Source: an optimization exercise on an open RTL-to-GDS flow (aim: small area). Production flows keep margins and buffers that such runs may drop.
RTL that was checked went through simulation tests only; none was proved equivalent to the original.
Not every run is shown, and edits may drop behaviour that the tests do not exercise.
For run 5, only the layout was checked, not whether the RTL still works.
Power and IR drop assume default switching activity.

### M1 wires, run 1

Supply wires on this layer in grey.
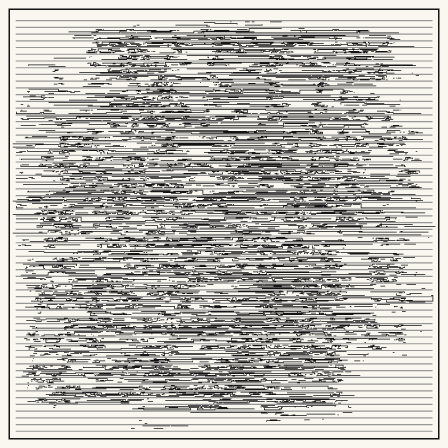
### Signal wires on met2, run 1

Scale bar: 50 um.
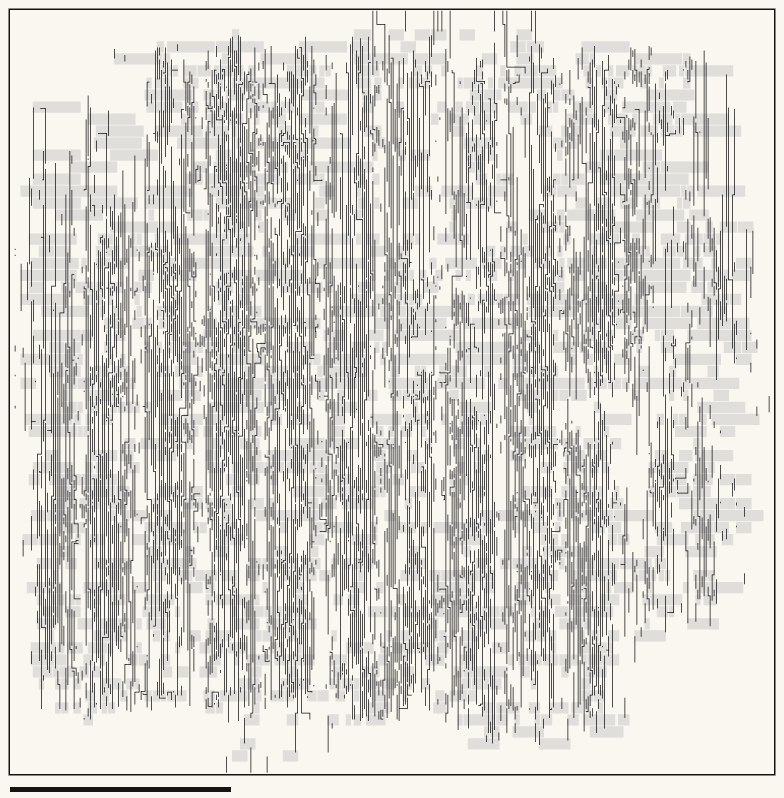
### The metal 3 layer, run 1

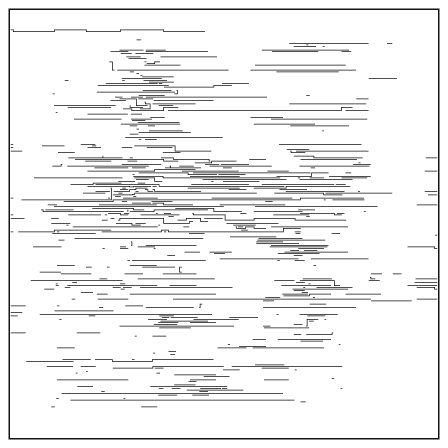
<file path="config.mk">
export PLATFORM = sky130hd
export DESIGN_NAME = tot6502
export DESIGN_NICKNAME = tot6502
export VERILOG_FILES = /design/flow/design.v
export SDC_FILE = /design/flow/constraint.sdc
export NUM_CORES = 4
export LEC_CHECK = 0
export CAP_MARGIN = 20
export CORE_MARGIN = 2
export CORE_UTILIZATION = 40
export SLEW_MARGIN = 20
</file>
<file path="constraint.sdc">
create_clock -name core_clock -period 8.5 [get_ports {clk}]
set_input_delay 1.7000 -clock core_clock [delete_from_list [all_inputs] [get_ports {clk}]]
set_output_delay 1.7000 -clock core_clock [all_outputs]
set_load 0.01 [all_outputs]
</file>
<file path="design.v">
module tot6502(
	input  clk,
	input  enable,
	input  [7:0]dati,
	output reg[7:0]dato,
	output [15:0]addr,
	output rw,
	input  rst_n,
	input  irq_n,
	input  nmi_n,
	input  rdy
);
	reg [7:0]a, x, y, sp;
	reg fn, fv, fd, fi, fz, fc;             
	reg [15:0]pc;
	reg [15:0]oaddr;
	reg [7:0]inst;
	reg [2:0]tctr;
	reg [7:0]tmp;
	reg s_oadr, s_wren, s_wror;
	reg pb;
	reg [1:0]nmi_st;
	reg [1:0]nmi_tg;
	reg [1:0]irq_st;
	reg [1:0]brk_v;                          
	reg brk_flag;
	reg nmi_n_st;
	wire [2:0]ia = inst[7:5];
	wire [2:0]ib = inst[4:2];
	wire [1:0]ic = inst[1:0];
	wire t0 = tctr == 0;
	wire t1 = tctr == 1;
	wire t2 = tctr == 2;
	wire t3 = tctr == 3;
	wire t4 = tctr == 4;
	wire t5 = tctr == 5;
	wire t6 = tctr == 6;
	wire c0 = ic == 0;
	wire ia45 = ia[2:1] == 2;
	wire zy = ic[1] & ia45;
	wire m_indx = ib == 0 & ic[0];
	wire m_imm  = (ib == 0 & !ic[0] & (ic[1] | ia[2])) | (ib == 2 & ic[0]);
	wire m_zpg  = ib == 1;
	wire m_abs  = ib == 3 & !(c0 & ia == 3);
	wire m_rel  = ib == 4 & c0;
	wire m_indy = ib == 4 & !c0;
	wire m_zpgx = ib == 5 & !zy;
	wire m_zpgy = ib == 5 & zy;
	wire m_absy = (ib == 6 & ic[0]) | (ib == 7 & zy);
	wire m_absx = ib == 7 & !zy;
	wire m_imp2 = (ib == 2 & !ic[0] & (ic[1] | ia[2])) | (ib == 6 & !ic[0]);
	wire m_absxy = m_absx | m_absy;
	wire i_jmp_ind	= inst == 8'h6C;
	wire i_jmp_abs	= inst == 8'h4C;
	wire i_jsr		= inst == 8'h20;
	wire i_rts		= inst == 8'h60;
	wire i_rti		= inst == 8'h40;
	wire i_brk		= inst == 8'h00;
	wire i_php		= inst == 8'h08;
	wire i_pha		= inst == 8'h48;
	wire i_plp		= inst == 8'h28;
	wire i_pla		= inst == 8'h68;
	wire i_push		= i_php | i_pha;
	wire i_pull		= i_plp | i_pla;
	wire i_bra		= m_rel;
	wire i_shy		= inst == 8'h9C;
	wire i_shx		= inst == 8'h9E;
	wire i_sta		= ia == 4 & ic[0];
	wire i_stx		= ia == 4 & ic[1] & ib != 2 & ib != 6;
	wire i_sty		= ia == 4 & c0 & ib[0];
	wire i_bit		= ia == 1 & c0 & (ib == 1 | ib == 3);
	wire i_ldy		= ia == 5 & c0 & (ib[0] | ib == 0);
	wire i_cpxy		= ia[2:1] == 3 & c0 & (ib == 0 | ib == 1 | ib == 3);
	wire i_lda		= ia == 5 & ic[0];
	wire i_ldx		= ia == 5 & ic[1] & ib != 2 & ib != 6;
	wire i_spec		= ib == 2 & ic == 3;               
	wire ldm_act	= ic[1] & (ib[0] | (ic[0] & ib != 2)) & !ia45;
	wire bra_f =
	ia[2:1] == 0 ? fn :
	ia[2:1] == 1 ? fv :
	ia[2:1] == 2 ? fc : fz;
	wire bra = bra_f == ia[0];
	wire exec =
	(m_zpg & t2) |
	((m_abs | m_zpgx | m_zpgy) & t3) |
	(m_absxy & (pb ? t4 : t3)) |
	(m_indx & t5) |
	(m_indy & (pb ? t5 : t4));
	wire op_rdy = exec | (m_imm & t1);
	wire [2:0]ldm_k =
	m_zpg ? 3'd2 :
	m_absxy ? 3'd4 :
	(m_indx | m_indy) ? 3'd5 : 3'd3;
	wire ldm_wre = tctr == ldm_k;
	wire ldm_dle = tctr == ldm_k + 3'd1;
	wire ldm_end = tctr == ldm_k + 3'd2;
	wire [8:0]aadd;
	wire bra_pb = aadd[8] ^ tmp[7];
	wire op_end =
	ldm_act				? ldm_end :
	i_bra 				? (t1 & !bra) | (t2 & !bra_pb) | t3 :
	i_sta 				? (m_indy ? t5 : m_absxy ? t4 : op_rdy) :
	i_shy | i_shx		? t4 :
	m_imp2				? t1 :
	i_push | i_jmp_abs	? t2 :
	i_pull				? t3 :
	i_jmp_ind			? t4 :
	i_jsr | i_rti | i_rts	? t5 :
	i_brk					? t6 :
	op_rdy;
	wire nmi_req 		= nmi_tg[0] != nmi_tg[1];
	wire irq_req 		= irq_st[1] == 0 & fi == 0;
	wire ie_req  		= nmi_req | irq_req;
	assign addr[15:0] = s_oadr ? oaddr[15:0] : pc[15:0];
	assign rw 			= !(s_wren | (s_wror & op_end));
	wire en = enable & (rdy | !rw);
	wire e_t1  = t1;
	wire e_end = op_end;
	wire e_dle = ldm_act & ldm_dle;
	wire o_dey = inst == 8'h88;
	wire o_iny = inst == 8'hC8;
	wire o_inx = inst == 8'hE8;
	wire o_dex = inst == 8'hCA;
	wire o_tya = inst == 8'h98;
	wire o_txa = inst == 8'h8A;
	wire o_tay = inst == 8'hA8;
	wire o_tax = inst == 8'hAA;
	wire o_tsx = ia == 5 & ic[1] & ib == 6;      
	wire o_txs = inst == 8'h9A;
	wire o_sha = ic == 2 & ib == 2 & !ia[2];     
	wire o_flg = ib == 6 & c0;                   
	wire u_sub	= (ia == 7 | ia == 6);            
	wire alu_grp	= ic[0] & !ia45 & !i_spec;   
	wire x_alu	= alu_grp & e_end;
	wire x_spec	= i_spec & t1;                
	wire x_ld	= (i_lda | i_ldx | i_ldy) & op_rdy;
	wire x_cp	= i_cpxy & op_rdy;
	wire x_bit	= i_bit & op_rdy;
	wire x_pla	= i_pla & t3;
	wire [7:0]opnd = ic[1] & ib != 2 ? dato : dati;
	reg [7:0]aa_in;
	reg [7:0]ab_in;
	reg ac_in;
	always @* begin
		aa_in = a;
		ab_in = 8'h00;
		ac_in = 0;
		if(e_dle) begin
			aa_in = dato;
			ab_in = ia[0] ? 8'h00 : 8'hff;               
			ac_in = ia[0];
		end else if(x_cp) begin
			aa_in = ia[0] ? x : y;
			ab_in = ~dati;
			ac_in = 1;
		end else if(i_spec) begin                       
			aa_in = ia[0] ? a : (a & x);
			ab_in = ~dati;
			ac_in = ia[0] ? fc : 1'b1;
		end else if(alu_grp) begin
			ab_in = u_sub ? ~opnd : opnd;
			ac_in = ia == 6 ? 1'b1 : fc;
		end else if(o_dey | o_iny) begin
			aa_in = y;
			ab_in = o_dey ? 8'hff : 8'h00;
			ac_in = o_iny;
		end else if(o_dex | o_inx) begin
			aa_in = x;
			ab_in = o_dex ? 8'hff : 8'h00;
			ac_in = o_inx;
		end else if(o_tya | i_sty) begin
			aa_in = y;
		end else if(o_txa | o_txs | i_stx) begin
			aa_in = i_sta ? (a & x) : x;
		end else if(o_tsx) begin
			aa_in = sp;
		end
	end
	wire [8:0]sum = aa_in + ab_in + ac_in;
	wire [7:0]and_v = a & opnd;
	wire [7:0]lg =
	(ia == 0 & !i_spec) ? a | opnd :
	(ia == 2 & !i_spec & !x_bit) ? a ^ opnd : and_v;
	wire [7:0]sh_src = e_dle ? dato : i_spec ? and_v : a;
	wire sh_in = ia[0] & fc;
	wire [7:0]shv = ia[1] ? {sh_in, sh_src[7:1]} : {sh_src[6:0], sh_in};
	wire sh_c = ia[1] ? sh_src[0] : sh_src[7];
	wire sel_sh = (e_dle & ia[2:1] != 3) | (e_t1 & o_sha) | (x_spec & (ia == 2 | ia == 3));
	wire sel_lg = x_bit | (x_alu & ia[2:1] == 0) | (x_alu & ia == 2) | (x_spec & ia[2:1] == 0);
	wire sel_di = x_ld | x_pla;
	wire [7:0]res =
	sel_di ? dati :
	sel_sh ? shv :
	sel_lg ? lg : sum[7:0];
	wire we_a =
	(x_alu & ia != 6) | (x_spec & ia != 4 & ia != 6) | (x_ld & i_lda) | x_pla |
	(e_t1 & (o_tya | o_txa | o_sha));
	wire we_x =
	(x_ld & (i_ldx | inst == 8'hAB)) | (x_spec & ia == 6) |
	(e_t1 & (o_inx | o_dex | o_tax | o_tsx));
	wire we_y = (x_ld & i_ldy) | (e_t1 & (o_iny | o_dey | o_tay));
	wire we_zn =
	x_alu | (x_spec & ia != 4) | x_ld | x_pla | x_cp | x_bit | e_dle |
	(e_t1 & (o_inx | o_dex | o_iny | o_dey | o_tax | o_tay | o_tsx | o_tya | o_txa | o_sha));
	wire tr_a = o_tay | o_tax;
	wire n_res = x_bit ? dati[7] : res[7];
	wire z_res = res == 0;
	wire aa_bra = i_bra & t2;
	wire aa_brh = i_bra & t3;
	wire aa_hi  = !i_bra & (t3 | t4);            
	wire [7:0]ad_a =
	aa_bra ? pc[7:0] :
	aa_brh ? pc[15:8] :
	aa_hi ? oaddr[15:8] :
	t2 & !m_indy ? oaddr[7:0] : dati;
	wire [7:0]ad_b =
	aa_bra ? tmp :
	aa_brh ? {8{tmp[7]}} :
	aa_hi ? 8'h00 :
	(m_indx | m_zpgx | m_absx) ? x : y;
	wire ad_c = (aa_brh & !tmp[7]) | aa_hi;
	assign aadd = ad_a + ad_b + ad_c;
	wire lo_dec = i_jsr | i_push | (i_brk & !t5);
	wire [7:0]lo_id = oaddr[7:0] + (lo_dec ? 8'hff : 8'h01);
	wire [15:0]pc_inc = pc + 1;
	always @(posedge clk)
	if(enable)
	begin
		nmi_n_st <= nmi_n;
	end
	always @(posedge clk)
	if(!rst_n)
	begin
		inst 			<= 8'h00;
		brk_v			<= 2;
		fi				<= 0;
		fn				<= 0;
		fv				<= 0;
		fd				<= 0;
		fz				<= 0;
		fc				<= 0;
		tctr 	   	<= 1;
		nmi_tg		<= 0;
		nmi_st		<= 0;
		brk_flag		<= 0;
		s_oadr		<= 0;
		s_wren		<= 0;
		s_wror		<= 0;
	end
		else
	if(en)
	begin
		nmi_st[1:0] <= {nmi_st[0], nmi_n_st};
		irq_st[1:0] <= {irq_st[0], irq_n};
		if(nmi_st[1:0] == 2'b10)
			nmi_tg[0] <= !nmi_tg[1];
		if(t0)
		begin
			inst		<= ie_req ? 8'h00 : dati;
			brk_flag	<= !ie_req;
			brk_v		<= (ie_req & nmi_req) ? 2'd1 : 2'd3;
			if(ie_req & nmi_req)
				nmi_tg[1] <= nmi_tg[0];
		end
		if((t0 & !ie_req) | (t1 & !((ib == 0 & c0 & !ia[2] & ia != 1) | ((ib == 2 | ib == 6) & !ic[0]))) |
			(t2 & (m_abs | m_absxy)) | (i_rts & t5) | (i_brk & t1 & brk_flag))
			pc <= pc_inc;
		if((i_jmp_ind & t4) | (i_jmp_abs & t2) | (i_jsr & t5) | (i_rts & t4) | (i_rti & t5) | (i_brk & t6))
			pc <= {dati, tmp};
		if(aa_bra)
			pc[7:0] <= aadd[7:0];
		if(aa_brh)
			pc[15:8] <= aadd[7:0];
		if(t1 & (m_indx | m_indy | m_zpg | m_zpgx | m_zpgy))
			oaddr <= {8'h00, dati};
		if(t1 & i_jmp_ind)
			oaddr[7:0] <= dati;
		if(t2 & i_jmp_ind)
			oaddr[15:8] <= dati;
		if(t2 & (m_indx | m_zpgx | m_zpgy))
			oaddr[7:0] <= aadd[7:0];
		if((t3 & (m_indx | i_jmp_ind | i_jsr | i_rts | i_rti | i_brk)) |
			(t2 & (m_indy | i_rts | i_rti | i_brk | i_pull)) |
			(t4 & (i_rti | i_jsr)) | (t5 & i_brk))
			oaddr[7:0] <= lo_id;
		if((t4 & m_indx) | (t3 & m_indy) | (t2 & (m_abs | m_absxy)))
			oaddr <= {dati, tmp};
		if(((t4 & m_indy) | (t3 & m_absxy)) & pb)
			oaddr[15:8] <= aadd[7:0];
		if(t1 & (i_jsr | i_rts | i_rti | i_brk | i_push | i_pull))
			oaddr <= {8'h01, sp};
		if(t4 & i_brk)
			oaddr <= {12'hfff, 1'b1, brk_v, 1'b0};
		if(t3 & (i_shx | i_shy))
			oaddr[15:8] <= (i_shx ? x : y) & aadd[7:0];
		if((t1 & (m_absxy)) | (t2 & m_indy))
			{pb, tmp} <= aadd;
		if((t3 & (m_indx | i_jmp_ind | i_rts)) | (t1 & (m_abs | i_jsr | i_bra)) | (t4 & i_rti) | (t5 & i_brk))
			tmp <= dati;
		if(t2 & i_push)
			sp <= lo_id;
		if(t2 & i_pull)
			sp <= lo_id;
		if((t3 & i_rts) | (t4 & i_rti))
			sp <= lo_id;
		if(t4 & i_brk)
			sp <= lo_id;
		if(t5 & i_jsr)
			sp <= oaddr[7:0];
		if(t1 & o_txs)
			sp <= x;
		if(t1 & (m_indx | m_indy | m_zpg | m_zpgx | m_zpgy | i_jsr | i_rts | i_rti | i_brk | i_push | i_pull) |
			t2 & (m_abs | m_absxy | i_jmp_ind))
			s_oadr <= 1;
		if(t4 & (i_jsr | i_rts))
			s_oadr <= 0;
		if((ldm_act & ldm_wre) | (t2 & i_jsr) | (t1 & i_push) | (t1 & i_brk & brk_v != 2))
			s_wren <= 1;
		if(t4 & (i_jsr | i_brk))
			s_wren <= 0;
		if((t1 & (i_sty | i_sta | i_stx)) | (t3 & (i_shx | i_shy)))
			s_wror <= 1;
		if(ldm_act & ldm_wre)
			dato <= dati;
		if(t1 & (i_sta | i_stx | i_sty | i_pha))
			dato <= sum[7:0];
		if(e_dle)
			dato <= res;
		if((t2 & i_jsr) | (t1 & i_brk & !brk_flag))
			dato <= pc[15:8];
		if(t1 & i_brk & brk_flag)
			dato <= pc_inc[15:8];
		if((t3 & i_jsr) | (t2 & i_brk))
			dato <= pc[7:0];
		if((t1 & i_php) | (t3 & i_brk))
			dato <= {fn, fv, 1'b1, brk_flag | i_php, fd, fi, fz, fc};
		if(t3 & (i_shx | i_shy))
			dato <= (i_shx ? x : y) & aadd[7:0];
		if(we_a)
			a <= res;
		if(we_x)
			x <= res;
		if(we_y)
			y <= res;
		if(we_zn) begin
			fz <= z_res;
			fn <= n_res;
		end
		if((x_alu & ia[1:0] == 3) | (x_alu & ia[2:1] == 3) | x_cp | (x_spec & (ia == 6 | ia == 7)))
			fc <= sum[8];
		if(e_dle & ia[2:1] != 3 | (e_t1 & o_sha) | (x_spec & ia == 2))
			fc <= sh_c;
		if(x_spec & (ia[2:1] == 0 | ia == 3))
			fc <= and_v[7];
		if((x_alu & (ia == 3 | ia == 7)) | (x_spec & ia == 7))
			fv <= (a[7] ^ sum[7]) & (dati[7] ^ sum[7] ^ ia[2]);
		if(x_spec & ia == 3)
			fv <= and_v[7] ^ and_v[6];
		if(x_bit)
			fv <= dati[6];
		if(e_t1 & o_flg & ia != 4)
		case(ia[2:1])
			0: fc <= ia[0];
			1: fi <= ia[0];
			2: fv <= 0;
			3: fd <= ia[0];
		endcase
		if(t3 & i_brk)
			fi <= 1;
		if((t3 & (i_plp | i_rti)))
			{fn, fv, fd, fi, fz, fc} <= {dati[7:6], dati[3:0]};
		if(op_end)
		begin
			s_oadr <= 0;
			s_wren <= 0;
			s_wror <= 0;
			tctr <= 0;
		end
			else
		if(tctr != 7)
			tctr <= tctr + 1;
	end
endmodule
</file>
<file path="run.sh">
#!/bin/bash
# synth_recipe.tcl (not shown) runs the flow's synth.tcl, then flattens the netlist and writes it again
# the make line also repeats each setting of config.mk as NAME=value (left out here)
make -C /OpenROAD-flow-scripts/flow DESIGN_CONFIG=/design/flow/config.mk WORK_HOME=/design/flow/orfs CLKGATE_MAP_FILE= SYNTH_SCRIPT=/design/flow/synth_recipe.tcl finish
</file>
==> report_table.html, run 1 <==
<table>
<tr><th>Metric</th><th>Value</th></tr>
<tr><th colspan="2">Outcome</th></tr>
<tr><td>Result of the run</td><td>timing/DRC/antenna clean</td></tr>
<tr><th colspan="2">Logic synthesis</th></tr>
<tr><td>Number of storage elements in the synthesis netlist</td><td>approximately 110</td></tr>
<tr><td>Cell type contributing the most total cell area after synthesis</td><td>sky130_fd_sc_hd__edfxtp_1</td></tr>
<tr><td>Fraction of synthesized cell area taken by the top area cell type</td><td>between 20% and 30%</td></tr>
<tr><td>Number of warnings issued by yosys</td><td>1</td></tr>
<tr><td>Ranking of synthesized cells by area</td><td>sky130_fd_sc_hd__edfxtp_1 22%, sky130_fd_sc_hd__o21ai_0 6.4%, sky130_fd_sc_hd__a21oi_1 6.0%</td></tr>
<tr><td>Netlist Area Pre-Place</td><td>about 0.011 mm^2</td></tr>
<tr><td>FFs w/ async S/R, synth</td><td>0%</td></tr>
<tr><th colspan="2">Power and ir drop</th></tr>
<tr><td>Areal power density over the cells</td><td>~110 mW/mm^2</td></tr>
<tr><td>Power in the clock group</td><td>~470 uW</td></tr>
<tr><td>Reported combinational group power</td><td>278 uW</td></tr>
<tr><td>Fraction of power consumed by the clock network</td><td>a little over a third</td></tr>
<tr><td>Top pwr grp</td><td>registers</td></tr>
<tr><td>Sequential share of power</td><td>between 40% and 50%</td></tr>
<tr><td>Cell internal pwr</td><td>between 900 and 1000 uW</td></tr>
<tr><td>Logic gate share of total power</td><td>between 20 and 25%</td></tr>
<tr><th colspan="2">Clock tree</th></tr>
<tr><td>Bufs on Longest Clock Path</td><td>2</td></tr>
<tr><td>Count of cells resized by post-cts repair</td><td>0</td></tr>
<tr><td>CTS tree</td><td>built</td></tr>
<tr><td>Number of buffers created by CTS</td><td>9</td></tr>
<tr><td>Clock tree root driver cell</td><td>sky130_fd_sc_hd__clkbuf_16</td></tr>
<tr><td>Hold buffer count at CTS</td><td>0</td></tr>
<tr><td>Buffer count from post-CTS setup fixing</td><td>0</td></tr>
<tr><td>Register clock-pin slew on the reported worst setup and hold paths</td><td>~0.070 ns</td></tr>
<tr><th colspan="2">Floorplan</th></tr>
<tr><td>Number of top-level design ports</td><td>39</td></tr>
<tr><td>Area of the die</td><td>roughly 0.030 mm^2</td></tr>
<tr><td>Initial core utilization</td><td>about 41%</td></tr>
<tr><td>Vertical die dimension</td><td>between 150 and 200 um</td></tr>
<tr><td>Core Box Area</td><td>between 0.02 and 0.03 mm^2</td></tr>
<tr><th colspan="2">Route</th></tr>
<tr><td>Number of iterations in the first detailed-routing pass</td><td>7</td></tr>
<tr><td>Via density per instance</td><td>~6.7</td></tr>
<tr><th colspan="2">Worst setup path</th></tr>
<tr><td>Sequence of cells on the critical path</td><td>clkdlybuf4s50_1 &gt; mux2i_1 &gt; nor2_1 &gt; a21oi_1 &gt; nor2_1 &gt; a21oi_1 &gt; o21ai_0 &gt; fa_1 &gt; inv_1 &gt; fa_1 &gt; nor2b_1 &gt; o31a_1 &gt; o22a_1 &gt; mux2i_1 &gt; nand2_1 &gt; nor3_1 &gt; inv_1 &gt; a21oi_1 &gt; clkdlybuf4s50_1</td></tr>
<tr><td>Worst setup path startpoint</td><td>dati[0]</td></tr>
<tr><td>Crit Path Max Fanout</td><td>3</td></tr>
<tr><td>Endpoint of the worst-slack reg-to-reg timing path</td><td>dato[5]</td></tr>
<tr><td>Buf/Inv on CP</td><td>4</td></tr>
<tr><td>Dominant cell type by count on the critical path</td><td>sky130_fd_sc_hd__a21oi_1</td></tr>
<tr><td>Slowest stage delay, CP</td><td>just under 0.6 ns</td></tr>
<tr><td>Category of cells accounting for the largest share of critical-path delay</td><td>buffers and inverters</td></tr>
<tr><td>Startpoint type of the worst setup path</td><td>input pin</td></tr>
<tr><th colspan="2">Timing</th></tr>
<tr><td>Number of hold violations in the final report</td><td>0</td></tr>
<tr><td>Setup repair after global routing missed its margin</td><td>false</td></tr>
<tr><td>Post-route fraction of the period consumed by the critical path</td><td>88.6%</td></tr>
<tr><td>Post-Route Hold Slack</td><td>between 0.4 and 0.5 ns</td></tr>
<tr><td>Highest achievable clock rate</td><td>between 0.1 and 0.15 GHz</td></tr>
<tr><td>Actual slew at the worst max-slew pin</td><td>1.19 ns</td></tr>
<tr><td>Total Negative Setup Slacks</td><td>0 ns</td></tr>
<tr><th colspan="2">Hold path</th></tr>
<tr><td>Hold-critical path endpoint</td><td>irq_st[1]</td></tr>
<tr><td>Hold Startpoint</td><td>irq_st[0]</td></tr>
<tr><td>Path type of the worst min-delay path</td><td>reg2reg</td></tr>
<tr><td>Hold Path Depth</td><td>0</td></tr>
<tr><th colspan="2">Layout</th></tr>
<tr><td>Leading registers by flop count</td><td>oaddr x16, pc x16</td></tr>
<tr><td>Count of clock-net buffers in the final layout</td><td>9</td></tr>
<tr><td>Top library cells by usage in the layout, fill and taps aside</td><td>168 x sky130_fd_sc_hd__nand2_1, 161 x sky130_fd_sc_hd__nor2_1, 146 x sky130_fd_sc_hd__o21ai_0, 136 x sky130_fd_sc_hd__a21oi_1, 84 x sky130_fd_sc_hd__edfxtp_1</td></tr>
<tr><td>FFs &amp; Latches</td><td>approximately 110</td></tr>
<tr><td>Cell type taking the most area</td><td>multi-input combinational cells</td></tr>
<tr><td>Sequential fraction of total cell area</td><td>about a quarter</td></tr>
<tr><td>Layout cells sized above 1</td><td>a little under a tenth</td></tr>
<tr><td>Share of cell area taken by multi-input logic gates</td><td>about three fifths</td></tr>
<tr><td>Number of antenna cells inserted</td><td>1</td></tr>
<tr><td>Signed area change from the synthesized netlist to the final layout</td><td>9.79%</td></tr>
<tr><td>Relative area of non-clock buffer cells in the final design</td><td>around 6%</td></tr>
<tr><td>Final Non-Filler Cells</td><td>roughly 1800</td></tr>
<tr><td>Clock buffers and inverters, area share</td><td>between 2 and 2.5%</td></tr>
<tr><td>Leading cell type in the layout, fill and taps excluded</td><td>sky130_fd_sc_hd__nand2_1</td></tr>
<tr><th colspan="2">Placed design</th></tr>
<tr><td>Port buffer count</td><td>38</td></tr>
<tr><td>Placed wire-length estimate</td><td>approximately 40000 um</td></tr>
<tr><td>Pre-CTS setup slack</td><td>approximately 1.1 ns</td></tr>
<tr><td>Post-placement cell area</td><td>0.0122 mm^2</td></tr>
<tr><th colspan="2">Job</th></tr>
<tr><td>Max-cap check violation count</td><td>0</td></tr>
<tr><th colspan="2">GRT</th></tr>
<tr><td>Initial antenna violation count</td><td>3</td></tr>
<tr><td>Total global routing overflow</td><td>0</td></tr>
<tr><td>Global-route wire length before repair</td><td>roughly 79000 um</td></tr>
</table>
About 'M1 wires':
main direction	horizontal
nets with wire on the layer	1433
met1 Track Usage GR: 47.4%
Vias: 12400

About 'Signal wires on met2':
wire length on this layer	22.7 mm
longest straight run	61.5 um
nets with wire on the layer	1211
total detailed-routing wirelength: 53200 um
met2 usage: 52.6%

About 'The metal 3 layer':
wire length on this layer	5950 um
nets with wire on the layer	267
share of all routed wire	11%
global routing usage on met3: 7.81%

## run 1: worst max path at each step
stage                     cells after the start  end  slack (ns)
final                                        19   rw        0.97
after global placement                       19   rw        1.09
after floorplan                              18   rw        2.11
after detailed placement                     19   rw        1.09
after global routing                         22   rw        0.54
after CTS                                    19   rw        1.06
## run 1: per-layer routing
metal	vias to the layer above	global-route usage (%)	wire (um)
li1	5455	-	-
met1	5996	47.4	21700
met2	794	52.6	22700
met3	162	7.81	5950
met4	2	16.5	2840
met5	-	0	13
## run 1: cell families after synthesis
group / count (synthesis) / share of synthesized area [%]
buf+inv: 160 / 5.66
xor+xnor: 40 / 3.07
simple gates: 498 / 20.4
mux: 111 / 10.5
flops: 111 / 26.8
fa+ha+maj: 48 / 5.59
compound gates: 506 / 27.9
## run 1: cells in the mapped netlist, drive strengths merged (8+ instances only)
cell,n
mux2i,65
buf,27
a31oi,28
dfxtp,27
nor2b,16
nor3,28
a221oi,13
o21ai,150
o22ai,24
clkbuf,82
ha,43
o21bai,8
and2,11
edfxtp,84
xor2,13
xnor2,27
mux2,43
and3,12
nand2,169
nor2,161
a21o,12
a21oi,137
nor4,11
nand2b,16
o211ai,32
a211oi,13
nand3,35
o21a,9
inv,48
a22oi,16
### Cell outlines without signal wires, run 1

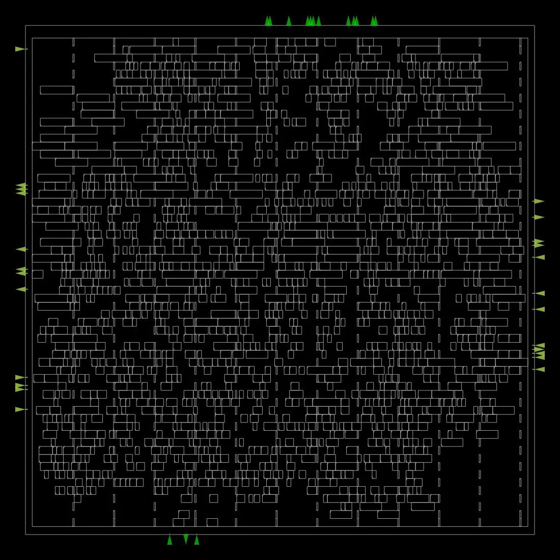

--- run 2 (changed files replaced; the others as in run 1) ---
==> design.v <==
module tot6502(
	input  clk,
	input  enable,
	input  [7:0]dati,
	output [7:0]dato,
	output [15:0]addr,
	output rw,
	input  rst_n,
	input  irq_n,
	input  nmi_n,
	input  rdy
);
	function [8:0]radd(input [7:0]p, input [7:0]q, input ci);
		integer k;
		reg c;
		begin
			c = ci;
			for(k = 0; k < 8; k = k + 1) begin
				radd[k] = p[k] ^ q[k] ^ c;
				c = (p[k] & q[k]) | (c & (p[k] ^ q[k]));
			end
			radd[8] = c;
		end
	endfunction
	reg [7:0]a, x, y, sp;
	reg [7:0]dl;                            
	reg fn, fv, fd, fi, fz, fc;             
	reg [15:0]pc;
	reg [15:0]ab;                            
	reg [7:0]inst;
	reg [2:0]tctr;
	reg s_oadr, s_wren;
	reg pb;
	reg [1:0]nmi_st;
	reg nmi_p;                               
	reg [1:0]irq_st;
	reg [1:0]brk_k;                          
	wire brk_flag = brk_k == 0;
	wire [1:0]brk_v = brk_flag ? 2'd3 : brk_k;
	reg nmi_n_st;
	wire [2:0]ia = inst[7:5];
	wire [2:0]ib = inst[4:2];
	wire [1:0]ic = inst[1:0];
	wire t0 = tctr == 0;
	wire t1 = tctr == 1;
	wire t2 = tctr == 2;
	wire t3 = tctr == 3;
	wire t4 = tctr == 4;
	wire t5 = tctr == 5;
	wire t6 = tctr == 6;
	wire c0 = ic == 0;
	wire ia45 = ia[2:1] == 2;
	wire zy = ic[1] & ia45;
	wire m_indx = ib == 0 & ic[0];
	wire m_imm  = (ib == 0 & !ic[0] & (ic[1] | ia[2])) | (ib == 2 & ic[0]);
	wire m_zpg  = ib == 1;
	wire m_abs  = ib == 3 & !(c0 & ia == 3);
	wire m_rel  = ib == 4 & c0;
	wire m_indy = ib == 4 & !c0;
	wire m_zpgx = ib == 5 & !zy;
	wire m_zpgy = ib == 5 & zy;
	wire m_absy = (ib == 6 & ic[0]) | (ib == 7 & zy);
	wire m_absx = ib == 7 & !zy;
	wire m_imp2 = (ib == 2 & !ic[0] & (ic[1] | ia[2])) | (ib == 6 & !ic[0]);
	wire m_absxy = m_absx | m_absy;
	wire i_jmp_ind	= inst == 8'h6C;
	wire i_jmp_abs	= inst == 8'h4C;
	wire i_jsr		= inst == 8'h20;
	wire i_rts		= inst == 8'h60;
	wire i_rti		= inst == 8'h40;
	wire i_brk		= inst == 8'h00;
	wire i_php		= inst == 8'h08;
	wire i_pha		= inst == 8'h48;
	wire i_plp		= inst == 8'h28;
	wire i_pla		= inst == 8'h68;
	wire i_push		= i_php | i_pha;
	wire i_pull		= i_plp | i_pla;
	wire i_bra		= m_rel;
	wire i_shy		= inst == 8'h9C;
	wire i_shx		= inst == 8'h9E;
	wire i_sta		= ia == 4 & ic[0];
	wire i_stx		= ia == 4 & ic[1] & ib != 2 & ib != 6;
	wire i_sty		= ia == 4 & c0 & ib[0];
	wire i_bit		= ia == 1 & c0 & (ib == 1 | ib == 3);
	wire i_ldy		= ia == 5 & c0 & (ib[0] | ib == 0);
	wire i_cpxy		= ia[2:1] == 3 & c0 & (ib == 0 | ib == 1 | ib == 3);
	wire i_lda		= ia == 5 & ic[0];
	wire i_ldx		= ia == 5 & ic[1] & ib != 2 & ib != 6;
	wire i_spec		= ib == 2 & ic == 3;               
	wire ldm_act	= ic[1] & (ib[0] | (ic[0] & ib != 2)) & !ia45;
	wire bra_f =
	ia[2:1] == 0 ? fn :
	ia[2:1] == 1 ? fv :
	ia[2:1] == 2 ? fc : fz;
	wire bra = bra_f == ia[0];
	wire exec =
	(m_zpg & t2) |
	((m_abs | m_zpgx | m_zpgy) & t3) |
	(m_absxy & (pb ? t4 : t3)) |
	(m_indx & t5) |
	(m_indy & (pb ? t5 : t4));
	wire op_rdy = exec | (m_imm & t1);
	wire [2:0]ldm_k =
	m_zpg ? 3'd2 :
	m_absxy ? 3'd4 :
	(m_indx | m_indy) ? 3'd5 : 3'd3;
	wire ldm_wre = tctr == ldm_k;
	wire ldm_dle = tctr == ldm_k + 3'd1;
	wire ldm_end = tctr == ldm_k + 3'd2;
	wire [8:0]aadd;
	wire bra_pb = aadd[8] ^ dl[7];
	wire op_end =
	ldm_act				? ldm_end :
	i_bra 				? (t1 & !bra) | (t2 & !bra_pb) | t3 :
	i_sta 				? (m_indy ? t5 : m_absxy ? t4 : op_rdy) :
	i_shy | i_shx		? t4 :
	m_imp2				? t1 :
	i_push | i_jmp_abs	? t2 :
	i_pull				? t3 :
	i_jmp_ind			? t4 :
	i_jsr | i_rti | i_rts	? t5 :
	i_brk					? t6 :
	op_rdy;
	wire nmi_req 		= nmi_p;
	wire irq_req 		= irq_st[1] == 0 & fi == 0;
	wire ie_req  		= nmi_req | irq_req;
	wire i_st = i_sta | i_stx | i_sty;
	wire st_out = (i_st & !i_shx & !i_shy) | i_pha;
	assign dato = st_out ? aa_in : dl;
	assign addr[15:0] = ab;
	wire st_end =
	i_sta				? (m_indy ? t5 : m_absxy ? t4 : op_rdy) :
	i_shy | i_shx		? t4 : op_rdy;
	assign rw 			= !(s_wren | (i_st & !t1 & st_end));
	wire en = enable & (rdy | !rw);
	wire e_t1  = t1;
	wire e_end = op_end;
	wire e_dl = ldm_act & ldm_dle;
	wire o_dey = inst == 8'h88;
	wire o_iny = inst == 8'hC8;
	wire o_inx = inst == 8'hE8;
	wire o_dex = inst == 8'hCA;
	wire o_tya = inst == 8'h98;
	wire o_txa = inst == 8'h8A;
	wire o_tay = inst == 8'hA8;
	wire o_tax = inst == 8'hAA;
	wire o_tsx = ia == 5 & ic[1] & ib == 6;      
	wire o_txs = inst == 8'h9A;
	wire o_sha = ic == 2 & ib == 2 & !ia[2];     
	wire o_flg = ib == 6 & c0;                   
	wire u_sub	= (ia == 7 | ia == 6);            
	wire alu_grp	= ic[0] & !ia45 & !i_spec;   
	wire x_alu	= alu_grp & e_end;
	wire x_spec	= i_spec & t1;                
	wire x_ld	= (i_lda | i_ldx | i_ldy) & op_rdy;
	wire x_cp	= i_cpxy & op_rdy;
	wire x_bit	= i_bit & op_rdy;
	wire x_pla	= i_pla & t3;
	wire [7:0]opnd = ic[1] & ib != 2 ? dl : dati;
	reg [7:0]aa_in;
	reg [7:0]ab_in;
	reg ac_in;
	always @* begin
		aa_in = a;
		ab_in = 8'h00;
		ac_in = 0;
		if(e_dl) begin
			aa_in = dl;
			ab_in = ia[0] ? 8'h00 : 8'hff;               
			ac_in = ia[0];
		end else if(x_cp) begin
			aa_in = ia[0] ? x : y;
			ab_in = ~dati;
			ac_in = 1;
		end else if(i_spec) begin                       
			aa_in = ia[0] ? a : (a & x);
			ab_in = ~dati;
			ac_in = ia[0] ? fc : 1'b1;
		end else if(alu_grp) begin
			ab_in = u_sub ? ~opnd : opnd;
			ac_in = ia == 6 ? 1'b1 : fc;
		end else if(o_dey | o_iny) begin
			aa_in = y;
			ab_in = o_dey ? 8'hff : 8'h00;
			ac_in = o_iny;
		end else if(o_dex | o_inx) begin
			aa_in = x;
			ab_in = o_dex ? 8'hff : 8'h00;
			ac_in = o_inx;
		end else if(o_tya | i_sty) begin
			aa_in = y;
		end else if(o_txa | o_txs | i_stx) begin
			aa_in = i_sta ? (a & x) : x;
		end else if(o_tsx) begin
			aa_in = sp;
		end
	end
	wire [8:0]sum = radd(aa_in, ab_in, ac_in);
	wire [7:0]and_v = a & opnd;
	wire [7:0]lg =
	(ia == 0 & !i_spec) ? a | opnd :
	(ia == 2 & !i_spec & !x_bit) ? a ^ opnd : and_v;
	wire [7:0]sh_src = e_dl ? dl : i_spec ? and_v : a;
	wire sh_in = ia[0] & fc;
	wire [7:0]shv = ia[1] ? {sh_in, sh_src[7:1]} : {sh_src[6:0], sh_in};
	wire sh_c = ia[1] ? sh_src[0] : sh_src[7];
	wire sel_sh = (e_dl & ia[2:1] != 3) | (e_t1 & o_sha) | (x_spec & (ia == 2 | ia == 3));
	wire sel_lg = x_bit | (x_alu & ia[2:1] == 0) | (x_alu & ia == 2) | (x_spec & ia[2:1] == 0);
	wire sel_di = x_ld | x_pla;
	wire [7:0]res =
	sel_di ? dati :
	sel_sh ? shv :
	sel_lg ? lg : sum[7:0];
	wire we_a =
	(x_alu & ia != 6) | (x_spec & ia != 4 & ia != 6) | (x_ld & i_lda) | x_pla |
	(e_t1 & (o_tya | o_txa | o_sha));
	wire we_x =
	(x_ld & (i_ldx | inst == 8'hAB)) | (x_spec & ia == 6) |
	(e_t1 & (o_inx | o_dex | o_tax | o_tsx));
	wire we_y = (x_ld & i_ldy) | (e_t1 & (o_iny | o_dey | o_tay));
	wire we_zn =
	x_alu | (x_spec & ia != 4) | x_ld | x_pla | x_cp | x_bit | e_dl |
	(e_t1 & (o_inx | o_dex | o_iny | o_dey | o_tax | o_tay | o_tsx | o_tya | o_txa | o_sha));
	wire tr_a = o_tay | o_tax;
	wire n_res = x_bit ? dati[7] : res[7];
	wire z_res = res == 0;
	wire aa_bra = i_bra & t2;
	wire aa_brh = i_bra & t3;
	wire aa_hi  = !i_bra & (t3 | t4);            
	wire [7:0]ad_a =
	aa_bra ? pc[7:0] :
	aa_brh ? pc[15:8] :
	aa_hi ? ab[15:8] :
	t2 & !m_indy ? ab[7:0] : dati;
	wire [7:0]ad_b =
	aa_bra ? dl :
	aa_brh ? {8{dl[7]}} :
	aa_hi ? 8'h00 :
	(m_indx | m_zpgx | m_absx) ? x : y;
	wire ad_c = (aa_brh & !dl[7]) | aa_hi;
	assign aadd = radd(ad_a, ad_b, ad_c);
	wire lo_dec = i_jsr | i_push | (i_brk & !t5);
	wire [8:0]lo_idc = radd(ab[7:0], {{7{lo_dec}}, 1'b1}, 1'b0);
	wire [7:0]lo_id = lo_idc[7:0];
	wire [8:0]pc_incl = radd(pc[7:0], 8'h00, 1'b1);
	wire [8:0]pc_inch = radd(pc[15:8], 8'h00, pc_incl[8]);
	wire [15:0]pc_inc = {pc_inch[7:0], pc_incl[7:0]};
	wire pc_ld = (i_jmp_ind & t4) | (i_jmp_abs & t2) | (i_jsr & t5) | (i_rts & t4) | (i_rti & t5) | (i_brk & t6);
	wire pc_up = (t0 & !ie_req) | (t1 & !((ib == 0 & c0 & !ia[2] & ia != 1) | ((ib == 2 | ib == 6) & !ic[0]))) |
		(t2 & (m_abs | m_absxy)) | (i_rts & t5) | (i_brk & t1 & brk_flag);
	wire [15:0]pc_next =
	pc_ld ? {dati, dl} :
	pc_up ? pc_inc :
	aa_bra ? {pc[15:8], aadd[7:0]} :
	aa_brh ? {aadd[7:0], pc[7:0]} : pc;
	wire m_zp1 = m_indx | m_indy | m_zpg | m_zpgx | m_zpgy;
	wire i_stk = i_jsr | i_rts | i_rti | i_brk | i_push | i_pull;
	wire oadr_next = !op_end & !(t4 & (i_jsr | i_rts)) &
		(s_oadr | (t1 & (m_zp1 | i_stk)) | (t2 & (m_abs | m_absxy | i_jmp_ind)));
	wire ld_dt = (t4 & m_indx) | (t3 & m_indy) | (t2 & (m_abs | m_absxy | i_jmp_ind));
	wire ld_id = (t3 & (m_indx | i_jmp_ind | i_jsr | i_rts | i_rti | i_brk)) |
		(t2 & (m_indy | i_rts | i_rti | i_brk | i_pull)) | (t4 & i_rti) | (t5 & i_brk);
	wire ld_hi = (((t4 & m_indy) | (t3 & m_absxy)) & pb) | (t3 & (i_shx | i_shy));
	wire [7:0]shxy = (i_shx ? x : y) & aadd[7:0];
	wire [15:0]oaddr_next =
	(t1 & m_zp1) ? {8'h00, dati} :
	(t1 & i_stk) ? {8'h01, sp} :
	ld_dt ? {dati, dl} :
	(t2 & (m_indx | m_zpgx | m_zpgy)) ? {ab[15:8], aadd[7:0]} :
	ld_id ? {ab[15:8], lo_id} :
	(t4 & i_brk) ? {12'hfff, 1'b1, brk_v, 1'b0} :
	ld_hi ? {(i_shx | i_shy) ? shxy : aadd[7:0], ab[7:0]} : ab;
	always @(posedge clk)
	if(enable)
	begin
		nmi_n_st <= nmi_n;
	end
	always @(posedge clk)
	if(!rst_n)
	begin
		inst 			<= 8'h00;
		brk_k			<= 2;
		fi				<= 0;
		fn				<= 0;
		fv				<= 0;
		fd				<= 0;
		fz				<= 0;
		fc				<= 0;
		tctr 	   	<= 1;
		nmi_p			<= 0;
		nmi_st		<= 0;
		s_oadr		<= 0;
		s_wren		<= 0;
	end
		else
	if(en)
	begin
		nmi_st[1:0] <= {nmi_st[0], nmi_n_st};
		irq_st[1:0] <= {irq_st[0], irq_n};
		nmi_p <= !(t0 & nmi_p) & (nmi_p | nmi_st[1:0] == 2'b10);
		if(t0)
		begin
			inst		<= ie_req ? 8'h00 : dati;
			brk_k		<= !ie_req ? 2'd0 : nmi_req ? 2'd1 : 2'd3;
		end
		pc <= pc_next;
		s_oadr <= oadr_next;
		ab <= oadr_next ? oaddr_next : pc_next;
		if(t2 & i_push)
			sp <= lo_id;
		if(t2 & i_pull)
			sp <= lo_id;
		if((t3 & i_rts) | (t4 & i_rti))
			sp <= lo_id;
		if(t4 & i_brk)
			sp <= lo_id;
		if(t4 & i_jsr)
			sp <= lo_id;
		if(t1 & i_jsr)
			sp <= dati;                          
		if(t1 & o_txs)
			sp <= res;
		if((ldm_act & ldm_wre) | (t2 & i_jsr) | (t1 & i_push) | (t1 & i_brk & brk_k != 2))
			s_wren <= 1;
		if(t4 & (i_jsr | i_brk))
			s_wren <= 0;
		if((t1 & m_absxy) | (t2 & m_indy))
			{pb, dl} <= aadd;
		if((t3 & (m_indx | i_jmp_ind | i_rts)) | (t1 & (m_abs | i_bra | i_jmp_ind)) | (t4 & i_rti) | (t5 & i_brk) | (ldm_act & ldm_wre))
			dl <= dati;
		if(e_dl)
			dl <= res;
		if((t2 & i_jsr) | (t1 & i_brk))
			dl <= pc_next[15:8];
		if((t3 & i_jsr) | (t2 & i_brk))
			dl <= pc_next[7:0];
		if((t1 & i_php) | (t3 & i_brk))
			dl <= {fn, fv, 1'b1, brk_flag | i_php, fd, fi, fz, fc};
		if(t3 & (i_shx | i_shy))
			dl <= shxy;
		if(t4 & i_jsr)
			dl <= sp;
		if(we_a)
			a <= res;
		if(we_x)
			x <= res;
		if(we_y)
			y <= res;
		if(we_zn) begin
			fz <= z_res;
			fn <= n_res;
		end
		if((x_alu & ia[1:0] == 3) | (x_alu & ia[2:1] == 3) | x_cp | (x_spec & (ia == 6 | ia == 7)))
			fc <= sum[8];
		if(e_dl & ia[2:1] != 3 | (e_t1 & o_sha) | (x_spec & ia == 2))
			fc <= sh_c;
		if(x_spec & (ia[2:1] == 0 | ia == 3))
			fc <= and_v[7];
		if((x_alu & (ia == 3 | ia == 7)) | (x_spec & ia == 7))
			fv <= (a[7] ^ sum[7]) & (dati[7] ^ sum[7] ^ ia[2]);
		if(x_spec & ia == 3)
			fv <= and_v[7] ^ and_v[6];
		if(x_bit)
			fv <= dati[6];
		if(e_t1 & o_flg & ia != 4)
		case(ia[2:1])
			0: fc <= ia[0];
			1: fi <= ia[0];
			2: fv <= 0;
			3: fd <= ia[0];
		endcase
		if(t3 & i_brk)
			fi <= 1;
		if((t3 & (i_plp | i_rti)))
			{fn, fv, fd, fi, fz, fc} <= {dati[7:6], dati[3:0]};
		if(op_end)
		begin
			s_oadr <= 0;
			s_wren <= 0;
			tctr <= 0;
		end
			else
		if(tctr != 7)
			tctr <= tctr + 1;
	end
endmodule
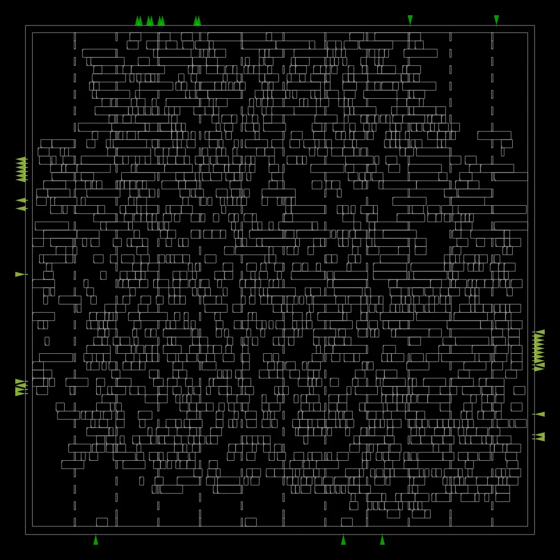
*Cell outlines without signal wires, run 2*
Final Core Density: 44.8%
FFs & Latches: 100
filler instances: 2704
sequential fraction of total cell area: 23.1%
Final Non-Filler Cells: 1739

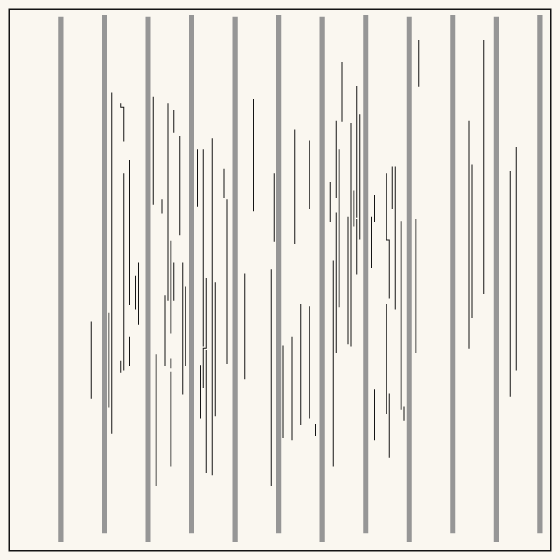
*The metal 4 layer, run 2*
Supply wires on this layer in grey.
main direction	vertical
nets with wire on the layer	54
share of all routed wire	4.9%
longest straight run	106 um
wire length on this layer	2450 um
Vias: 11800
total detailed-routing wirelength: 50000 um

==> report_table.html, run 2 <==
<table>
<tr><th>Metric</th><th>Value</th></tr>
<tr><th colspan="2">Layout</th></tr>
<tr><td>Leading registers by flop count</td><td>ab x16, pc x16</td></tr>
<tr><td>Layout cells sized above 1</td><td>around 10%</td></tr>
<tr><td>Count of clock-net buffers in the final layout</td><td>9</td></tr>
<tr><td>Signed area change from the synthesized netlist to the final layout</td><td>11.0%</td></tr>
<tr><td>Relative area of non-clock buffer cells in the final design</td><td>between 7 and 8%</td></tr>
<tr><th colspan="2">Floorplan</th></tr>
<tr><td>Initial core utilization</td><td>between 40% and 50%</td></tr>
<tr><th colspan="2">Route</th></tr>
<tr><td>Detailed-routing wirelength on met1</td><td>around 20000 um</td></tr>
<tr><td>Via density per instance</td><td>between 6 and 7</td></tr>
<tr><td>Routed wl met3</td><td>around 6700 um</td></tr>
<tr><th colspan="2">Timing</th></tr>
<tr><td>Highest achievable clock rate</td><td>0.127 GHz</td></tr>
<tr><td>Total Negative Setup Slacks</td><td>0 ns</td></tr>
<tr><td>Setup repair after global routing missed its margin</td><td>false</td></tr>
<tr><td>Post-route fraction of the period consumed by the critical path</td><td>between 90% and 100%</td></tr>
<tr><th colspan="2">Worst setup path</th></tr>
<tr><td>Dominant cell type by count on the critical path</td><td>sky130_fd_sc_hd__fa_1</td></tr>
<tr><td>Startpoint type of the worst setup path</td><td>input pin</td></tr>
<tr><td>Category of cells accounting for the largest share of critical-path delay</td><td>adder cells</td></tr>
<tr><td>Crit Path Max Fanout</td><td>8</td></tr>
<tr><th colspan="2">Clock tree</th></tr>
<tr><td>Register clock-pin slew on the reported worst setup and hold paths</td><td>approximately 0.080 ns</td></tr>
<tr><td>Clock tree root driver cell</td><td>sky130_fd_sc_hd__clkbuf_16</td></tr>
<tr><td>Buffer count from post-CTS setup fixing</td><td>0</td></tr>
<tr><td>Count of cells resized by post-cts repair</td><td>0</td></tr>
<tr><td>Hold buffer count at CTS</td><td>0</td></tr>
<tr><th colspan="2">Hold path</th></tr>
<tr><td>Path type of the worst min-delay path</td><td>reg2reg</td></tr>
<tr><th colspan="2">Logic synthesis</th></tr>
<tr><td>Number of warnings issued by yosys</td><td>1</td></tr>
<tr><td>Synthesized-area fraction occupied by xor and xnor cells</td><td>1.46%</td></tr>
<tr><td>Proportion of synthesized area in mux cells</td><td>between 10% and 20%</td></tr>
<tr><td>Number of storage elements in the synthesis netlist</td><td>100</td></tr>
<tr><td>Top cell types by occurrence after synthesis</td><td>172 x sky130_fd_sc_hd__nand2_1, 134 x sky130_fd_sc_hd__nor2_1, 134 x sky130_fd_sc_hd__o21ai_0, 132 x sky130_fd_sc_hd__a21oi_1, 93 x sky130_fd_sc_hd__mux2i_1</td></tr>
<tr><td>Fraction of synthesized cell area taken by the top area cell type</td><td>approximately a fifth</td></tr>
<tr><td>Area share of and/or/nand/nor cells after synthesis</td><td>18.7%</td></tr>
<tr><td>Main combinational cell family by area after synthesis</td><td>compound AO/OA/AOI/OAI gates</td></tr>
<tr><td>Cell type contributing the most total cell area after synthesis</td><td>sky130_fd_sc_hd__edfxtp_1</td></tr>
<tr><td>Post-synthesis share of cell area spent on full adders, half adders and majority gates</td><td>under 10%</td></tr>
<tr><th colspan="2">Outcome</th></tr>
<tr><td>Result of the run</td><td>timing/DRC/antenna clean</td></tr>
<tr><th colspan="2">GRT</th></tr>
<tr><td>Total global routing overflow</td><td>0</td></tr>
<tr><th colspan="2">Power and ir drop</th></tr>
<tr><td>Power in the clock group</td><td>about 430 uW</td></tr>
<tr><td>Reported combinational group power</td><td>about 460 uW</td></tr>
<tr><td>Sequential share of power</td><td>39.2%</td></tr>
<tr><td>Fraction of power consumed by the clock network</td><td>a little under 30%</td></tr>
<tr><th colspan="2">Placed design</th></tr>
<tr><td>Placed wire-length estimate</td><td>about 38000 um</td></tr>
</table>
[run 2: cell types whose count changed after synthesis, sizes merged, moves of 12 or more]
cell / before / now
a211oi: 13 / 31
clkbuf: 82 / 66
a31oi: 28 / 12
xnor2: 27 / 8
o22ai: 24 / 12
nor2: 161 / 134
fa: 5 / 22
mux2i: 65 / 93
buf: 27 / 43
mux2: 43 / 27
[run 2: per-stage QoR]
stage | total power [uW] | cell area [um^2] | setup slack, ns | utilization (%) | std cells
global route | 1500 | 12000 | 0.348 | 44.8 | 1736
detailed placement | 1020 | 11700 | 0.296 | 43.6 | 1718
CTS | 1440 | 12000 | 0.677 | 44.7 | 1734
floorplan | 840 | 10800 | 1.08 | - | 1381
global placement | 1020 | 11700 | 0.387 | 43.6 | 1718
finish | 1460 | 12000 | 0.634 | 44.8 | 1739
[run 2: path summary, 6_finish.rpt]
path	start	to	slack, ns	depth (start not counted)
worst max-delay path	dati[0]	ab[15]	0.63	22
worst min-delay path	irq_st[0]	irq_st[1]	0.44	0
worst max register to register	tctr[1]	ab[15]	0.74	27
worst min register to register	irq_st[0]	irq_st[1]	0.44	0
### The metal 3 layer, run 2

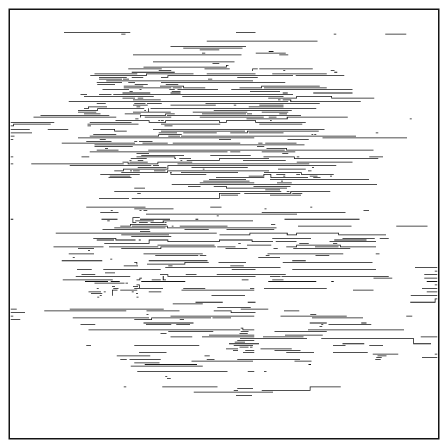

## Run 3: files that changed since run 2, shown whole
==> design.v <==
module tot6502(
	input  clk,
	input  enable,
	input  [7:0]dati,
	output [7:0]dato,
	output [15:0]addr,
	output rw,
	input  rst_n,
	input  irq_n,
	input  nmi_n,
	input  rdy
);
	function [8:0]radd(input [7:0]p, input [7:0]q, input ci);
		integer k;
		reg c;
		begin
			c = ci;
			for(k = 0; k < 8; k = k + 1) begin
				radd[k] = p[k] ^ q[k] ^ c;
				c = (p[k] & q[k]) | (c & (p[k] ^ q[k]));
			end
			radd[8] = c;
		end
	endfunction
	reg [7:0]a, x, y, sp;
	reg [7:0]dl;                            
	reg fn, fv, fd, fi, fz, fc;             
	reg [15:0]pc;
	reg [15:0]ab;                            
	reg [7:0]inst;
	reg [2:0]tctr;
	reg s_oadr, s_wren;
	reg pb;
	reg [1:0]nmi_st;
	reg nmi_p;                               
	reg [1:0]irq_st;
	reg [1:0]brk_k;                          
	wire brk_flag = brk_k == 0;
	wire [1:0]brk_v = brk_flag ? 2'd3 : brk_k;
	reg nmi_n_st;
	wire [2:0]ia = inst[7:5];
	wire [2:0]ib = inst[4:2];
	wire [1:0]ic = inst[1:0];
	wire t0 = tctr == 0;
	wire t1 = tctr == 1;
	wire t2 = tctr == 2;
	wire t3 = tctr == 3;
	wire t4 = tctr == 4;
	wire t5 = tctr == 5;
	wire t6 = tctr == 6;
	wire c0 = ic == 0;
	wire ia45 = ia[2:1] == 2;
	wire zy = ic[1] & ia45;
	wire m_indx = ib == 0 & ic[0];
	wire m_imm  = (ib == 0 & !ic[0] & (ic[1] | ia[2])) | (ib == 2 & ic[0]);
	wire m_zpg  = ib == 1;
	wire m_abs  = ib == 3 & !(c0 & ia == 3);
	wire m_rel  = ib == 4 & c0;
	wire m_indy = ib == 4 & !c0;
	wire m_zpgx = ib == 5 & !zy;
	wire m_zpgy = ib == 5 & zy;
	wire m_absy = (ib == 6 & ic[0]) | (ib == 7 & zy);
	wire m_absx = ib == 7 & !zy;
	wire m_imp2 = (ib == 2 & !ic[0] & (ic[1] | ia[2])) | (ib == 6 & !ic[0]);
	wire m_absxy = m_absx | m_absy;
	wire i_jmp_ind	= inst == 8'h6C;
	wire i_jmp_abs	= inst == 8'h4C;
	wire i_jsr		= inst == 8'h20;
	wire i_rts		= inst == 8'h60;
	wire i_rti		= inst == 8'h40;
	wire i_brk		= inst == 8'h00;
	wire i_php		= inst == 8'h08;
	wire i_pha		= inst == 8'h48;
	wire i_plp		= inst == 8'h28;
	wire i_pla		= inst == 8'h68;
	wire i_push		= i_php | i_pha;
	wire i_pull		= i_plp | i_pla;
	wire i_bra		= m_rel;
	wire i_shy		= inst == 8'h9C;
	wire i_shx		= inst == 8'h9E;
	wire i_sta		= ia == 4 & ic[0];
	wire i_stx		= ia == 4 & ic[1] & ib != 2 & ib != 6;
	wire i_sty		= ia == 4 & c0 & ib[0];
	wire i_bit		= ia == 1 & c0 & (ib == 1 | ib == 3);
	wire i_ldy		= ia == 5 & c0 & (ib[0] | ib == 0);
	wire i_cpxy		= ia[2:1] == 3 & c0 & (ib == 0 | ib == 1 | ib == 3);
	wire i_lda		= ia == 5 & ic[0];
	wire i_ldx		= ia == 5 & ic[1] & ib != 2 & ib != 6;
	wire i_spec		= ib == 2 & ic == 3;               
	wire ldm_act	= ic[1] & (ib[0] | (ic[0] & ib != 2)) & !ia45;
	wire bra_f =
	ia[2:1] == 0 ? fn :
	ia[2:1] == 1 ? fv :
	ia[2:1] == 2 ? fc : fz;
	wire bra = bra_f == ia[0];
	wire exec =
	(m_zpg & t2) |
	((m_abs | m_zpgx | m_zpgy) & t3) |
	(m_absxy & (pb ? t4 : t3)) |
	(m_indx & t5) |
	(m_indy & (pb ? t5 : t4));
	wire op_rdy = exec | (m_imm & t1);
	wire [2:0]ldm_k =
	m_zpg ? 3'd2 :
	m_absxy ? 3'd4 :
	(m_indx | m_indy) ? 3'd5 : 3'd3;
	wire ldm_wre = tctr == ldm_k;
	wire ldm_dle = tctr == ldm_k + 3'd1;
	wire ldm_end = tctr == ldm_k + 3'd2;
	wire [8:0]aadd;
	wire bra_pb = aadd[8] ^ dl[7];
	wire op_end =
	ldm_act				? ldm_end :
	i_bra 				? (t1 & !bra) | (t2 & !bra_pb) | t3 :
	i_sta 				? (m_indy ? t5 : m_absxy ? t4 : op_rdy) :
	i_shy | i_shx		? t4 :
	m_imp2				? t1 :
	i_push | i_jmp_abs	? t2 :
	i_pull				? t3 :
	i_jmp_ind			? t4 :
	i_jsr | i_rti | i_rts	? t5 :
	i_brk					? t6 :
	op_rdy;
	wire nmi_req 		= nmi_p;
	wire irq_req 		= irq_st[1] == 0 & fi == 0;
	wire ie_req  		= nmi_req | irq_req;
	wire i_st = i_sta | i_stx | i_sty;
	wire st_out = (i_st & !i_shx & !i_shy) | i_pha;
	assign dato = st_out ? aa_in : dl;
	assign addr[15:0] = ab;
	wire st_end =
	i_sta				? (m_indy ? t5 : m_absxy ? t4 : op_rdy) :
	i_shy | i_shx		? t4 : op_rdy;
	assign rw 			= !(s_wren | (i_st & !t1 & st_end));
	wire en = enable & (rdy | !rw);
	wire e_t1  = t1;
	wire e_end = op_end;
	wire e_dl = ldm_act & ldm_dle;
	wire o_dey = inst == 8'h88;
	wire o_iny = inst == 8'hC8;
	wire o_inx = inst == 8'hE8;
	wire o_dex = inst == 8'hCA;
	wire o_tya = inst == 8'h98;
	wire o_txa = inst == 8'h8A;
	wire o_tay = inst == 8'hA8;
	wire o_tax = inst == 8'hAA;
	wire o_tsx = ia == 5 & ic[1] & ib == 6;      
	wire o_txs = inst == 8'h9A;
	wire o_sha = ic == 2 & ib == 2 & !ia[2];     
	wire o_flg = ib == 6 & c0;                   
	wire u_sub	= (ia == 7 | ia == 6);            
	wire alu_grp	= ic[0] & !ia45 & !i_spec;   
	wire x_alu	= alu_grp & e_end;
	wire x_spec	= i_spec & t1;                
	wire x_ld	= (i_lda | i_ldx | i_ldy) & op_rdy;
	wire x_cp	= i_cpxy & op_rdy;
	wire x_bit	= i_bit & op_rdy;
	wire x_pla	= i_pla & t3;
	wire [7:0]opnd = ic[1] & ib != 2 ? dl : dati;
	wire s_dl = e_dl;
	wire s_x  = !e_dl & ((i_cpxy & ia[0]) | o_dex | o_inx | o_txa | o_txs | (i_stx & !i_sta));
	wire s_y  = !e_dl & ((i_cpxy & !ia[0]) | o_dey | o_iny | o_tya | i_sty);
	wire s_ax = !e_dl & ((i_spec & ia == 6) | (i_stx & i_sta));
	wire s_sp = !e_dl & o_tsx;
	wire s_a  = !(s_dl | s_x | s_y | s_ax | s_sp);
	wire [7:0]aa_in =
	({8{s_dl}} & dl) | ({8{s_x}} & x) | ({8{s_y}} & y) | ({8{s_sp}} & sp) |
	({8{s_a | s_ax}} & a & ({8{!s_ax}} | x));
	wire use_op = !e_dl & (i_cpxy | i_spec | i_bit | alu_grp);
	wire b_inv = e_dl ? !ia[0] : (i_cpxy | (i_spec & ia[2]) | (alu_grp & u_sub) | o_dey | o_dex);
	wire [7:0]ab_in = ({8{use_op}} & opnd) ^ {8{b_inv}};
	wire ac_in =
	e_dl ? ia[0] :
	(i_cpxy | o_iny | o_inx) |
	(i_spec & ia[2] & (!ia[0] | fc)) |
	(alu_grp & (ia == 6 | fc));
	wire [7:0]h = aa_in ^ ab_in;
	wire [7:0]g = aa_in & ab_in;
	reg [8:0]sum;
	integer k;
	always @* begin
		sum[0] = ac_in;
		for(k = 0; k < 8; k = k + 1)
			sum[k + 1] = g[k] | (h[k] & sum[k]);
		sum[7:0] = h ^ sum[7:0];
	end
	wire [7:0]and_v = g;
	wire [7:0]lg =
	(ia == 0 & !i_spec) ? h | g :
	(ia == 2 & !i_spec & !x_bit) ? h : g;
	wire [7:0]sh_src = e_dl ? dl : i_spec ? and_v : a;
	wire sh_in = ia[0] & fc;
	wire [7:0]shv = ia[1] ? {sh_in, sh_src[7:1]} : {sh_src[6:0], sh_in};
	wire sh_c = ia[1] ? sh_src[0] : sh_src[7];
	wire sel_sh = (e_dl & ia[2:1] != 3) | (e_t1 & o_sha) | (x_spec & (ia == 2 | ia == 3));
	wire sel_lg = x_bit | (x_alu & ia[2:1] == 0) | (x_alu & ia == 2) | (x_spec & ia[2:1] == 0);
	wire sel_di = x_ld | x_pla;
	wire sel_sm = !(sel_di | sel_sh | sel_lg);
	wire [7:0]res =
	({8{sel_di}} & dati) | ({8{sel_sh}} & shv) | ({8{sel_lg}} & lg) | ({8{sel_sm}} & sum[7:0]);
	wire we_a =
	(x_alu & ia != 6) | (x_spec & ia != 4 & ia != 6) | (x_ld & i_lda) | x_pla |
	(e_t1 & (o_tya | o_txa | o_sha));
	wire we_x =
	(x_ld & (i_ldx | inst == 8'hAB)) | (x_spec & ia == 6) |
	(e_t1 & (o_inx | o_dex | o_tax | o_tsx));
	wire we_y = (x_ld & i_ldy) | (e_t1 & (o_iny | o_dey | o_tay));
	wire we_zn =
	x_alu | (x_spec & ia != 4) | x_ld | x_pla | x_cp | x_bit | e_dl |
	(e_t1 & (o_inx | o_dex | o_iny | o_dey | o_tax | o_tay | o_tsx | o_tya | o_txa | o_sha));
	wire tr_a = o_tay | o_tax;
	wire n_res = x_bit ? dati[7] : res[7];
	wire z_res = res == 0;
	wire m_zp1 = m_indx | m_indy | m_zpg | m_zpgx | m_zpgy;
	wire i_stk = i_jsr | i_rts | i_rti | i_brk | i_push | i_pull;
	wire aa_bra = i_bra & t2;
	wire aa_brh = i_bra & t3;
	wire hi_inc = (t3 & m_absxy) | (t4 & m_indy);           
	wire b_idx  = (t1 & m_absxy) | (t2 & (m_indx | m_zpgx | m_zpgy)) | (t3 & m_indy);
	wire b_zero = (t1 & m_zp1) | (t2 & m_indy) | hi_inc;
	wire lo_dec = i_jsr | i_push | (i_brk & !t5);
	wire sa_di = t1 & !i_bra;
	wire sa_dl = t3 & m_indy;
	wire sa_lo = !(aa_bra | aa_brh | sa_di | hi_inc | sa_dl);
	wire [7:0]ad_a =
	({8{aa_bra}} & pc[7:0]) | ({8{aa_brh}} & pc[15:8]) | ({8{sa_di}} & dati) |
	({8{hi_inc}} & ab[15:8]) | ({8{sa_dl}} & dl) | ({8{sa_lo}} & ab[7:0]);
	wire ix = m_indx | m_zpgx | m_absx;
	wire ad_s = aa_brh ? dl[7] : (!aa_bra & !b_idx & !b_zero & lo_dec);
	wire [7:0]ad_b =
	({8{aa_bra}} & dl) | ({8{b_idx & ix}} & x) | ({8{b_idx & !ix}} & y) | {8{ad_s}};
	wire ad_c = i_bra ? (t3 & !dl[7]) : (b_zero ? !(t1 & m_zp1) : (!b_idx & !lo_dec));
	assign aadd = radd(ad_a, ad_b, ad_c);
	wire [8:0]pc_incl = radd(pc[7:0], 8'h00, 1'b1);
	wire [8:0]pc_inch = radd(pc[15:8], 8'h00, pc_incl[8]);
	wire [15:0]pc_inc = {pc_inch[7:0], pc_incl[7:0]};
	wire pc_ld = (i_jmp_ind & t4) | (i_jmp_abs & t2) | (i_jsr & t5) | (i_rts & t4) | (i_rti & t5) | (i_brk & t6);
	wire pc_up = (t0 & !ie_req) | (t1 & !((ib == 0 & c0 & !ia[2] & ia != 1) | ((ib == 2 | ib == 6) & !ic[0]))) |
		(t2 & (m_abs | m_absxy)) | (i_rts & t5) | (i_brk & t1 & brk_flag);
	wire pc_upx = pc_up & !pc_ld;
	wire pc_hl = !(pc_ld | pc_upx | aa_brh);
	wire pc_ll = !(pc_ld | pc_upx | aa_bra);
	wire [15:0]pc_next = {
	({8{pc_ld}} & dati) | ({8{pc_upx}} & pc_inc[15:8]) | ({8{aa_brh}} & aadd[7:0]) | ({8{pc_hl}} & pc[15:8]),
	({8{pc_ld}} & dl) | ({8{pc_upx}} & pc_inc[7:0]) | ({8{aa_bra}} & aadd[7:0]) | ({8{pc_ll}} & pc[7:0])};
	wire oadr_next = !op_end & !(t4 & (i_jsr | i_rts)) &
		(s_oadr | (t1 & (m_zp1 | i_stk)) | (t2 & (m_abs | m_absxy | i_jmp_ind)));
	wire ld_dt = (t4 & m_indx) | (t2 & (m_abs | m_absxy | i_jmp_ind));
	wire ld_ad = (t1 & m_zp1) | (t2 & (m_indx | m_zpgx | m_zpgy)) | (t3 & m_indy) |
		(t3 & (m_indx | i_jmp_ind | i_jsr | i_rts | i_rti | i_brk)) |
		(t2 & (m_indy | i_rts | i_rti | i_brk | i_pull)) | (t4 & i_rti) | (t5 & i_brk);
	wire ld_hi = (hi_inc & pb) | (t3 & (i_shx | i_shy));
	wire [7:0]shxy = (i_shx ? x : y) & aadd[7:0];
	wire o_sp = t1 & i_stk;
	wire o_vec = t4 & i_brk;
	wire o_lh = !(ld_ad | o_sp | ld_dt | o_vec);
	wire [7:0]oaddr_lo =
	({8{ld_ad}} & aadd[7:0]) | ({8{o_sp}} & sp) | ({8{ld_dt}} & dl) |
	({8{o_vec}} & {4'hf, 1'b1, brk_v, 1'b0}) | ({8{o_lh}} & ab[7:0]);
	wire o_hdi = ld_dt | (t3 & m_indy);
	wire o_shxy = t3 & (i_shx | i_shy);
	wire o_hadd = hi_inc & pb & !o_shxy;
	wire o_hh = !((t1 & (m_zp1 | i_stk)) | o_hdi | o_vec | o_shxy | o_hadd);
	wire [7:0]oaddr_hi =
	{7'h00, o_sp} | {8{o_vec}} | ({8{o_hdi}} & dati) | ({8{o_shxy}} & shxy) |
	({8{o_hadd}} & aadd[7:0]) | ({8{o_hh}} & ab[15:8]);
	wire [15:0]oaddr_next = {oaddr_hi, oaddr_lo};
	wire d_ad = t1 & m_absxy;
	wire d_di = (t3 & (m_indx | i_jmp_ind | i_rts)) | (t1 & (m_abs | i_bra | i_jmp_ind)) | (t2 & m_indy) |
		(t4 & i_rti) | (t5 & i_brk) | (ldm_act & ldm_wre);
	wire d_ph = (t2 & i_jsr) | (t1 & i_brk);
	wire d_pl = (t3 & i_jsr) | (t2 & i_brk);
	wire d_st = (t1 & i_php) | (t3 & i_brk);
	wire d_sp = t4 & i_jsr;
	wire dl_we = d_ad | d_di | e_dl | d_ph | d_pl | d_st | o_shxy | d_sp;
	wire [7:0]dl_next =
	({8{d_ad}} & aadd[7:0]) | ({8{d_di}} & dati) | ({8{e_dl}} & res) | ({8{d_ph}} & pc_next[15:8]) |
	({8{d_pl}} & pc_next[7:0]) | ({8{d_st}} & {fn, fv, 1'b1, brk_flag | i_php, fd, fi, fz, fc}) |
	({8{o_shxy}} & shxy) | ({8{d_sp}} & sp);
	wire sp_ad = (t2 & (i_push | i_pull)) | (t3 & i_rts) | (t4 & (i_rti | i_brk | i_jsr));
	wire sp_di = t1 & i_jsr;                     
	wire sp_rs = t1 & o_txs;
	always @(posedge clk)
	if(enable)
	begin
		nmi_n_st <= nmi_n;
	end
	always @(posedge clk)
	if(!rst_n)
	begin
		inst 			<= 8'h00;
		brk_k			<= 2;
		fi				<= 0;
		fn				<= 0;
		fv				<= 0;
		fd				<= 0;
		fz				<= 0;
		fc				<= 0;
		tctr 	   	<= 1;
		nmi_p			<= 0;
		nmi_st		<= 0;
		s_oadr		<= 0;
		s_wren		<= 0;
	end
		else
	if(en)
	begin
		nmi_st[1:0] <= {nmi_st[0], nmi_n_st};
		irq_st[1:0] <= {irq_st[0], irq_n};
		nmi_p <= !(t0 & nmi_p) & (nmi_p | nmi_st[1:0] == 2'b10);
		if(t0)
		begin
			inst		<= ie_req ? 8'h00 : dati;
			brk_k		<= !ie_req ? 2'd0 : nmi_req ? 2'd1 : 2'd3;
		end
		pc <= pc_next;
		s_oadr <= oadr_next;
		ab <= oadr_next ? oaddr_next : pc_next;
		if(sp_ad | sp_di | sp_rs)
			sp <= ({8{sp_ad}} & aadd[7:0]) | ({8{sp_di}} & dati) | ({8{sp_rs}} & res);
		if((ldm_act & ldm_wre) | (t2 & i_jsr) | (t1 & i_push) | (t1 & i_brk & brk_k != 2))
			s_wren <= 1;
		if(t4 & (i_jsr | i_brk))
			s_wren <= 0;
		if((t1 & m_absxy) | (t3 & m_indy))
			pb <= aadd[8];
		if(dl_we)
			dl <= dl_next;
		if(we_a)
			a <= res;
		if(we_x)
			x <= res;
		if(we_y)
			y <= res;
		if(we_zn) begin
			fz <= z_res;
			fn <= n_res;
		end
		if((x_alu & ia[1:0] == 3) | (x_alu & ia[2:1] == 3) | x_cp | (x_spec & (ia == 6 | ia == 7)))
			fc <= sum[8];
		if(e_dl & ia[2:1] != 3 | (e_t1 & o_sha) | (x_spec & ia == 2))
			fc <= sh_c;
		if(x_spec & (ia[2:1] == 0 | ia == 3))
			fc <= and_v[7];
		if((x_alu & (ia == 3 | ia == 7)) | (x_spec & ia == 7))
			fv <= (a[7] ^ sum[7]) & (dati[7] ^ sum[7] ^ ia[2]);
		if(x_spec & ia == 3)
			fv <= and_v[7] ^ and_v[6];
		if(x_bit)
			fv <= dati[6];
		if(e_t1 & o_flg & ia != 4)
		case(ia[2:1])
			0: fc <= ia[0];
			1: fi <= ia[0];
			2: fv <= 0;
			3: fd <= ia[0];
		endcase
		if(t3 & i_brk)
			fi <= 1;
		if((t3 & (i_plp | i_rti)))
			{fn, fv, fd, fi, fz, fc} <= {dati[7:6], dati[3:0]};
		if(op_end)
		begin
			s_oadr <= 0;
			s_wren <= 0;
			tctr <= 0;
		end
			else
		if(tctr != 7)
			tctr <= tctr + 1;
	end
endmodule
==> config.mk <==
export PLATFORM = sky130hd
export DESIGN_NAME = tot6502
export DESIGN_NICKNAME = tot6502
export VERILOG_FILES = /design/flow/design.v
export SDC_FILE = /design/flow/constraint.sdc
export NUM_CORES = 4
export LEC_CHECK = 0
export ABC_AREA = 1
export CAP_MARGIN = 0
export CORE_MARGIN = 2
export CORE_UTILIZATION = 60
export SLEW_MARGIN = 0
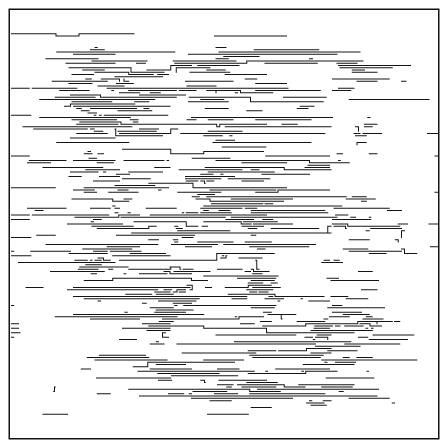
*The metal 3 layer, run 3*
wire length on this layer	5450 um
longest straight run	71.3 um
main direction	horizontal
global routing usage on met3: 11.5%
total detailed-routing wirelength: 35300 um
Vias: 10400

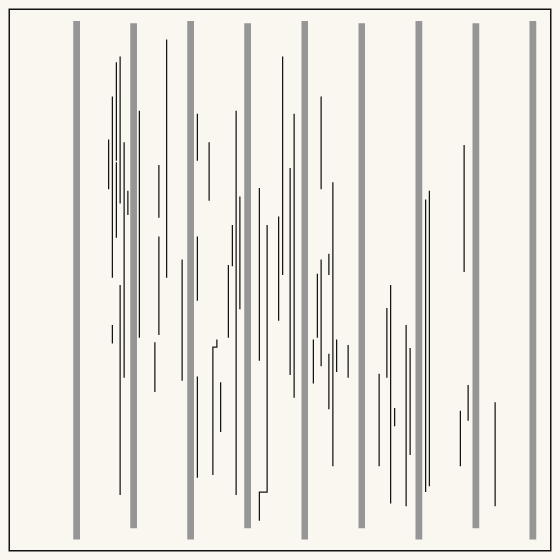
*The metal 4 layer, run 3*
Supply wires on this layer in grey.
nets with wire on the layer	47
wire length on this layer	1540 um

==> report_table.html, run 3 <==
<table>
<tr><th>Metric</th><th>Value</th></tr>
<tr><th colspan="2">Outcome</th></tr>
<tr><td>Result of the run</td><td>timing/DRC/antenna clean</td></tr>
<tr><th colspan="2">Placed design</th></tr>
<tr><td>Pre-CTS setup slack</td><td>between 0.4 and 0.5 ns</td></tr>
<tr><td>Placed wire-length estimate</td><td>~28000 um</td></tr>
<tr><td>Post-placement cell area</td><td>between 0.01 and 0.015 mm^2</td></tr>
<tr><td>Placed cell count</td><td>roughly 1500</td></tr>
<tr><td>Port buffer count</td><td>38</td></tr>
<tr><th colspan="2">Timing</th></tr>
<tr><td>Highest achievable clock rate</td><td>approximately 0.12 GHz</td></tr>
<tr><td>Post-route clock skew</td><td>approximately 0.0081 ns</td></tr>
<tr><td>Post-Route Hold Slack</td><td>between 0.4 and 0.5 ns</td></tr>
<tr><td>Number of hold violations in the final report</td><td>0</td></tr>
<tr><td>Setup repair after global routing missed its margin</td><td>false</td></tr>
<tr><th colspan="2">Power and ir drop</th></tr>
<tr><td>Logic gate share of total power</td><td>a little over a quarter</td></tr>
<tr><td>Power in the clock group</td><td>402 uW</td></tr>
<tr><td>Overall power of the completed layout</td><td>between 1000 and 1500 uW</td></tr>
<tr><td>Top pwr grp</td><td>registers</td></tr>
<tr><td>Areal power density over the cells</td><td>around 130 mW/mm^2</td></tr>
<tr><td>Cell internal pwr</td><td>about 870 uW</td></tr>
<tr><th colspan="2">Logic synthesis</th></tr>
<tr><td>Most used flip-flop cell after synthesis</td><td>sky130_fd_sc_hd__edfxtp_1</td></tr>
<tr><td>Post-synth EDFFs</td><td>76</td></tr>
<tr><td>Fraction of synthesized cell area taken by the top area cell type</td><td>between 20 and 25%</td></tr>
<tr><td>Most common cell in the netlist</td><td>sky130_fd_sc_hd__nand2_1</td></tr>
<tr><td>Cell type contributing the most total cell area after synthesis</td><td>sky130_fd_sc_hd__edfxtp_1</td></tr>
<tr><td>Netlist Area Pre-Place</td><td>slightly above 0.009 mm^2</td></tr>
<tr><td>Number of warnings issued by yosys</td><td>1</td></tr>
<tr><td>Ranking of synthesized cells by area</td><td>sky130_fd_sc_hd__edfxtp_1 25%, sky130_fd_sc_hd__nand2_1 14%, sky130_fd_sc_hd__inv_1 6.5%</td></tr>
<tr><td>Number of storage elements in the synthesis netlist</td><td>100</td></tr>
<tr><td>FFs w/ async S/R, synth</td><td>0%</td></tr>
<tr><td>Top cell types by occurrence after synthesis</td><td>341 x sky130_fd_sc_hd__nand2_1, 161 x sky130_fd_sc_hd__inv_1, 129 x sky130_fd_sc_hd__nor2_1, 76 x sky130_fd_sc_hd__edfxtp_1, 64 x sky130_fd_sc_hd__a21oi_1</td></tr>
<tr><th colspan="2">Worst setup path</th></tr>
<tr><td>Startpoint type of the worst setup path</td><td>register</td></tr>
<tr><td>Buf/Inv on CP</td><td>7</td></tr>
<tr><td>Category of cells accounting for the largest share of critical-path delay</td><td>adder cells</td></tr>
<tr><td>Critical Path RT</td><td>8.77 ns</td></tr>
<tr><td>Crit Path Max Fanout</td><td>9</td></tr>
<tr><th colspan="2">GRT</th></tr>
<tr><td>Number of global-route vias before repair</td><td>roughly 9600</td></tr>
<tr><td>Gr busiest metal</td><td>met2</td></tr>
<tr><td>Initial antenna violation count</td><td>0</td></tr>
<tr><td>Met2 usage</td><td>about 64%</td></tr>
<tr><td>Total global routing overflow</td><td>0</td></tr>
<tr><td>Global-route wire length before repair</td><td>54500 um</td></tr>
<tr><td>Met1 Track Usage GR</td><td>between 60% and 70%</td></tr>
<tr><th colspan="2">Job</th></tr>
<tr><td>Max-cap check violation count</td><td>0</td></tr>
<tr><th colspan="2">Route</th></tr>
<tr><td>Top sig layer</td><td>met4</td></tr>
<tr><td>Detailed-routing wirelength on met1</td><td>~14000 um</td></tr>
<tr><td>Routed wl met3</td><td>about 5400 um</td></tr>
<tr><td>Metal2 WL</td><td>14600 um</td></tr>
<tr><td>Via density per instance</td><td>~6.8</td></tr>
<tr><td>Number of iterations in the first detailed-routing pass</td><td>7</td></tr>
<tr><th colspan="2">Layout</th></tr>
<tr><td>Filler instances</td><td>roughly 1300</td></tr>
<tr><td>Number of antenna cells inserted</td><td>0</td></tr>
<tr><td>Signed area change from the synthesized netlist to the final layout</td><td>10.9%</td></tr>
<tr><td>Final non-filler cell area</td><td>~0.010 mm^2</td></tr>
<tr><td>Leading cell type in the layout, fill and taps excluded</td><td>sky130_fd_sc_hd__nand2_1</td></tr>
<tr><td>Final Core Density</td><td>between 60% and 70%</td></tr>
<tr><td>Final Non-Filler Cells</td><td>~1500</td></tr>
<tr><td>Leading registers by flop count</td><td>ab x16, pc x16</td></tr>
<tr><td>Top library cells by usage in the layout, fill and taps aside</td><td>341 x sky130_fd_sc_hd__nand2_1, 161 x sky130_fd_sc_hd__inv_1, 128 x sky130_fd_sc_hd__nor2_1, 76 x sky130_fd_sc_hd__edfxtp_1, 64 x sky130_fd_sc_hd__a21oi_1</td></tr>
<tr><td>Layout cells sized above 1</td><td>8.18%</td></tr>
<tr><th colspan="2">Clock tree</th></tr>
<tr><td>Clock tree root driver cell</td><td>sky130_fd_sc_hd__clkbuf_16</td></tr>
<tr><td>Register clock-pin slew on the reported worst setup and hold paths</td><td>roughly 0.07 ns</td></tr>
<tr><td>Number of buffers created by CTS</td><td>9</td></tr>
<tr><td>Hold buffer count at CTS</td><td>0</td></tr>
<tr><td>Buffer count from post-CTS setup fixing</td><td>0</td></tr>
<tr><td>Count of cells resized by post-cts repair</td><td>0</td></tr>
<tr><td>Clock latency reported for the late side of the worst-skew pair</td><td>~0.35 ns</td></tr>
<tr><td>Bufs on Longest Clock Path</td><td>2</td></tr>
<tr><td>CTS tree</td><td>built</td></tr>
<tr><th colspan="2">Floorplan</th></tr>
<tr><td>Number of top-level design ports</td><td>39</td></tr>
<tr><td>Vertical die dimension</td><td>129 um</td></tr>
<tr><td>Initial core utilization</td><td>roughly three fifths</td></tr>
<tr><td>Core Box Area</td><td>around 0.015 mm^2</td></tr>
<tr><td>Area of the die</td><td>around 0.017 mm^2</td></tr>
<tr><th colspan="2">Hold path</th></tr>
<tr><td>Path type of the worst min-delay path</td><td>reg2reg</td></tr>
</table>
[run 3: worst reg2reg max path: cells and delay by family, from the launching register on]
family	cells	cell delay [ns]
AOI/OAI and AO/OA	3	0.39
adders and majority gates	8	3.64
buffers and inverters	7	1.18
DFF	1	0.53
and+or+nand+nor	15	2.17
[run 3: area by class of cell]
type / count / area share (%)
inverter: 178 / 6.50
clock buffer: 9 / 2.18
timing repair buffer: 74 / 6.30
multi-input combinational: 989 / 55.4
clock inverter: 7 / 0.545
tap: 188 / 2.28
sequential: 100 / 26.8
[run 3: cells by family after synthesis]
logic type               Yosys count  synth area share, %
AO/OA/AOI/OAI                    317                 23.2
XOR/XNOR                          14                 1.32
adder cells (fa/ha/maj)           53                 8.42
buffers and inverters            212                 8.89
flip-flops                       100                 29.7
AND/OR/NAND/NOR                  605                 28.5
[run 3: final timing paths]
| check | startpoint | cells past startpoint | slack [ns] | endpoint |
|---|---|---|---|---|
| max | inst[2] | 33 | 0.49 | fv |
| min | irq_st[0] | 0 | 0.43 | irq_st[1] |
| max reg2reg | inst[2] | 33 | 0.49 | fv |
| min reg2reg | irq_st[0] | 0 | 0.43 | irq_st[1] |
## Run 4: what changed since run 3
--- a/config.mk
+++ b/config.mk
@@ -6,7 +6,7 @@
 export NUM_CORES = 4
 export LEC_CHECK = 0
 export ABC_AREA = 1
-export CAP_MARGIN = 0
+export CAP_MARGIN = 20
 export CORE_MARGIN = 2
 export CORE_UTILIZATION = 60
-export SLEW_MARGIN = 0
+export SLEW_MARGIN = 20
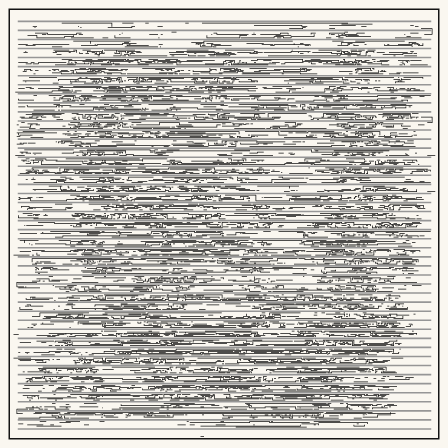
*M1 wires, run 4*
Supply wires on this layer in grey.
wire length on this layer	13700 um
longest straight run	51.1 um
share of all routed wire	39%
main direction	horizontal
met1 Track Usage GR: 60.3%

==> report_table.html, run 4 <==
<table>
<tr><th>Metric</th><th>Value</th></tr>
<tr><th colspan="2">Layout</th></tr>
<tr><td>Number of antenna cells inserted</td><td>0</td></tr>
<tr><td>Top library cells by usage in the layout, fill and taps aside</td><td>341 x sky130_fd_sc_hd__nand2_1, 161 x sky130_fd_sc_hd__inv_1, 128 x sky130_fd_sc_hd__nor2_1, 76 x sky130_fd_sc_hd__edfxtp_1, 64 x sky130_fd_sc_hd__a21oi_1</td></tr>
<tr><td>Clock buffers and inverters, area share</td><td>2.73%</td></tr>
<tr><td>Multi-input gate count</td><td>between 900 and 1000</td></tr>
<tr><td>Leading cell type in the layout, fill and taps excluded</td><td>sky130_fd_sc_hd__nand2_1</td></tr>
<tr><td>Signed area change from the synthesized netlist to the final layout</td><td>10.9%</td></tr>
<tr><td>Relative area of non-clock buffer cells in the final design</td><td>under 10%</td></tr>
<tr><td>Filler instances</td><td>between 1000 and 1500</td></tr>
<tr><td>Count of clock-net buffers in the final layout</td><td>9</td></tr>
<tr><td>Share of cell area taken by multi-input logic gates</td><td>55.4%</td></tr>
<tr><td>Number of non-clock inverters in the layout</td><td>around 180</td></tr>
<tr><td>FFs &amp; Latches</td><td>100</td></tr>
<tr><td>Count of plain and timing-repair buffers</td><td>74</td></tr>
<tr><td>Sequential fraction of total cell area</td><td>between 20% and 30%</td></tr>
<tr><th colspan="2">Logic synthesis</th></tr>
<tr><td>Most used flip-flop cell after synthesis</td><td>sky130_fd_sc_hd__edfxtp_1</td></tr>
<tr><td>Most common cell in the netlist</td><td>sky130_fd_sc_hd__nand2_1</td></tr>
<tr><td>Number of warnings issued by yosys</td><td>1</td></tr>
<tr><td>Post-synthesis share of cell area spent on full adders, half adders and majority gates</td><td>8.42%</td></tr>
<tr><td>Number of storage elements in the synthesis netlist</td><td>100</td></tr>
<tr><td>Proportion of synthesized area in mux cells</td><td>0%</td></tr>
<tr><td>Top cell types by occurrence after synthesis</td><td>341 x sky130_fd_sc_hd__nand2_1, 161 x sky130_fd_sc_hd__inv_1, 129 x sky130_fd_sc_hd__nor2_1, 76 x sky130_fd_sc_hd__edfxtp_1, 64 x sky130_fd_sc_hd__a21oi_1</td></tr>
<tr><td>Main combinational cell family by area after synthesis</td><td>simple AND/OR/NAND/NOR gates</td></tr>
<tr><td>Synthesized-area fraction occupied by xor and xnor cells</td><td>about 1.3%</td></tr>
<tr><td>Area fraction in compound gates after synthesis</td><td>~23%</td></tr>
<tr><td>Area share of and/or/nand/nor cells after synthesis</td><td>28.5%</td></tr>
<tr><td>Post-synth EDFFs</td><td>76</td></tr>
<tr><td>Ranking of synthesized cells by area</td><td>sky130_fd_sc_hd__edfxtp_1 25%, sky130_fd_sc_hd__nand2_1 14%, sky130_fd_sc_hd__inv_1 6.5%</td></tr>
<tr><th colspan="2">Route</th></tr>
<tr><td>Via density per instance</td><td>approximately 6.8</td></tr>
<tr><td>Metal2 WL</td><td>14600 um</td></tr>
<tr><td>Routed wl met3</td><td>between 5000 and 6000 um</td></tr>
<tr><td>Top sig layer</td><td>met4</td></tr>
<tr><td>Detailed-routing wirelength on met1</td><td>13700 um</td></tr>
<tr><td>Total detailed-routing wirelength</td><td>35300 um</td></tr>
<tr><td>Vias</td><td>10400</td></tr>
<tr><td>Number of iterations in the first detailed-routing pass</td><td>7</td></tr>
<tr><th colspan="2">Hold path</th></tr>
<tr><td>Hold-critical path endpoint</td><td>irq_st[1]</td></tr>
<tr><td>Hold Startpoint</td><td>irq_st[0]</td></tr>
<tr><td>Path type of the worst min-delay path</td><td>reg2reg</td></tr>
<tr><td>Hold Path Depth</td><td>0</td></tr>
<tr><th colspan="2">Power and ir drop</th></tr>
<tr><td>Reported combinational group power</td><td>between 300 and 400 uW</td></tr>
<tr><td>Top pwr grp</td><td>registers</td></tr>
<tr><td>Sequential share of power</td><td>a little over two fifths</td></tr>
<tr><td>Logic gate share of total power</td><td>27.2%</td></tr>
<tr><td>Power in the clock group</td><td>between 400 and 500 uW</td></tr>
<tr><td>Fraction of power consumed by the clock network</td><td>between 30% and 40%</td></tr>
<tr><td>Cell internal pwr</td><td>just under 900 uW</td></tr>
<tr><td>Areal power density over the cells</td><td>around 130 mW/mm^2</td></tr>
<tr><th colspan="2">Floorplan</th></tr>
<tr><td>Core Box Area</td><td>0.0152 mm^2</td></tr>
<tr><td>Initial core utilization</td><td>61.2%</td></tr>
<tr><td>Vertical die dimension</td><td>~130 um</td></tr>
<tr><td>Tap Count</td><td>about 190</td></tr>
<tr><td>Number of top-level design ports</td><td>39</td></tr>
<tr><th colspan="2">Worst setup path</th></tr>
<tr><td>Dominant cell type by count on the critical path</td><td>sky130_fd_sc_hd__nand2_1</td></tr>
<tr><td>Category of cells accounting for the largest share of critical-path delay</td><td>adder cells</td></tr>
<tr><td>Startpoint type of the worst setup path</td><td>register</td></tr>
<tr><td>Register-to-Register Path Depth</td><td>33</td></tr>
<tr><td>Worst r2r src</td><td>inst[2]</td></tr>
<tr><td>Critical Path RT</td><td>roughly 9 ns</td></tr>
<tr><td>Slowest stage delay, CP</td><td>between 0.5 and 0.6 ns</td></tr>
<tr><td>Critical path depth</td><td>33</td></tr>
<tr><td>Buf/Inv on CP</td><td>7</td></tr>
<tr><th colspan="2">Clock tree</th></tr>
<tr><td>Bufs on Longest Clock Path</td><td>2</td></tr>
<tr><td>Count of cells resized by post-cts repair</td><td>0</td></tr>
<tr><td>Register clock-pin slew on the reported worst setup and hold paths</td><td>roughly 0.070 ns</td></tr>
<tr><td>Buffer count from post-CTS setup fixing</td><td>0</td></tr>
<tr><td>CTS tree</td><td>built</td></tr>
<tr><td>Number of buffers created by CTS</td><td>9</td></tr>
<tr><td>Clock tree root driver cell</td><td>sky130_fd_sc_hd__clkbuf_16</td></tr>
<tr><td>Clock latency reported for the late side of the worst-skew pair</td><td>about 0.35 ns</td></tr>
<tr><th colspan="2">GRT</th></tr>
<tr><td>Number of global-route vias before repair</td><td>between 9000 and 10000</td></tr>
<tr><td>Global-route wire length before repair</td><td>about 54000 um</td></tr>
<tr><td>Initial antenna violation count</td><td>0</td></tr>
<tr><th colspan="2">Outcome</th></tr>
<tr><td>Result of the run</td><td>timing/DRC/antenna clean</td></tr>
<tr><th colspan="2">Timing</th></tr>
<tr><td>Actual slew at the worst max-slew pin</td><td>about 1.1 ns</td></tr>
<tr><td>Post-route worst setup slack</td><td>roughly 0.49 ns</td></tr>
<tr><td>Total Negative Setup Slacks</td><td>0 ns</td></tr>
<tr><td>Post-route clock skew</td><td>slightly above 0.008 ns</td></tr>
<tr><td>Highest achievable clock rate</td><td>~0.12 GHz</td></tr>
<tr><td>Setup repair after global routing missed its margin</td><td>false</td></tr>
<tr><th colspan="2">Job</th></tr>
<tr><td>Max-cap check violation count</td><td>0</td></tr>
</table>
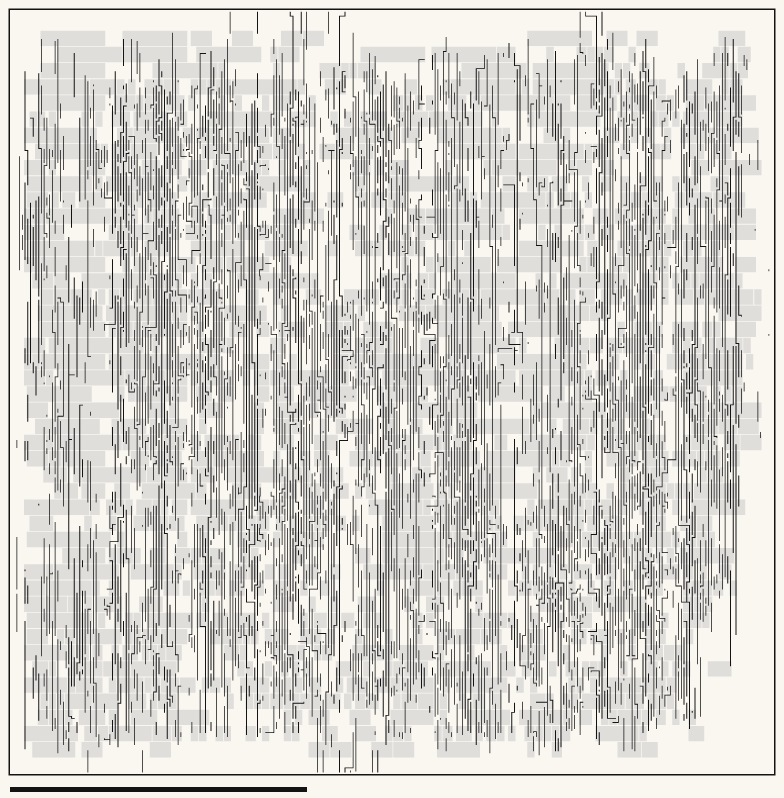
*Signal wires on met2, run 4*
Scale bar: 50 um.
wire length on this layer	14600 um
longest straight run	55.4 um
nets with wire on the layer	1142
met2 usage: 63.9%

## run 4: per-stage QoR
stage	area (um^2)	hold slack (ns)	cells	utilization [%]	power (uW)
after floorplan	9300	0.400	1301	-	786
after global placement	10000	0.414	1529	66.0	911
after detailed placement	10000	0.419	1529	66.0	915
after CTS	10300	0.436	1545	67.9	1310
after global routing	10300	0.442	1545	67.9	1370
final	10300	0.431	1545	67.9	1330
## run 4: how the worst max path moves through the flow
stage / from / end / slack, ns
after global placement: dati[0] / sp[1] / 0.52
after detailed placement: dati[0] / sp[7] / 0.42
final: inst[2] / fv / 0.49
after floorplan: dati[0] / sp[7] / 1.40
after CTS: inst[2] / sp[7] / 0.74
after global routing: inst[2] / fv / 0.17
## run 4: cell families (layout without fill, tap and decap cells)
family	count (synthesis)	count (layout)
flip-flops	100	100
buffers and inverters	212	268
AO/OA/AOI/OAI	317	317
adder cells (fa/ha/maj)	53	53
AND/OR/NAND/NOR	605	605
XOR/XNOR	14	14
## run 4: worst register-to-register path, delay by kind of cell, from the launching register on
family                     cells  cell delay, ns
AOI/OAI and AO/OA              3            0.39
DFF                            1            0.53
adders and majority gates      8            3.64
buffers and inverters          7            1.18
and+or+nand+nor               15            2.17
### Cell outlines without signal wires, run 4

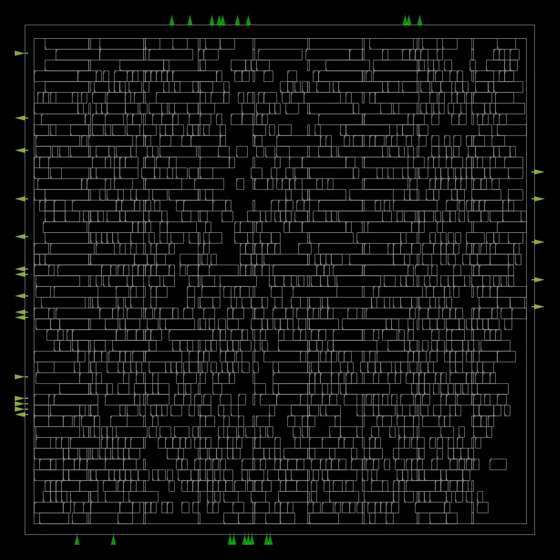

## Run 5: files that changed since run 4, shown whole
==> design.v <==
module tot6502(
	input  clk,
	input  enable,
	input  [7:0]dati,
	output [7:0]dato,
	output [15:0]addr,
	output rw,
	input  rst_n,
	input  irq_n,
	input  nmi_n,
	input  rdy
);
	function [8:0]radd(input [7:0]p, input [7:0]q, input ci);
		integer k;
		reg c;
		begin
			c = ci;
			for(k = 0; k < 8; k = k + 1) begin
				radd[k] = p[k] ^ q[k] ^ c;
				c = (p[k] & q[k]) | (c & (p[k] ^ q[k]));
			end
			radd[8] = c;
		end
	endfunction
	reg [7:0]a, x, y, sp;
	reg [7:0]dl;                            
	reg fn, fv, fd, fi, fz, fc;             
	reg [15:0]pc;
	reg [15:0]ab;                            
	reg [7:0]inst;
	reg [2:0]tctr;
	reg s_oadr, s_wren;
	reg pb;
	reg [1:0]nmi_st;
	reg nmi_p;                               
	reg [1:0]irq_st;
	reg [1:0]brk_k;                          
	wire brk_flag = brk_k == 0;
	wire [1:0]brk_v = brk_flag ? 2'd3 : brk_k;
	reg nmi_n_st;
	wire [2:0]ia = inst[7:5];
	wire [2:0]ib = inst[4:2];
	wire [1:0]ic = inst[1:0];
	wire t0 = tctr == 0;
	wire t1 = tctr == 1;
	wire t2 = tctr == 2;
	wire t3 = tctr == 3;
	wire t4 = tctr == 4;
	wire t5 = tctr == 5;
	wire t6 = tctr == 6;
	wire c0 = ic == 0;
	wire ia45 = ia[2:1] == 2;
	wire zy = ic[1] & ia45;
	wire m_indx = ib == 0 & ic[0];
	wire m_imm  = (ib == 0 & !ic[0] & (ic[1] | ia[2])) | (ib == 2 & ic[0]);
	wire m_zpg  = ib == 1;
	wire m_abs  = ib == 3 & !(c0 & ia == 3);
	wire m_rel  = ib == 4 & c0;
	wire m_indy = ib == 4 & !c0;
	wire m_zpgx = ib == 5 & !zy;
	wire m_zpgy = ib == 5 & zy;
	wire m_absy = (ib == 6 & ic[0]) | (ib == 7 & zy);
	wire m_absx = ib == 7 & !zy;
	wire m_imp2 = (ib == 2 & !ic[0] & (ic[1] | ia[2])) | (ib == 6 & !ic[0]);
	wire m_absxy = m_absx | m_absy;
	wire i_jmp_ind	= inst == 8'h6C;
	wire i_jmp_abs	= inst == 8'h4C;
	wire i_jsr		= inst == 8'h20;
	wire i_rts		= inst == 8'h60;
	wire i_rti		= inst == 8'h40;
	wire i_brk		= inst == 8'h00;
	wire i_php		= inst == 8'h08;
	wire i_pha		= inst == 8'h48;
	wire i_plp		= inst == 8'h28;
	wire i_pla		= inst == 8'h68;
	wire i_push		= i_php | i_pha;
	wire i_pull		= i_plp | i_pla;
	wire i_bra		= m_rel;
	wire i_shy		= inst == 8'h9C;
	wire i_shx		= inst == 8'h9E;
	wire i_sta		= ia == 4 & ic[0];
	wire i_stx		= ia == 4 & ic[1] & ib != 2 & ib != 6;
	wire i_sty		= ia == 4 & c0 & ib[0];
	wire i_bit		= ia == 1 & c0 & (ib == 1 | ib == 3);
	wire i_ldy		= ia == 5 & c0 & (ib[0] | ib == 0);
	wire i_cpxy		= ia[2:1] == 3 & c0 & (ib == 0 | ib == 1 | ib == 3);
	wire i_lda		= ia == 5 & ic[0];
	wire i_ldx		= ia == 5 & ic[1] & ib != 2 & ib != 6;
	wire i_spec		= ib == 2 & ic == 3;               
	wire ldm_act	= ic[1] & (ib[0] | (ic[0] & ib != 2)) & !ia45;
	wire bra_f =
	ia[2:1] == 0 ? fn :
	ia[2:1] == 1 ? fv :
	ia[2:1] == 2 ? fc : fz;
	wire bra = bra_f == ia[0];
	wire exec =
	(m_zpg & t2) |
	((m_abs | m_zpgx | m_zpgy) & t3) |
	(m_absxy & (pb ? t4 : t3)) |
	(m_indx & t5) |
	(m_indy & (pb ? t5 : t4));
	wire op_rdy = exec | (m_imm & t1);
	wire [2:0]ldm_k =
	m_zpg ? 3'd2 :
	m_absxy ? 3'd4 :
	(m_indx | m_indy) ? 3'd5 : 3'd3;
	wire ldm_wre = tctr == ldm_k;
	wire ldm_dle = tctr == ldm_k + 3'd1;
	wire ldm_end = tctr == ldm_k + 3'd2;
	wire [8:0]aadd;
	wire bra_pb = aadd[8] ^ dl[7];
	wire st_long = ia == 4 & (ic[0] | ib == 7) & (m_indy | m_absxy);
	wire op_end =
	(ldm_act & ldm_end) |
	(i_bra & ((t1 & !bra) | (t2 & !bra_pb) | t3)) |
	(st_long & (m_indy ? t5 : t4)) |
	(m_imp2 & t1) |
	((i_push | i_jmp_abs) & t2) |
	(i_pull & t3) |
	(i_jmp_ind & t4) |
	((i_jsr | i_rti | i_rts) & t5) |
	(i_brk & t6) |
	(!ldm_act & !st_long & op_rdy);
	wire nmi_req 		= nmi_p;
	wire irq_req 		= irq_st[1] == 0 & fi == 0;
	wire ie_req  		= nmi_req | irq_req;
	wire i_st = i_sta | i_stx | i_sty;
	wire st_out = (i_st & !i_shx & !i_shy) | i_pha;
	assign dato = st_out ? aa_in : dl;
	assign addr[15:0] = ab;
	wire st_end = st_long ? (m_indy ? t5 : t4) : op_rdy;
	assign rw 			= !(s_wren | (i_st & !t1 & st_end));
	wire en = enable & (rdy | !rw);
	wire e_t1  = t1;
	wire e_end = op_end;
	wire e_dl = ldm_act & ldm_dle;
	wire o_dey = inst == 8'h88;
	wire o_iny = inst == 8'hC8;
	wire o_inx = inst == 8'hE8;
	wire o_dex = inst == 8'hCA;
	wire o_tya = inst == 8'h98;
	wire o_txa = inst == 8'h8A;
	wire o_tay = inst == 8'hA8;
	wire o_tax = inst == 8'hAA;
	wire o_tsx = ia == 5 & ic[1] & ib == 6;      
	wire o_txs = inst == 8'h9A;
	wire o_sha = ic == 2 & ib == 2 & !ia[2];     
	wire o_flg = ib == 6 & c0;                   
	wire u_sub	= (ia == 7 | ia == 6);            
	wire alu_grp	= ic[0] & !ia45 & !i_spec;   
	wire x_alu	= alu_grp & e_end;
	wire x_spec	= i_spec & t1;                
	wire x_ld	= (i_lda | i_ldx | i_ldy) & op_rdy;
	wire x_cp	= i_cpxy & op_rdy;
	wire x_bit	= i_bit & op_rdy;
	wire x_pla	= i_pla & t3;
	wire ls = (e_dl & ia[2:1] == 0) | (e_t1 & o_sha & !ia[1]);              
	wire rs = (e_dl & ia[2:1] == 1) | (e_t1 & o_sha & ia[1]) | (x_spec & ia[2:1] == 1);    
	wire z_a = x_ld | x_pla;                     
	wire s_dl = e_dl;
	wire s_x  = !e_dl & ((i_cpxy & ia[0]) | o_dex | o_inx | o_txa | o_txs | (i_stx & !i_sta));
	wire s_y  = !e_dl & ((i_cpxy & !ia[0]) | o_dey | o_iny | o_tya | i_sty);
	wire s_ax = !e_dl & ((i_spec & ia == 6) | (i_stx & i_sta));
	wire s_sp = !e_dl & o_tsx & !z_a;
	wire s_a  = !(s_dl | s_x | s_y | s_ax | s_sp | z_a);
	wire [7:0]aa_in =
	({8{s_dl}} & dl) | ({8{s_x}} & x) | ({8{s_y}} & y) | ({8{s_sp}} & sp) |
	({8{s_a | s_ax}} & a & ({8{!s_ax}} | x));
	wire use_dl = alu_grp & !e_dl & ic[1];
	wire use_di = !e_dl & (i_cpxy | i_spec | i_bit | z_a | (alu_grp & !ic[1]));
	wire b_inv = (rs & !i_spec) | (e_dl & ia == 6) | i_cpxy | (i_spec & ia[2:1] == 3) | (alu_grp & u_sub & !e_dl) | o_dey | o_dex;
	wire [7:0]ab_in = (({8{ls}} & aa_in) | ({8{use_di}} & dati) | ({8{use_dl}} & dl)) ^ {8{b_inv}};
	wire ac_in =
	(e_dl & ia == 7) | (ls & ia[0] & fc) | i_cpxy | o_iny | o_inx |
	(i_spec & ia == 6) | (i_spec & ia == 7 & fc) |
	(alu_grp & !e_dl & (ia == 6 | (ia[1:0] == 3 & fc)));
	wire [7:0]h = aa_in ^ ab_in;
	wire [7:0]g = aa_in & ab_in;
	reg [8:0]sum;
	integer k;
	always @* begin
		sum[0] = ac_in;
		for(k = 0; k < 8; k = k + 1)
			sum[k + 1] = g[k] | (h[k] & sum[k]);
		sum[7:0] = h ^ sum[7:0];
	end
	wire [7:0]and_v = g;
	wire sh_in = ia[0] & fc;
	wire [7:0]shv = {sh_in, g[7:1]};
	wire lg_any = x_bit | (x_alu & ia[2:1] == 0) | (x_alu & ia == 2) | (x_spec & ia[2:1] == 0);
	wire sel_h = lg_any & !x_bit & !i_spec & (ia == 0 | ia == 2);
	wire sel_g = lg_any & (ia != 2 | x_bit | i_spec);
	wire sel_sm = !(rs | lg_any);
	wire [7:0]res =
	({8{rs}} & shv) | ({8{sel_h}} & h) | ({8{sel_g}} & g) | ({8{sel_sm}} & sum[7:0]);
	wire we_a =
	(x_alu & ia != 6) | (x_spec & ia != 4 & ia != 6) | (x_ld & i_lda) | x_pla |
	(e_t1 & (o_tya | o_txa | o_sha));
	wire we_x =
	(x_ld & (i_ldx | inst == 8'hAB)) | (x_spec & ia == 6) |
	(e_t1 & (o_inx | o_dex | o_tax | o_tsx));
	wire we_y = (x_ld & i_ldy) | (e_t1 & (o_iny | o_dey | o_tay));
	wire we_zn =
	x_alu | (x_spec & ia != 4) | x_ld | x_pla | x_cp | x_bit | e_dl |
	(e_t1 & (o_inx | o_dex | o_iny | o_dey | o_tax | o_tay | o_tsx | o_tya | o_txa | o_sha));
	wire tr_a = o_tay | o_tax;
	wire n_res = x_bit ? dati[7] : res[7];
	wire z_res = res == 0;
	wire m_zp1 = m_indx | m_indy | m_zpg | m_zpgx | m_zpgy;
	wire i_stk = i_jsr | i_rts | i_rti | i_brk | i_push | i_pull;
	wire aa_bra = i_bra & t2;
	wire aa_brh = i_bra & t3;
	wire hi_inc = (t3 & m_absxy) | (t4 & m_indy);           
	wire b_idx  = (t1 & m_absxy) | (t2 & (m_indx | m_zpgx | m_zpgy)) | (t3 & m_indy);
	wire b_zero = (t1 & m_zp1) | (t2 & m_indy) | hi_inc;
	wire lo_dec = i_jsr | i_push | (i_brk & !t5);
	wire sa_di = t1 & !i_bra;
	wire sa_dl = t3 & m_indy;
	wire sa_lo = !(aa_bra | aa_brh | sa_di | hi_inc | sa_dl);
	wire [7:0]ad_a =
	({8{aa_bra}} & pc[7:0]) | ({8{aa_brh}} & pc[15:8]) | ({8{sa_di}} & dati) |
	({8{hi_inc}} & ab[15:8]) | ({8{sa_dl}} & dl) | ({8{sa_lo}} & ab[7:0]);
	wire ix = m_indx | m_zpgx | m_absx;
	wire ad_s = aa_brh ? dl[7] : (!aa_bra & !b_idx & !b_zero & lo_dec);
	wire [7:0]ad_b =
	({8{aa_bra}} & dl) | ({8{b_idx & ix}} & x) | ({8{b_idx & !ix}} & y) | {8{ad_s}};
	wire ad_c = i_bra ? (t3 & !dl[7]) : (b_zero ? !(t1 & m_zp1) : (!b_idx & !lo_dec));
	assign aadd = radd(ad_a, ad_b, ad_c);
	wire [8:0]pc_incl = radd(pc[7:0], 8'h00, 1'b1);
	wire [8:0]pc_inch = radd(pc[15:8], 8'h00, pc_incl[8]);
	wire [15:0]pc_inc = {pc_inch[7:0], pc_incl[7:0]};
	wire pc_ld = (i_jmp_ind & t4) | (i_jmp_abs & t2) | (i_jsr & t5) | (i_rts & t4) | (i_rti & t5) | (i_brk & t6);
	wire pc_up = (t0 & !ie_req) | (t1 & !((ib == 0 & c0 & !ia[2] & ia != 1) | ((ib == 2 | ib == 6) & !ic[0]))) |
		(t2 & (m_abs | m_absxy)) | (i_rts & t5) | (i_brk & t1 & brk_flag);
	wire pc_upx = pc_up & !pc_ld;
	wire pc_hw = pc_ld | pc_upx | aa_brh;
	wire pc_lw = pc_ld | pc_upx | aa_bra;
	wire [7:0]pc_nvh = ({8{pc_ld}} & dati) | ({8{pc_upx}} & pc_inc[15:8]) | ({8{aa_brh}} & aadd[7:0]);
	wire [7:0]pc_nvl = ({8{pc_ld}} & dl) | ({8{pc_upx}} & pc_inc[7:0]) | ({8{aa_bra}} & aadd[7:0]);
	wire [15:0]pc_next = {pc_hw ? pc_nvh : pc[15:8], pc_lw ? pc_nvl : pc[7:0]};
	wire oadr_next = !op_end & !(t4 & (i_jsr | i_rts)) &
		(s_oadr | (t1 & (m_zp1 | i_stk)) | (t2 & (m_abs | m_absxy | i_jmp_ind)));
	wire ld_dt = (t4 & m_indx) | (t2 & (m_abs | m_absxy | i_jmp_ind));
	wire ld_ad = (t1 & m_zp1) | (t2 & (m_indx | m_zpgx | m_zpgy)) | (t3 & m_indy) |
		(t3 & (m_indx | i_jmp_ind | i_jsr | i_rts | i_rti | i_brk)) |
		(t2 & (m_indy | i_rts | i_rti | i_brk | i_pull)) | (t4 & i_rti) | (t5 & i_brk);
	wire ld_hi = (hi_inc & pb) | (t3 & (i_shx | i_shy));
	wire [7:0]shxy = (i_shx ? x : y) & aadd[7:0];
	wire o_sp = t1 & i_stk;
	wire o_vec = t4 & i_brk;
	wire o_lw = ld_ad | o_sp | ld_dt | o_vec;
	wire [7:0]oaddr_lo =
	({8{ld_ad}} & aadd[7:0]) | ({8{o_sp}} & sp) | ({8{ld_dt}} & dl) |
	({8{o_vec}} & {4'hf, 1'b1, brk_v, 1'b0});
	wire o_hdi = ld_dt | (t3 & m_indy);
	wire o_shxy = t3 & (i_shx | i_shy);
	wire o_hadd = hi_inc & pb & !o_shxy;
	wire o_hw = (t1 & (m_zp1 | i_stk)) | o_hdi | o_vec | o_shxy | o_hadd;
	wire [7:0]oaddr_hi =
	{7'h00, o_sp} | {8{o_vec}} | ({8{o_hdi}} & dati) | ({8{o_shxy}} & shxy) |
	({8{o_hadd}} & aadd[7:0]);
	wire [15:0]oaddr_next = {oaddr_hi, oaddr_lo};
	wire d_ad = t1 & m_absxy;
	wire d_di = (t3 & (m_indx | i_jmp_ind | i_rts)) | (t1 & (m_abs | i_bra | i_jmp_ind)) | (t2 & m_indy) |
		(t4 & i_rti) | (t5 & i_brk) | (ldm_act & ldm_wre);
	wire d_ph = (t2 & i_jsr) | (t1 & i_brk);
	wire d_pl = (t3 & i_jsr) | (t2 & i_brk);
	wire d_st = (t1 & i_php) | (t3 & i_brk);
	wire d_sp = t4 & i_jsr;
	wire dl_we = d_ad | d_di | e_dl | d_ph | d_pl | d_st | o_shxy | d_sp;
	wire [7:0]dl_next =
	({8{d_ad}} & aadd[7:0]) | ({8{d_di}} & dati) | ({8{e_dl}} & res) | ({8{d_ph}} & pc_next[15:8]) |
	({8{d_pl}} & pc_next[7:0]) | ({8{d_st}} & {fn, fv, 1'b1, brk_flag | i_php, fd, fi, fz, fc}) |
	({8{o_shxy}} & shxy) | ({8{d_sp}} & sp);
	wire sp_ad = (t2 & (i_push | i_pull)) | (t3 & i_rts) | (t4 & (i_rti | i_brk | i_jsr));
	wire sp_di = t1 & i_jsr;                     
	wire sp_rs = t1 & o_txs;
	wire f_pl  = t3 & (i_plp | i_rti);
	wire f_op  = e_t1 & o_flg & ia != 4;
	wire c_sum = (x_alu & (ia[1:0] == 3 | ia[2:1] == 3)) | x_cp | (x_spec & ia[2:1] == 3) | ls;
	wire c_g0  = (e_dl & ia[2:1] == 1) | (e_t1 & o_sha & ia[1]) | (x_spec & ia == 2);
	wire c_g7  = x_spec & (ia[2:1] == 0 | ia == 3);
	wire c_op  = f_op & ia[2:1] == 0;
	wire v_add = (x_alu & ia[1:0] == 3) | (x_spec & ia == 7);
	wire v_arr = x_spec & ia == 3;
	wire v_di  = x_bit | f_pl;
	wire v_clv = f_op & ia[2:1] == 2;
	wire i_op  = f_op & ia[2:1] == 1;
	wire i_bk  = t3 & i_brk;
	wire d_op  = f_op & ia[2:1] == 3;
	always @(posedge clk)
	if(enable)
	begin
		nmi_n_st <= nmi_n;
	end
	always @(posedge clk)
	if(!rst_n)
	begin
		inst 			<= 8'h00;
		brk_k			<= 2;
		fi				<= 0;
		fn				<= 0;
		fv				<= 0;
		fd				<= 0;
		fz				<= 0;
		fc				<= 0;
		tctr 	   	<= 1;
		nmi_p			<= 0;
		nmi_st		<= 0;
		s_oadr		<= 0;
		s_wren		<= 0;
	end
		else
	if(en)
	begin
		nmi_st[1:0] <= {nmi_st[0], nmi_n_st};
		irq_st[1:0] <= {irq_st[0], irq_n};
		nmi_p <= !(t0 & nmi_p) & (nmi_p | nmi_st[1:0] == 2'b10);
		if(t0)
		begin
			inst		<= ie_req ? 8'h00 : dati;
			brk_k		<= !ie_req ? 2'd0 : nmi_req ? 2'd1 : 2'd3;
		end
		if(pc_hw)
			pc[15:8] <= pc_nvh;
		if(pc_lw)
			pc[7:0] <= pc_nvl;
		s_oadr <= oadr_next;
		if(oadr_next ? o_hw : (pc_hw | s_oadr))
			ab[15:8] <= oadr_next ? oaddr_hi : pc_next[15:8];
		if(oadr_next ? o_lw : (pc_lw | s_oadr))
			ab[7:0] <= oadr_next ? oaddr_lo : pc_next[7:0];
		if(sp_ad | sp_di | sp_rs)
			sp <= ({8{sp_ad}} & aadd[7:0]) | ({8{sp_di}} & dati) | ({8{sp_rs}} & res);
		if((ldm_act & ldm_wre) | (t2 & i_jsr) | (t1 & i_push) | (t1 & i_brk & brk_k != 2))
			s_wren <= 1;
		if(t4 & (i_jsr | i_brk))
			s_wren <= 0;
		if((t1 & m_absxy) | (t3 & m_indy))
			pb <= aadd[8];
		if(dl_we)
			dl <= dl_next;
		if(we_a)
			a <= res;
		if(we_x)
			x <= res;
		if(we_y)
			y <= res;
		if(we_zn) begin
			fz <= z_res;
			fn <= n_res;
		end
		if(c_sum | c_g0 | c_g7 | c_op | f_pl)
			fc <= (c_sum & sum[8]) | (c_g0 & g[0]) | (c_g7 & g[7]) | (c_op & ia[0]) | (f_pl & dati[0]);
		if(v_add | v_arr | v_di | v_clv)
			fv <= (v_add & (a[7] ^ sum[7]) & (dati[7] ^ sum[7] ^ ia[2])) | (v_arr & (g[7] ^ g[6])) | (v_di & dati[6]);
		if(i_op | i_bk | f_pl)
			fi <= (i_op & ia[0]) | i_bk | (f_pl & dati[2]);
		if(d_op | f_pl)
			fd <= (d_op & ia[0]) | (f_pl & dati[3]);
		if(f_pl) begin
			fn <= dati[7];
			fz <= dati[1];
		end
		if(op_end)
		begin
			s_oadr <= 0;
			s_wren <= 0;
			tctr <= 0;
		end
			else
		if(tctr != 7)
			tctr <= tctr + 1;
	end
endmodule
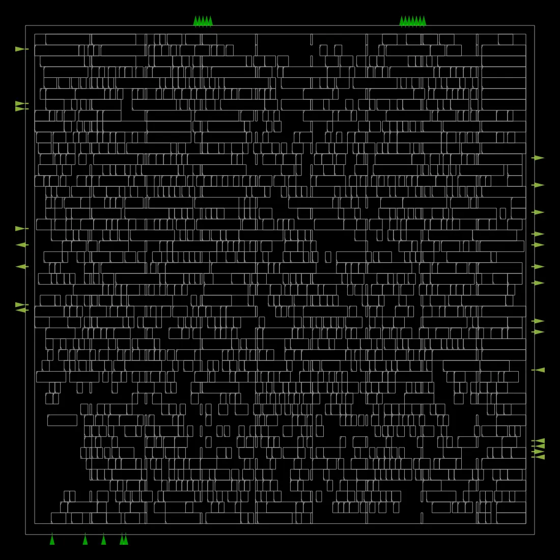
*Cell outlines without signal wires, run 5*
Final Core Density: 67.5%
row cnt: 45
Final Non-Filler Cells: 1522
Core Box Area: 0.0150 mm^2
sequential fraction of total cell area: 27.4%

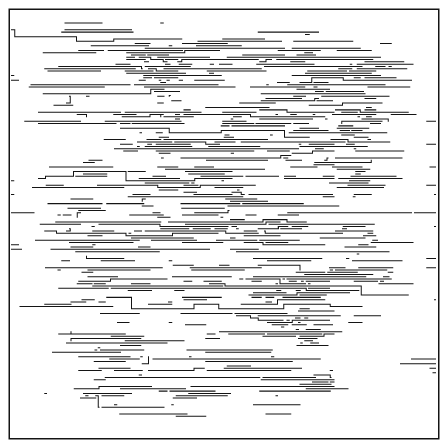
*The metal 3 layer, run 5*
longest straight run	58.0 um
main direction	horizontal
nets with wire on the layer	330
share of all routed wire	16%
Vias: 10300
global routing usage on met3: 13.0%
total detailed-routing wirelength: 35900 um

==> report_table.html, run 5 <==
<table>
<tr><th>Metric</th><th>Value</th></tr>
<tr><th colspan="2">Outcome</th></tr>
<tr><td>Result of the run</td><td>timing/DRC/antenna clean</td></tr>
<tr><th colspan="2">Timing</th></tr>
<tr><td>Actual slew at the worst max-slew pin</td><td>1.14 ns</td></tr>
<tr><td>Setup repair after global routing missed its margin</td><td>false</td></tr>
<tr><td>Total Negative Setup Slacks</td><td>0 ns</td></tr>
<tr><td>Number of hold violations in the final report</td><td>0</td></tr>
<tr><td>Highest achievable clock rate</td><td>0.124 GHz</td></tr>
<tr><td>Post-route worst setup slack</td><td>roughly 0.46 ns</td></tr>
<tr><td>Worst slew margin relative to its limit</td><td>23.7%</td></tr>
<tr><td>Post-Route Hold Slack</td><td>0.435 ns</td></tr>
<tr><td>Post-route fraction of the period consumed by the critical path</td><td>~95%</td></tr>
<tr><th colspan="2">GRT</th></tr>
<tr><td>Met1 Track Usage GR</td><td>between 60 and 70%</td></tr>
<tr><td>Global-route wire length before repair</td><td>around 55000 um</td></tr>
<tr><td>Met2 usage</td><td>about two thirds</td></tr>
<tr><td>Number of global-route vias before repair</td><td>between 9000 and 10000</td></tr>
<tr><td>Total global routing overflow</td><td>0</td></tr>
<tr><td>Gr busiest metal</td><td>met2</td></tr>
<tr><th colspan="2">Clock tree</th></tr>
<tr><td>Buffer count from post-CTS setup fixing</td><td>0</td></tr>
<tr><td>Clock tree root driver cell</td><td>sky130_fd_sc_hd__clkbuf_16</td></tr>
<tr><td>Number of buffers created by CTS</td><td>9</td></tr>
<tr><td>Clock latency reported for the late side of the worst-skew pair</td><td>roughly 0.37 ns</td></tr>
<tr><td>Maximum level of the CTS H-tree</td><td>3</td></tr>
<tr><td>Hold buffer count at CTS</td><td>0</td></tr>
<tr><td>Bufs on Longest Clock Path</td><td>2</td></tr>
<tr><td>Count of cells resized by post-cts repair</td><td>0</td></tr>
<tr><td>Count of clock tree sinks</td><td>100</td></tr>
<tr><td>Register clock-pin slew on the reported worst setup and hold paths</td><td>approximately 0.08 ns</td></tr>
<tr><td>CTS tree</td><td>built</td></tr>
<tr><th colspan="2">Placed design</th></tr>
<tr><td>Post-placement cell area</td><td>~0.01 mm^2</td></tr>
<tr><td>Port buffer count</td><td>38</td></tr>
<tr><td>Placed wire-length estimate</td><td>around 28000 um</td></tr>
<tr><td>Placed cell count</td><td>1506</td></tr>
<tr><td>Pre-CTS setup slack</td><td>~0.15 ns</td></tr>
<tr><th colspan="2">Hold path</th></tr>
<tr><td>Hold Startpoint</td><td>irq_st[0]</td></tr>
<tr><td>Hold Path Depth</td><td>0</td></tr>
<tr><td>Hold-critical path endpoint</td><td>irq_st[1]</td></tr>
<tr><td>Path type of the worst min-delay path</td><td>reg2reg</td></tr>
<tr><th colspan="2">Power and ir drop</th></tr>
<tr><td>Reported combinational group power</td><td>336 uW</td></tr>
<tr><td>Top pwr grp</td><td>registers</td></tr>
<tr><td>Fraction of power consumed by the clock network</td><td>roughly a third</td></tr>
<tr><td>Power in the clock group</td><td>a little over 400 uW</td></tr>
<tr><td>Logic gate share of total power</td><td>between 20% and 30%</td></tr>
<tr><td>Cell internal pwr</td><td>~850 uW</td></tr>
<tr><td>Areal power density over the cells</td><td>~130 mW/mm^2</td></tr>
<tr><td>Overall power of the completed layout</td><td>between 1000 and 1500 uW</td></tr>
<tr><td>Sequential share of power</td><td>between 40% and 50%</td></tr>
<tr><th colspan="2">Layout</th></tr>
<tr><td>Leading registers by flop count</td><td>ab x16, pc x16</td></tr>
<tr><td>Relative area of non-clock buffer cells in the final design</td><td>under 10%</td></tr>
<tr><td>Number of non-clock inverters in the layout</td><td>between 150 and 200</td></tr>
<tr><td>Cell type taking the most area</td><td>multi-input combinational cells</td></tr>
<tr><td>Share of cell area taken by multi-input logic gates</td><td>between 50% and 60%</td></tr>
<tr><td>FFs &amp; Latches</td><td>100</td></tr>
<tr><td>Final net count</td><td>~1400</td></tr>
<tr><td>Leading cell type in the layout, fill and taps excluded</td><td>sky130_fd_sc_hd__nand2_1</td></tr>
<tr><td>Filler instances</td><td>1308</td></tr>
<tr><td>Count of clock-net buffers in the final layout</td><td>9</td></tr>
<tr><td>Final non-filler cell area</td><td>0.0101 mm^2</td></tr>
<tr><td>Area of the multi-input gates</td><td>~0.0055 mm^2</td></tr>
<tr><td>Layout cells sized above 1</td><td>11.7%</td></tr>
<tr><td>Top library cells by usage in the layout, fill and taps aside</td><td>292 x sky130_fd_sc_hd__nand2_1, 159 x sky130_fd_sc_hd__inv_1, 125 x sky130_fd_sc_hd__nor2_1, 76 x sky130_fd_sc_hd__edfxtp_1, 70 x sky130_fd_sc_hd__a21oi_1</td></tr>
<tr><td>Count of plain and timing-repair buffers</td><td>71</td></tr>
<tr><td>Multi-input gate count</td><td>953</td></tr>
<tr><td>Number of antenna cells inserted</td><td>0</td></tr>
<tr><td>Clock buffers and inverters, area share</td><td>2.76%</td></tr>
<tr><td>Signed area change from the synthesized netlist to the final layout</td><td>11.3%</td></tr>
<tr><th colspan="2">Logic synthesis</th></tr>
<tr><td>Cell type contributing the most total cell area after synthesis</td><td>sky130_fd_sc_hd__edfxtp_1</td></tr>
<tr><td>Top cell types by occurrence after synthesis</td><td>292 x sky130_fd_sc_hd__nand2_1, 159 x sky130_fd_sc_hd__inv_1, 127 x sky130_fd_sc_hd__nor2_1, 76 x sky130_fd_sc_hd__edfxtp_1, 71 x sky130_fd_sc_hd__a21oi_1</td></tr>
<tr><td>Most common cell in the netlist</td><td>sky130_fd_sc_hd__nand2_1</td></tr>
<tr><td>Number of storage elements in the synthesis netlist</td><td>100</td></tr>
<tr><td>Most used flip-flop cell after synthesis</td><td>sky130_fd_sc_hd__edfxtp_1</td></tr>
<tr><td>Netlist Area Pre-Place</td><td>around 0.0091 mm^2</td></tr>
<tr><td>FFs w/ async S/R, synth</td><td>0%</td></tr>
<tr><td>Post-synth EDFFs</td><td>between 70 and 80</td></tr>
<tr><td>Ranking of synthesized cells by area</td><td>sky130_fd_sc_hd__edfxtp_1 25%, sky130_fd_sc_hd__nand2_1 12%, sky130_fd_sc_hd__inv_1 6.5%</td></tr>
<tr><td>Synthesized Nets</td><td>1332</td></tr>
<tr><td>Number of warnings issued by yosys</td><td>1</td></tr>
<tr><td>Fraction of synthesized cell area taken by the top area cell type</td><td>between 20% and 30%</td></tr>
<tr><th colspan="2">Worst setup path</th></tr>
<tr><td>Endpoint of the worst-slack reg-to-reg timing path</td><td>dl[7]</td></tr>
<tr><td>Dominant cell type by count on the critical path</td><td>sky130_fd_sc_hd__fa_1</td></tr>
<tr><td>Worst setup slack for register-to-register paths</td><td>between 0.4 and 0.5 ns</td></tr>
<tr><td>Startpoint type of the worst setup path</td><td>register</td></tr>
<tr><td>Worst setup path startpoint</td><td>inst[0]</td></tr>
<tr><td>Critical Path RT</td><td>between 8 and 9 ns</td></tr>
<tr><td>Register-to-Register Path Depth</td><td>35</td></tr>
<tr><td>Worst r2r src</td><td>inst[0]</td></tr>
<tr><td>Crit Path Max Fanout</td><td>16</td></tr>
<tr><td>Slowest stage delay, CP</td><td>roughly 0.60 ns</td></tr>
<tr><td>Category of cells accounting for the largest share of critical-path delay</td><td>adder cells</td></tr>
<tr><td>Buf/Inv on CP</td><td>6</td></tr>
<tr><th colspan="2">Route</th></tr>
<tr><td>Detailed-routing wirelength on met1</td><td>approximately 13000 um</td></tr>
<tr><td>DR WL/cell</td><td>23.6 um</td></tr>
<tr><td>Top sig layer</td><td>met4</td></tr>
<tr><td>Number of iterations in the first detailed-routing pass</td><td>7</td></tr>
<tr><td>Metal2 WL</td><td>between 15000 and 20000 um</td></tr>
<tr><td>Routed wl met3</td><td>roughly 6000 um</td></tr>
<tr><th colspan="2">Floorplan</th></tr>
<tr><td>Tap Count</td><td>approximately 190</td></tr>
<tr><td>Number of top-level design ports</td><td>39</td></tr>
<tr><td>Initial core utilization</td><td>slightly above 60%</td></tr>
<tr><td>Vertical die dimension</td><td>about 130 um</td></tr>
<tr><td>Area of the die</td><td>between 0.015 and 0.02 mm^2</td></tr>
<tr><th colspan="2">Job</th></tr>
<tr><td>Max-cap check violation count</td><td>0</td></tr>
</table>
==> run 5: cell types whose count changed after synthesis, moves of 10 or more <==
cell and delta:
sky130_fd_sc_hd__nand3_1 +12, sky130_fd_sc_hd__nand4_1 +16, sky130_fd_sc_hd__nand2_1 -49, sky130_fd_sc_hd__o21ai_1 +10, sky130_fd_sc_hd__clkbuf_1 -10, sky130_fd_sc_hd__o21ai_0 +16, sky130_fd_sc_hd__xor2_1 +10, sky130_fd_sc_hd__inv_2 +17
sky130_fd_sc_hd__o22ai_1 -11, sky130_fd_sc_hd__a211oi_1 -22
==> run 5: cells by family (layout without fill, tap and decap cells) <==
logic type	count (synthesis)	after routing	synth area share [%]
compound gates	300	300	21.4
xor+xnor	16	16	1.54
fa+ha+maj	45	45	7.49
buf+inv	220	281	9.82
flops	100	100	30.3
simple gates	592	592	29.5
==> run 5: worst max-delay path by stage <==
stage               cells past startpoint  slack [ns]  endpoint
floorplan                              29        1.27     ab[0]
detailed placement                     33        0.15     dl[7]
finish                                 35        0.46     dl[7]
global placement                       34        0.26     dl[7]
CTS                                    33        0.12     dl[7]
global route                           35      0.0009     dl[7]
### M1 wires, run 5

Supply wires on this layer in grey.
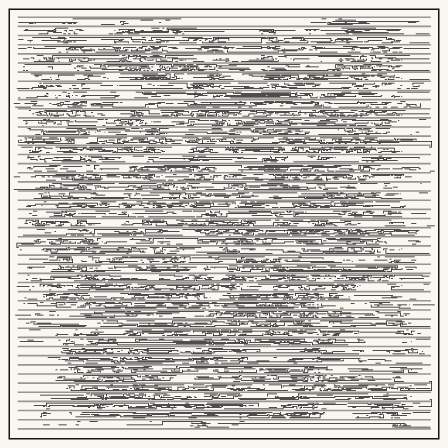

## Run 6: what changed since run 5
--- a/design.v
+++ b/design.v
@@ -29,7 +29,6 @@
 	reg [15:0]ab;                            
 	reg [7:0]inst;
 	reg [2:0]tctr;
-	reg s_oadr, s_wren;
 	reg pb;
 	reg [1:0]nmi_st;
 	reg nmi_p;                               
@@ -129,6 +128,12 @@
 	assign dato = st_out ? aa_in : dl;
 	assign addr[15:0] = ab;
 	wire st_end = st_long ? (m_indy ? t5 : t4) : op_rdy;
+	wire t2p = tctr >= 2;
+	wire t3p = tctr >= 3;
+	wire s_oadr = (t2p & (m_indx | m_indy | m_zpg | m_zpgx | m_zpgy | i_rti | i_brk | i_push | i_pull |
+		((i_jsr | i_rts) & !t5))) | (t3p & (m_abs | m_absxy | i_jmp_ind));
+	wire s_wren = (ldm_act & (ldm_dle | ldm_end)) | (i_jsr & (t3 | t4)) | (i_push & t2) |
+		(i_brk & (t2 | t3 | t4) & brk_k != 2);
 	assign rw 			= !(s_wren | (i_st & !t1 & st_end));
 	wire en = enable & (rdy | !rw);
 	wire e_t1  = t1;
@@ -298,7 +303,6 @@
 	begin
 		inst 			<= 8'h00;
 		brk_k			<= 2;
-		fi				<= 0;
 		fn				<= 0;
 		fv				<= 0;
 		fd				<= 0;
@@ -307,8 +311,6 @@
 		tctr 	   	<= 1;
 		nmi_p			<= 0;
 		nmi_st		<= 0;
-		s_oadr		<= 0;
-		s_wren		<= 0;
 	end
 		else
 	if(en)
@@ -325,17 +327,12 @@
 			pc[15:8] <= pc_nvh;
 		if(pc_lw)
 			pc[7:0] <= pc_nvl;
-		s_oadr <= oadr_next;
 		if(oadr_next ? o_hw : (pc_hw | s_oadr))
 			ab[15:8] <= oadr_next ? oaddr_hi : pc_next[15:8];
 		if(oadr_next ? o_lw : (pc_lw | s_oadr))
 			ab[7:0] <= oadr_next ? oaddr_lo : pc_next[7:0];
 		if(sp_ad | sp_di | sp_rs)
 			sp <= ({8{sp_ad}} & aadd[7:0]) | ({8{sp_di}} & dati) | ({8{sp_rs}} & res);
-		if((ldm_act & ldm_wre) | (t2 & i_jsr) | (t1 & i_push) | (t1 & i_brk & brk_k != 2))
-			s_wren <= 1;
-		if(t4 & (i_jsr | i_brk))
-			s_wren <= 0;
 		if((t1 & m_absxy) | (t3 & m_indy))
 			pb <= aadd[8];
 		if(dl_we)
@@ -364,8 +361,6 @@
 		end
 		if(op_end)
 		begin
-			s_oadr <= 0;
-			s_wren <= 0;
 			tctr <= 0;
 		end
 			else
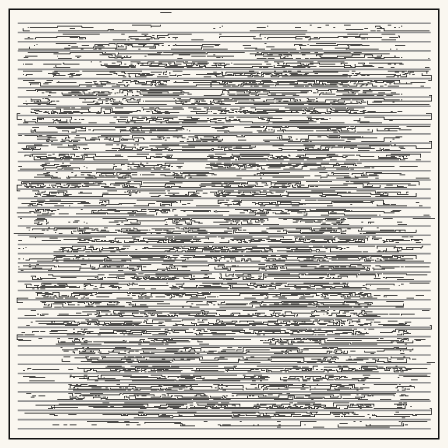
*M1 wires, run 6*
Supply wires on this layer in grey.
longest straight run	68.1 um
nets with wire on the layer	1311
share of all routed wire	37%
main direction	horizontal
wire length on this layer	13400 um
total detailed-routing wirelength: 35900 um
Vias: 10200
met1 Track Usage GR: 60.6%

==> report_table.html, run 6 <==
<table>
<tr><th>Metric</th><th>Value</th></tr>
<tr><th colspan="2">Timing</th></tr>
<tr><td>Post-route worst setup slack</td><td>0.524 ns</td></tr>
<tr><td>Post-route fraction of the period consumed by the critical path</td><td>between 90% and 100%</td></tr>
<tr><td>Post-route clock skew</td><td>0.0114 ns</td></tr>
<tr><td>Highest achievable clock rate</td><td>between 0.1 and 0.15 GHz</td></tr>
<tr><td>Actual slew at the worst max-slew pin</td><td>about 1.0 ns</td></tr>
<tr><td>Number of hold violations in the final report</td><td>0</td></tr>
<tr><td>Setup repair after global routing missed its margin</td><td>false</td></tr>
<tr><th colspan="2">Route</th></tr>
<tr><td>DR WL/cell</td><td>~23 um</td></tr>
<tr><td>Metal2 WL</td><td>about 15000 um</td></tr>
<tr><td>Number of iterations in the first detailed-routing pass</td><td>6</td></tr>
<tr><td>Via density per instance</td><td>roughly 6.7</td></tr>
<tr><td>Detailed-routing wirelength on met1</td><td>13400 um</td></tr>
<tr><td>Top sig layer</td><td>met4</td></tr>
<tr><th colspan="2">Worst setup path</th></tr>
<tr><td>Slowest stage delay, CP</td><td>about 0.5 ns</td></tr>
<tr><td>Buf/Inv on CP</td><td>8</td></tr>
<tr><td>Worst setup slack for register-to-register paths</td><td>0.52 ns</td></tr>
<tr><td>Category of cells accounting for the largest share of critical-path delay</td><td>adder cells</td></tr>
<tr><td>Crit Path Max Fanout</td><td>7</td></tr>
<tr><td>Dominant cell type by count on the critical path</td><td>sky130_fd_sc_hd__fa_1</td></tr>
<tr><td>Register-to-Register Path Depth</td><td>28</td></tr>
<tr><td>Worst r2r src</td><td>tctr[1]</td></tr>
<tr><th colspan="2">GRT</th></tr>
<tr><td>Gr busiest metal</td><td>met2</td></tr>
<tr><td>Total global routing overflow</td><td>0</td></tr>
<tr><td>Met2 usage</td><td>between 60% and 70%</td></tr>
<tr><td>Global-route wire length before repair</td><td>between 50000 and 60000 um</td></tr>
<tr><td>Initial antenna violation count</td><td>0</td></tr>
<tr><td>Number of global-route vias before repair</td><td>between 9000 and 10000</td></tr>
<tr><th colspan="2">Layout</th></tr>
<tr><td>Final Non-Filler Cells</td><td>approximately 1500</td></tr>
<tr><td>Final Core Density</td><td>69.3%</td></tr>
<tr><td>Layout cells sized above 1</td><td>between 10% and 20%</td></tr>
<tr><td>Signed area change from the synthesized netlist to the final layout</td><td>12.6%</td></tr>
<tr><td>Top library cells by usage in the layout, fill and taps aside</td><td>310 x sky130_fd_sc_hd__nand2_1, 169 x sky130_fd_sc_hd__inv_1, 138 x sky130_fd_sc_hd__nor2_1, 77 x sky130_fd_sc_hd__edfxtp_1, 75 x sky130_fd_sc_hd__a21oi_1</td></tr>
<tr><td>Number of antenna cells inserted</td><td>0</td></tr>
<tr><td>Area of the multi-input gates</td><td>about 0.0054 mm^2</td></tr>
<tr><td>Leading registers by flop count</td><td>ab x16, pc x16</td></tr>
<tr><td>Leading cell type in the layout, fill and taps excluded</td><td>sky130_fd_sc_hd__nand2_1</td></tr>
<tr><th colspan="2">Logic synthesis</th></tr>
<tr><td>Top cell types by occurrence after synthesis</td><td>310 x sky130_fd_sc_hd__nand2_1, 169 x sky130_fd_sc_hd__inv_1, 140 x sky130_fd_sc_hd__nor2_1, 77 x sky130_fd_sc_hd__edfxtp_1, 75 x sky130_fd_sc_hd__a21oi_1</td></tr>
<tr><td>FFs w/ async S/R, synth</td><td>0%</td></tr>
<tr><td>Most used flip-flop cell after synthesis</td><td>sky130_fd_sc_hd__edfxtp_1</td></tr>
<tr><td>Number of warnings issued by yosys</td><td>1</td></tr>
<tr><td>Number of storage elements in the synthesis netlist</td><td>98</td></tr>
<tr><td>Fraction of synthesized cell area taken by the top area cell type</td><td>between 20% and 30%</td></tr>
<tr><th colspan="2">Placed design</th></tr>
<tr><td>Pre-CTS setup slack</td><td>0.327 ns</td></tr>
<tr><td>Port buffer count</td><td>38</td></tr>
<tr><td>Placed wire-length estimate</td><td>~28000 um</td></tr>
<tr><th colspan="2">Power and ir drop</th></tr>
<tr><td>Overall power of the completed layout</td><td>around 1400 uW</td></tr>
<tr><td>Logic gate share of total power</td><td>between 20% and 30%</td></tr>
<tr><td>Areal power density over the cells</td><td>about 140 mW/mm^2</td></tr>
<tr><td>Reported combinational group power</td><td>392 uW</td></tr>
<tr><td>Fraction of power consumed by the clock network</td><td>a little under a third</td></tr>
<tr><th colspan="2">Clock tree</th></tr>
<tr><td>Clock latency reported for the late side of the worst-skew pair</td><td>between 0.3 and 0.4 ns</td></tr>
<tr><td>Register clock-pin slew on the reported worst setup and hold paths</td><td>around 0.070 ns</td></tr>
<tr><td>Maximum level of the CTS H-tree</td><td>3</td></tr>
<tr><td>Clock tree root driver cell</td><td>sky130_fd_sc_hd__clkbuf_16</td></tr>
<tr><th colspan="2">Hold path</th></tr>
<tr><td>Hold Startpoint</td><td>irq_st[0]</td></tr>
<tr><td>Hold-critical path endpoint</td><td>irq_st[1]</td></tr>
<tr><td>Path type of the worst min-delay path</td><td>reg2reg</td></tr>
<tr><th colspan="2">Floorplan</th></tr>
<tr><td>Vertical die dimension</td><td>126 um</td></tr>
<tr><td>Number of top-level design ports</td><td>39</td></tr>
<tr><td>Initial core utilization</td><td>a little over 60%</td></tr>
<tr><td>Row cnt</td><td>44</td></tr>
<tr><th colspan="2">Outcome</th></tr>
<tr><td>Result of the run</td><td>timing/DRC/antenna clean</td></tr>
</table>
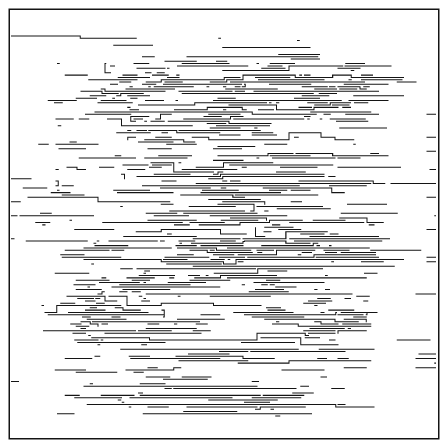
*The metal 3 layer, run 6*
wire length on this layer	5720 um
nets with wire on the layer	328
longest straight run	73.4 um
main direction	horizontal
global routing usage on met3: 15.4%

-- run 6: what timing repair did --
action	CTS	global route
hold buffers	0	0
setup endpoints to repair	0	18
resized for setup	0	2
buffers inserted	0	0
-- run 6: area by class of cell --
class	count	area share (%)
clock inverter	7	0.693
clock buffer	9	2.23
multi-input combinational	950	53.1
timing repair buffer	87	7.40
tap	184	2.28
sequential	98	27.1
inverter	194	7.21
-- run 6: worst max path at each step --
stage / slack [ns] / from / cells after the start / endpoint
2_1_floorplan: 0.48 / tctr[2] / 31 / ab[10]
3_3_place_gp: 0.50 / dati[0] / 23 / ab[12]
3_5_place_dp: 0.33 / dati[0] / 23 / ab[12]
4_1_cts: 0.55 / tctr[2] / 30 / ab[13]
5_1_grt: 0.09 / tctr[1] / 28 / ab[13]
6_report: 0.52 / tctr[1] / 28 / ab[13]
-- run 6: kinds of logic (layout without fill, tap and decap cells) --
logic type      count (synthesis)  after routing  share of synthesized area [%]
compound gates                282            282                           20.9
buf+inv                       223            297                           9.81
fa+ha+maj                      45             45                           7.61
xor+xnor                       12             12                           1.17
simple gates                  611            611                           30.1
flops                          98             98                           30.4

Re-timed with assumed drivers on the ports (clkbuf_16 on the clock, buf_2 on other inputs), run 6 has 0.524 ns of setup slack against 0.524 ns with ideal ports, and 0.226 ns once port delays also move by the mid clock arrival of 0.413 ns.
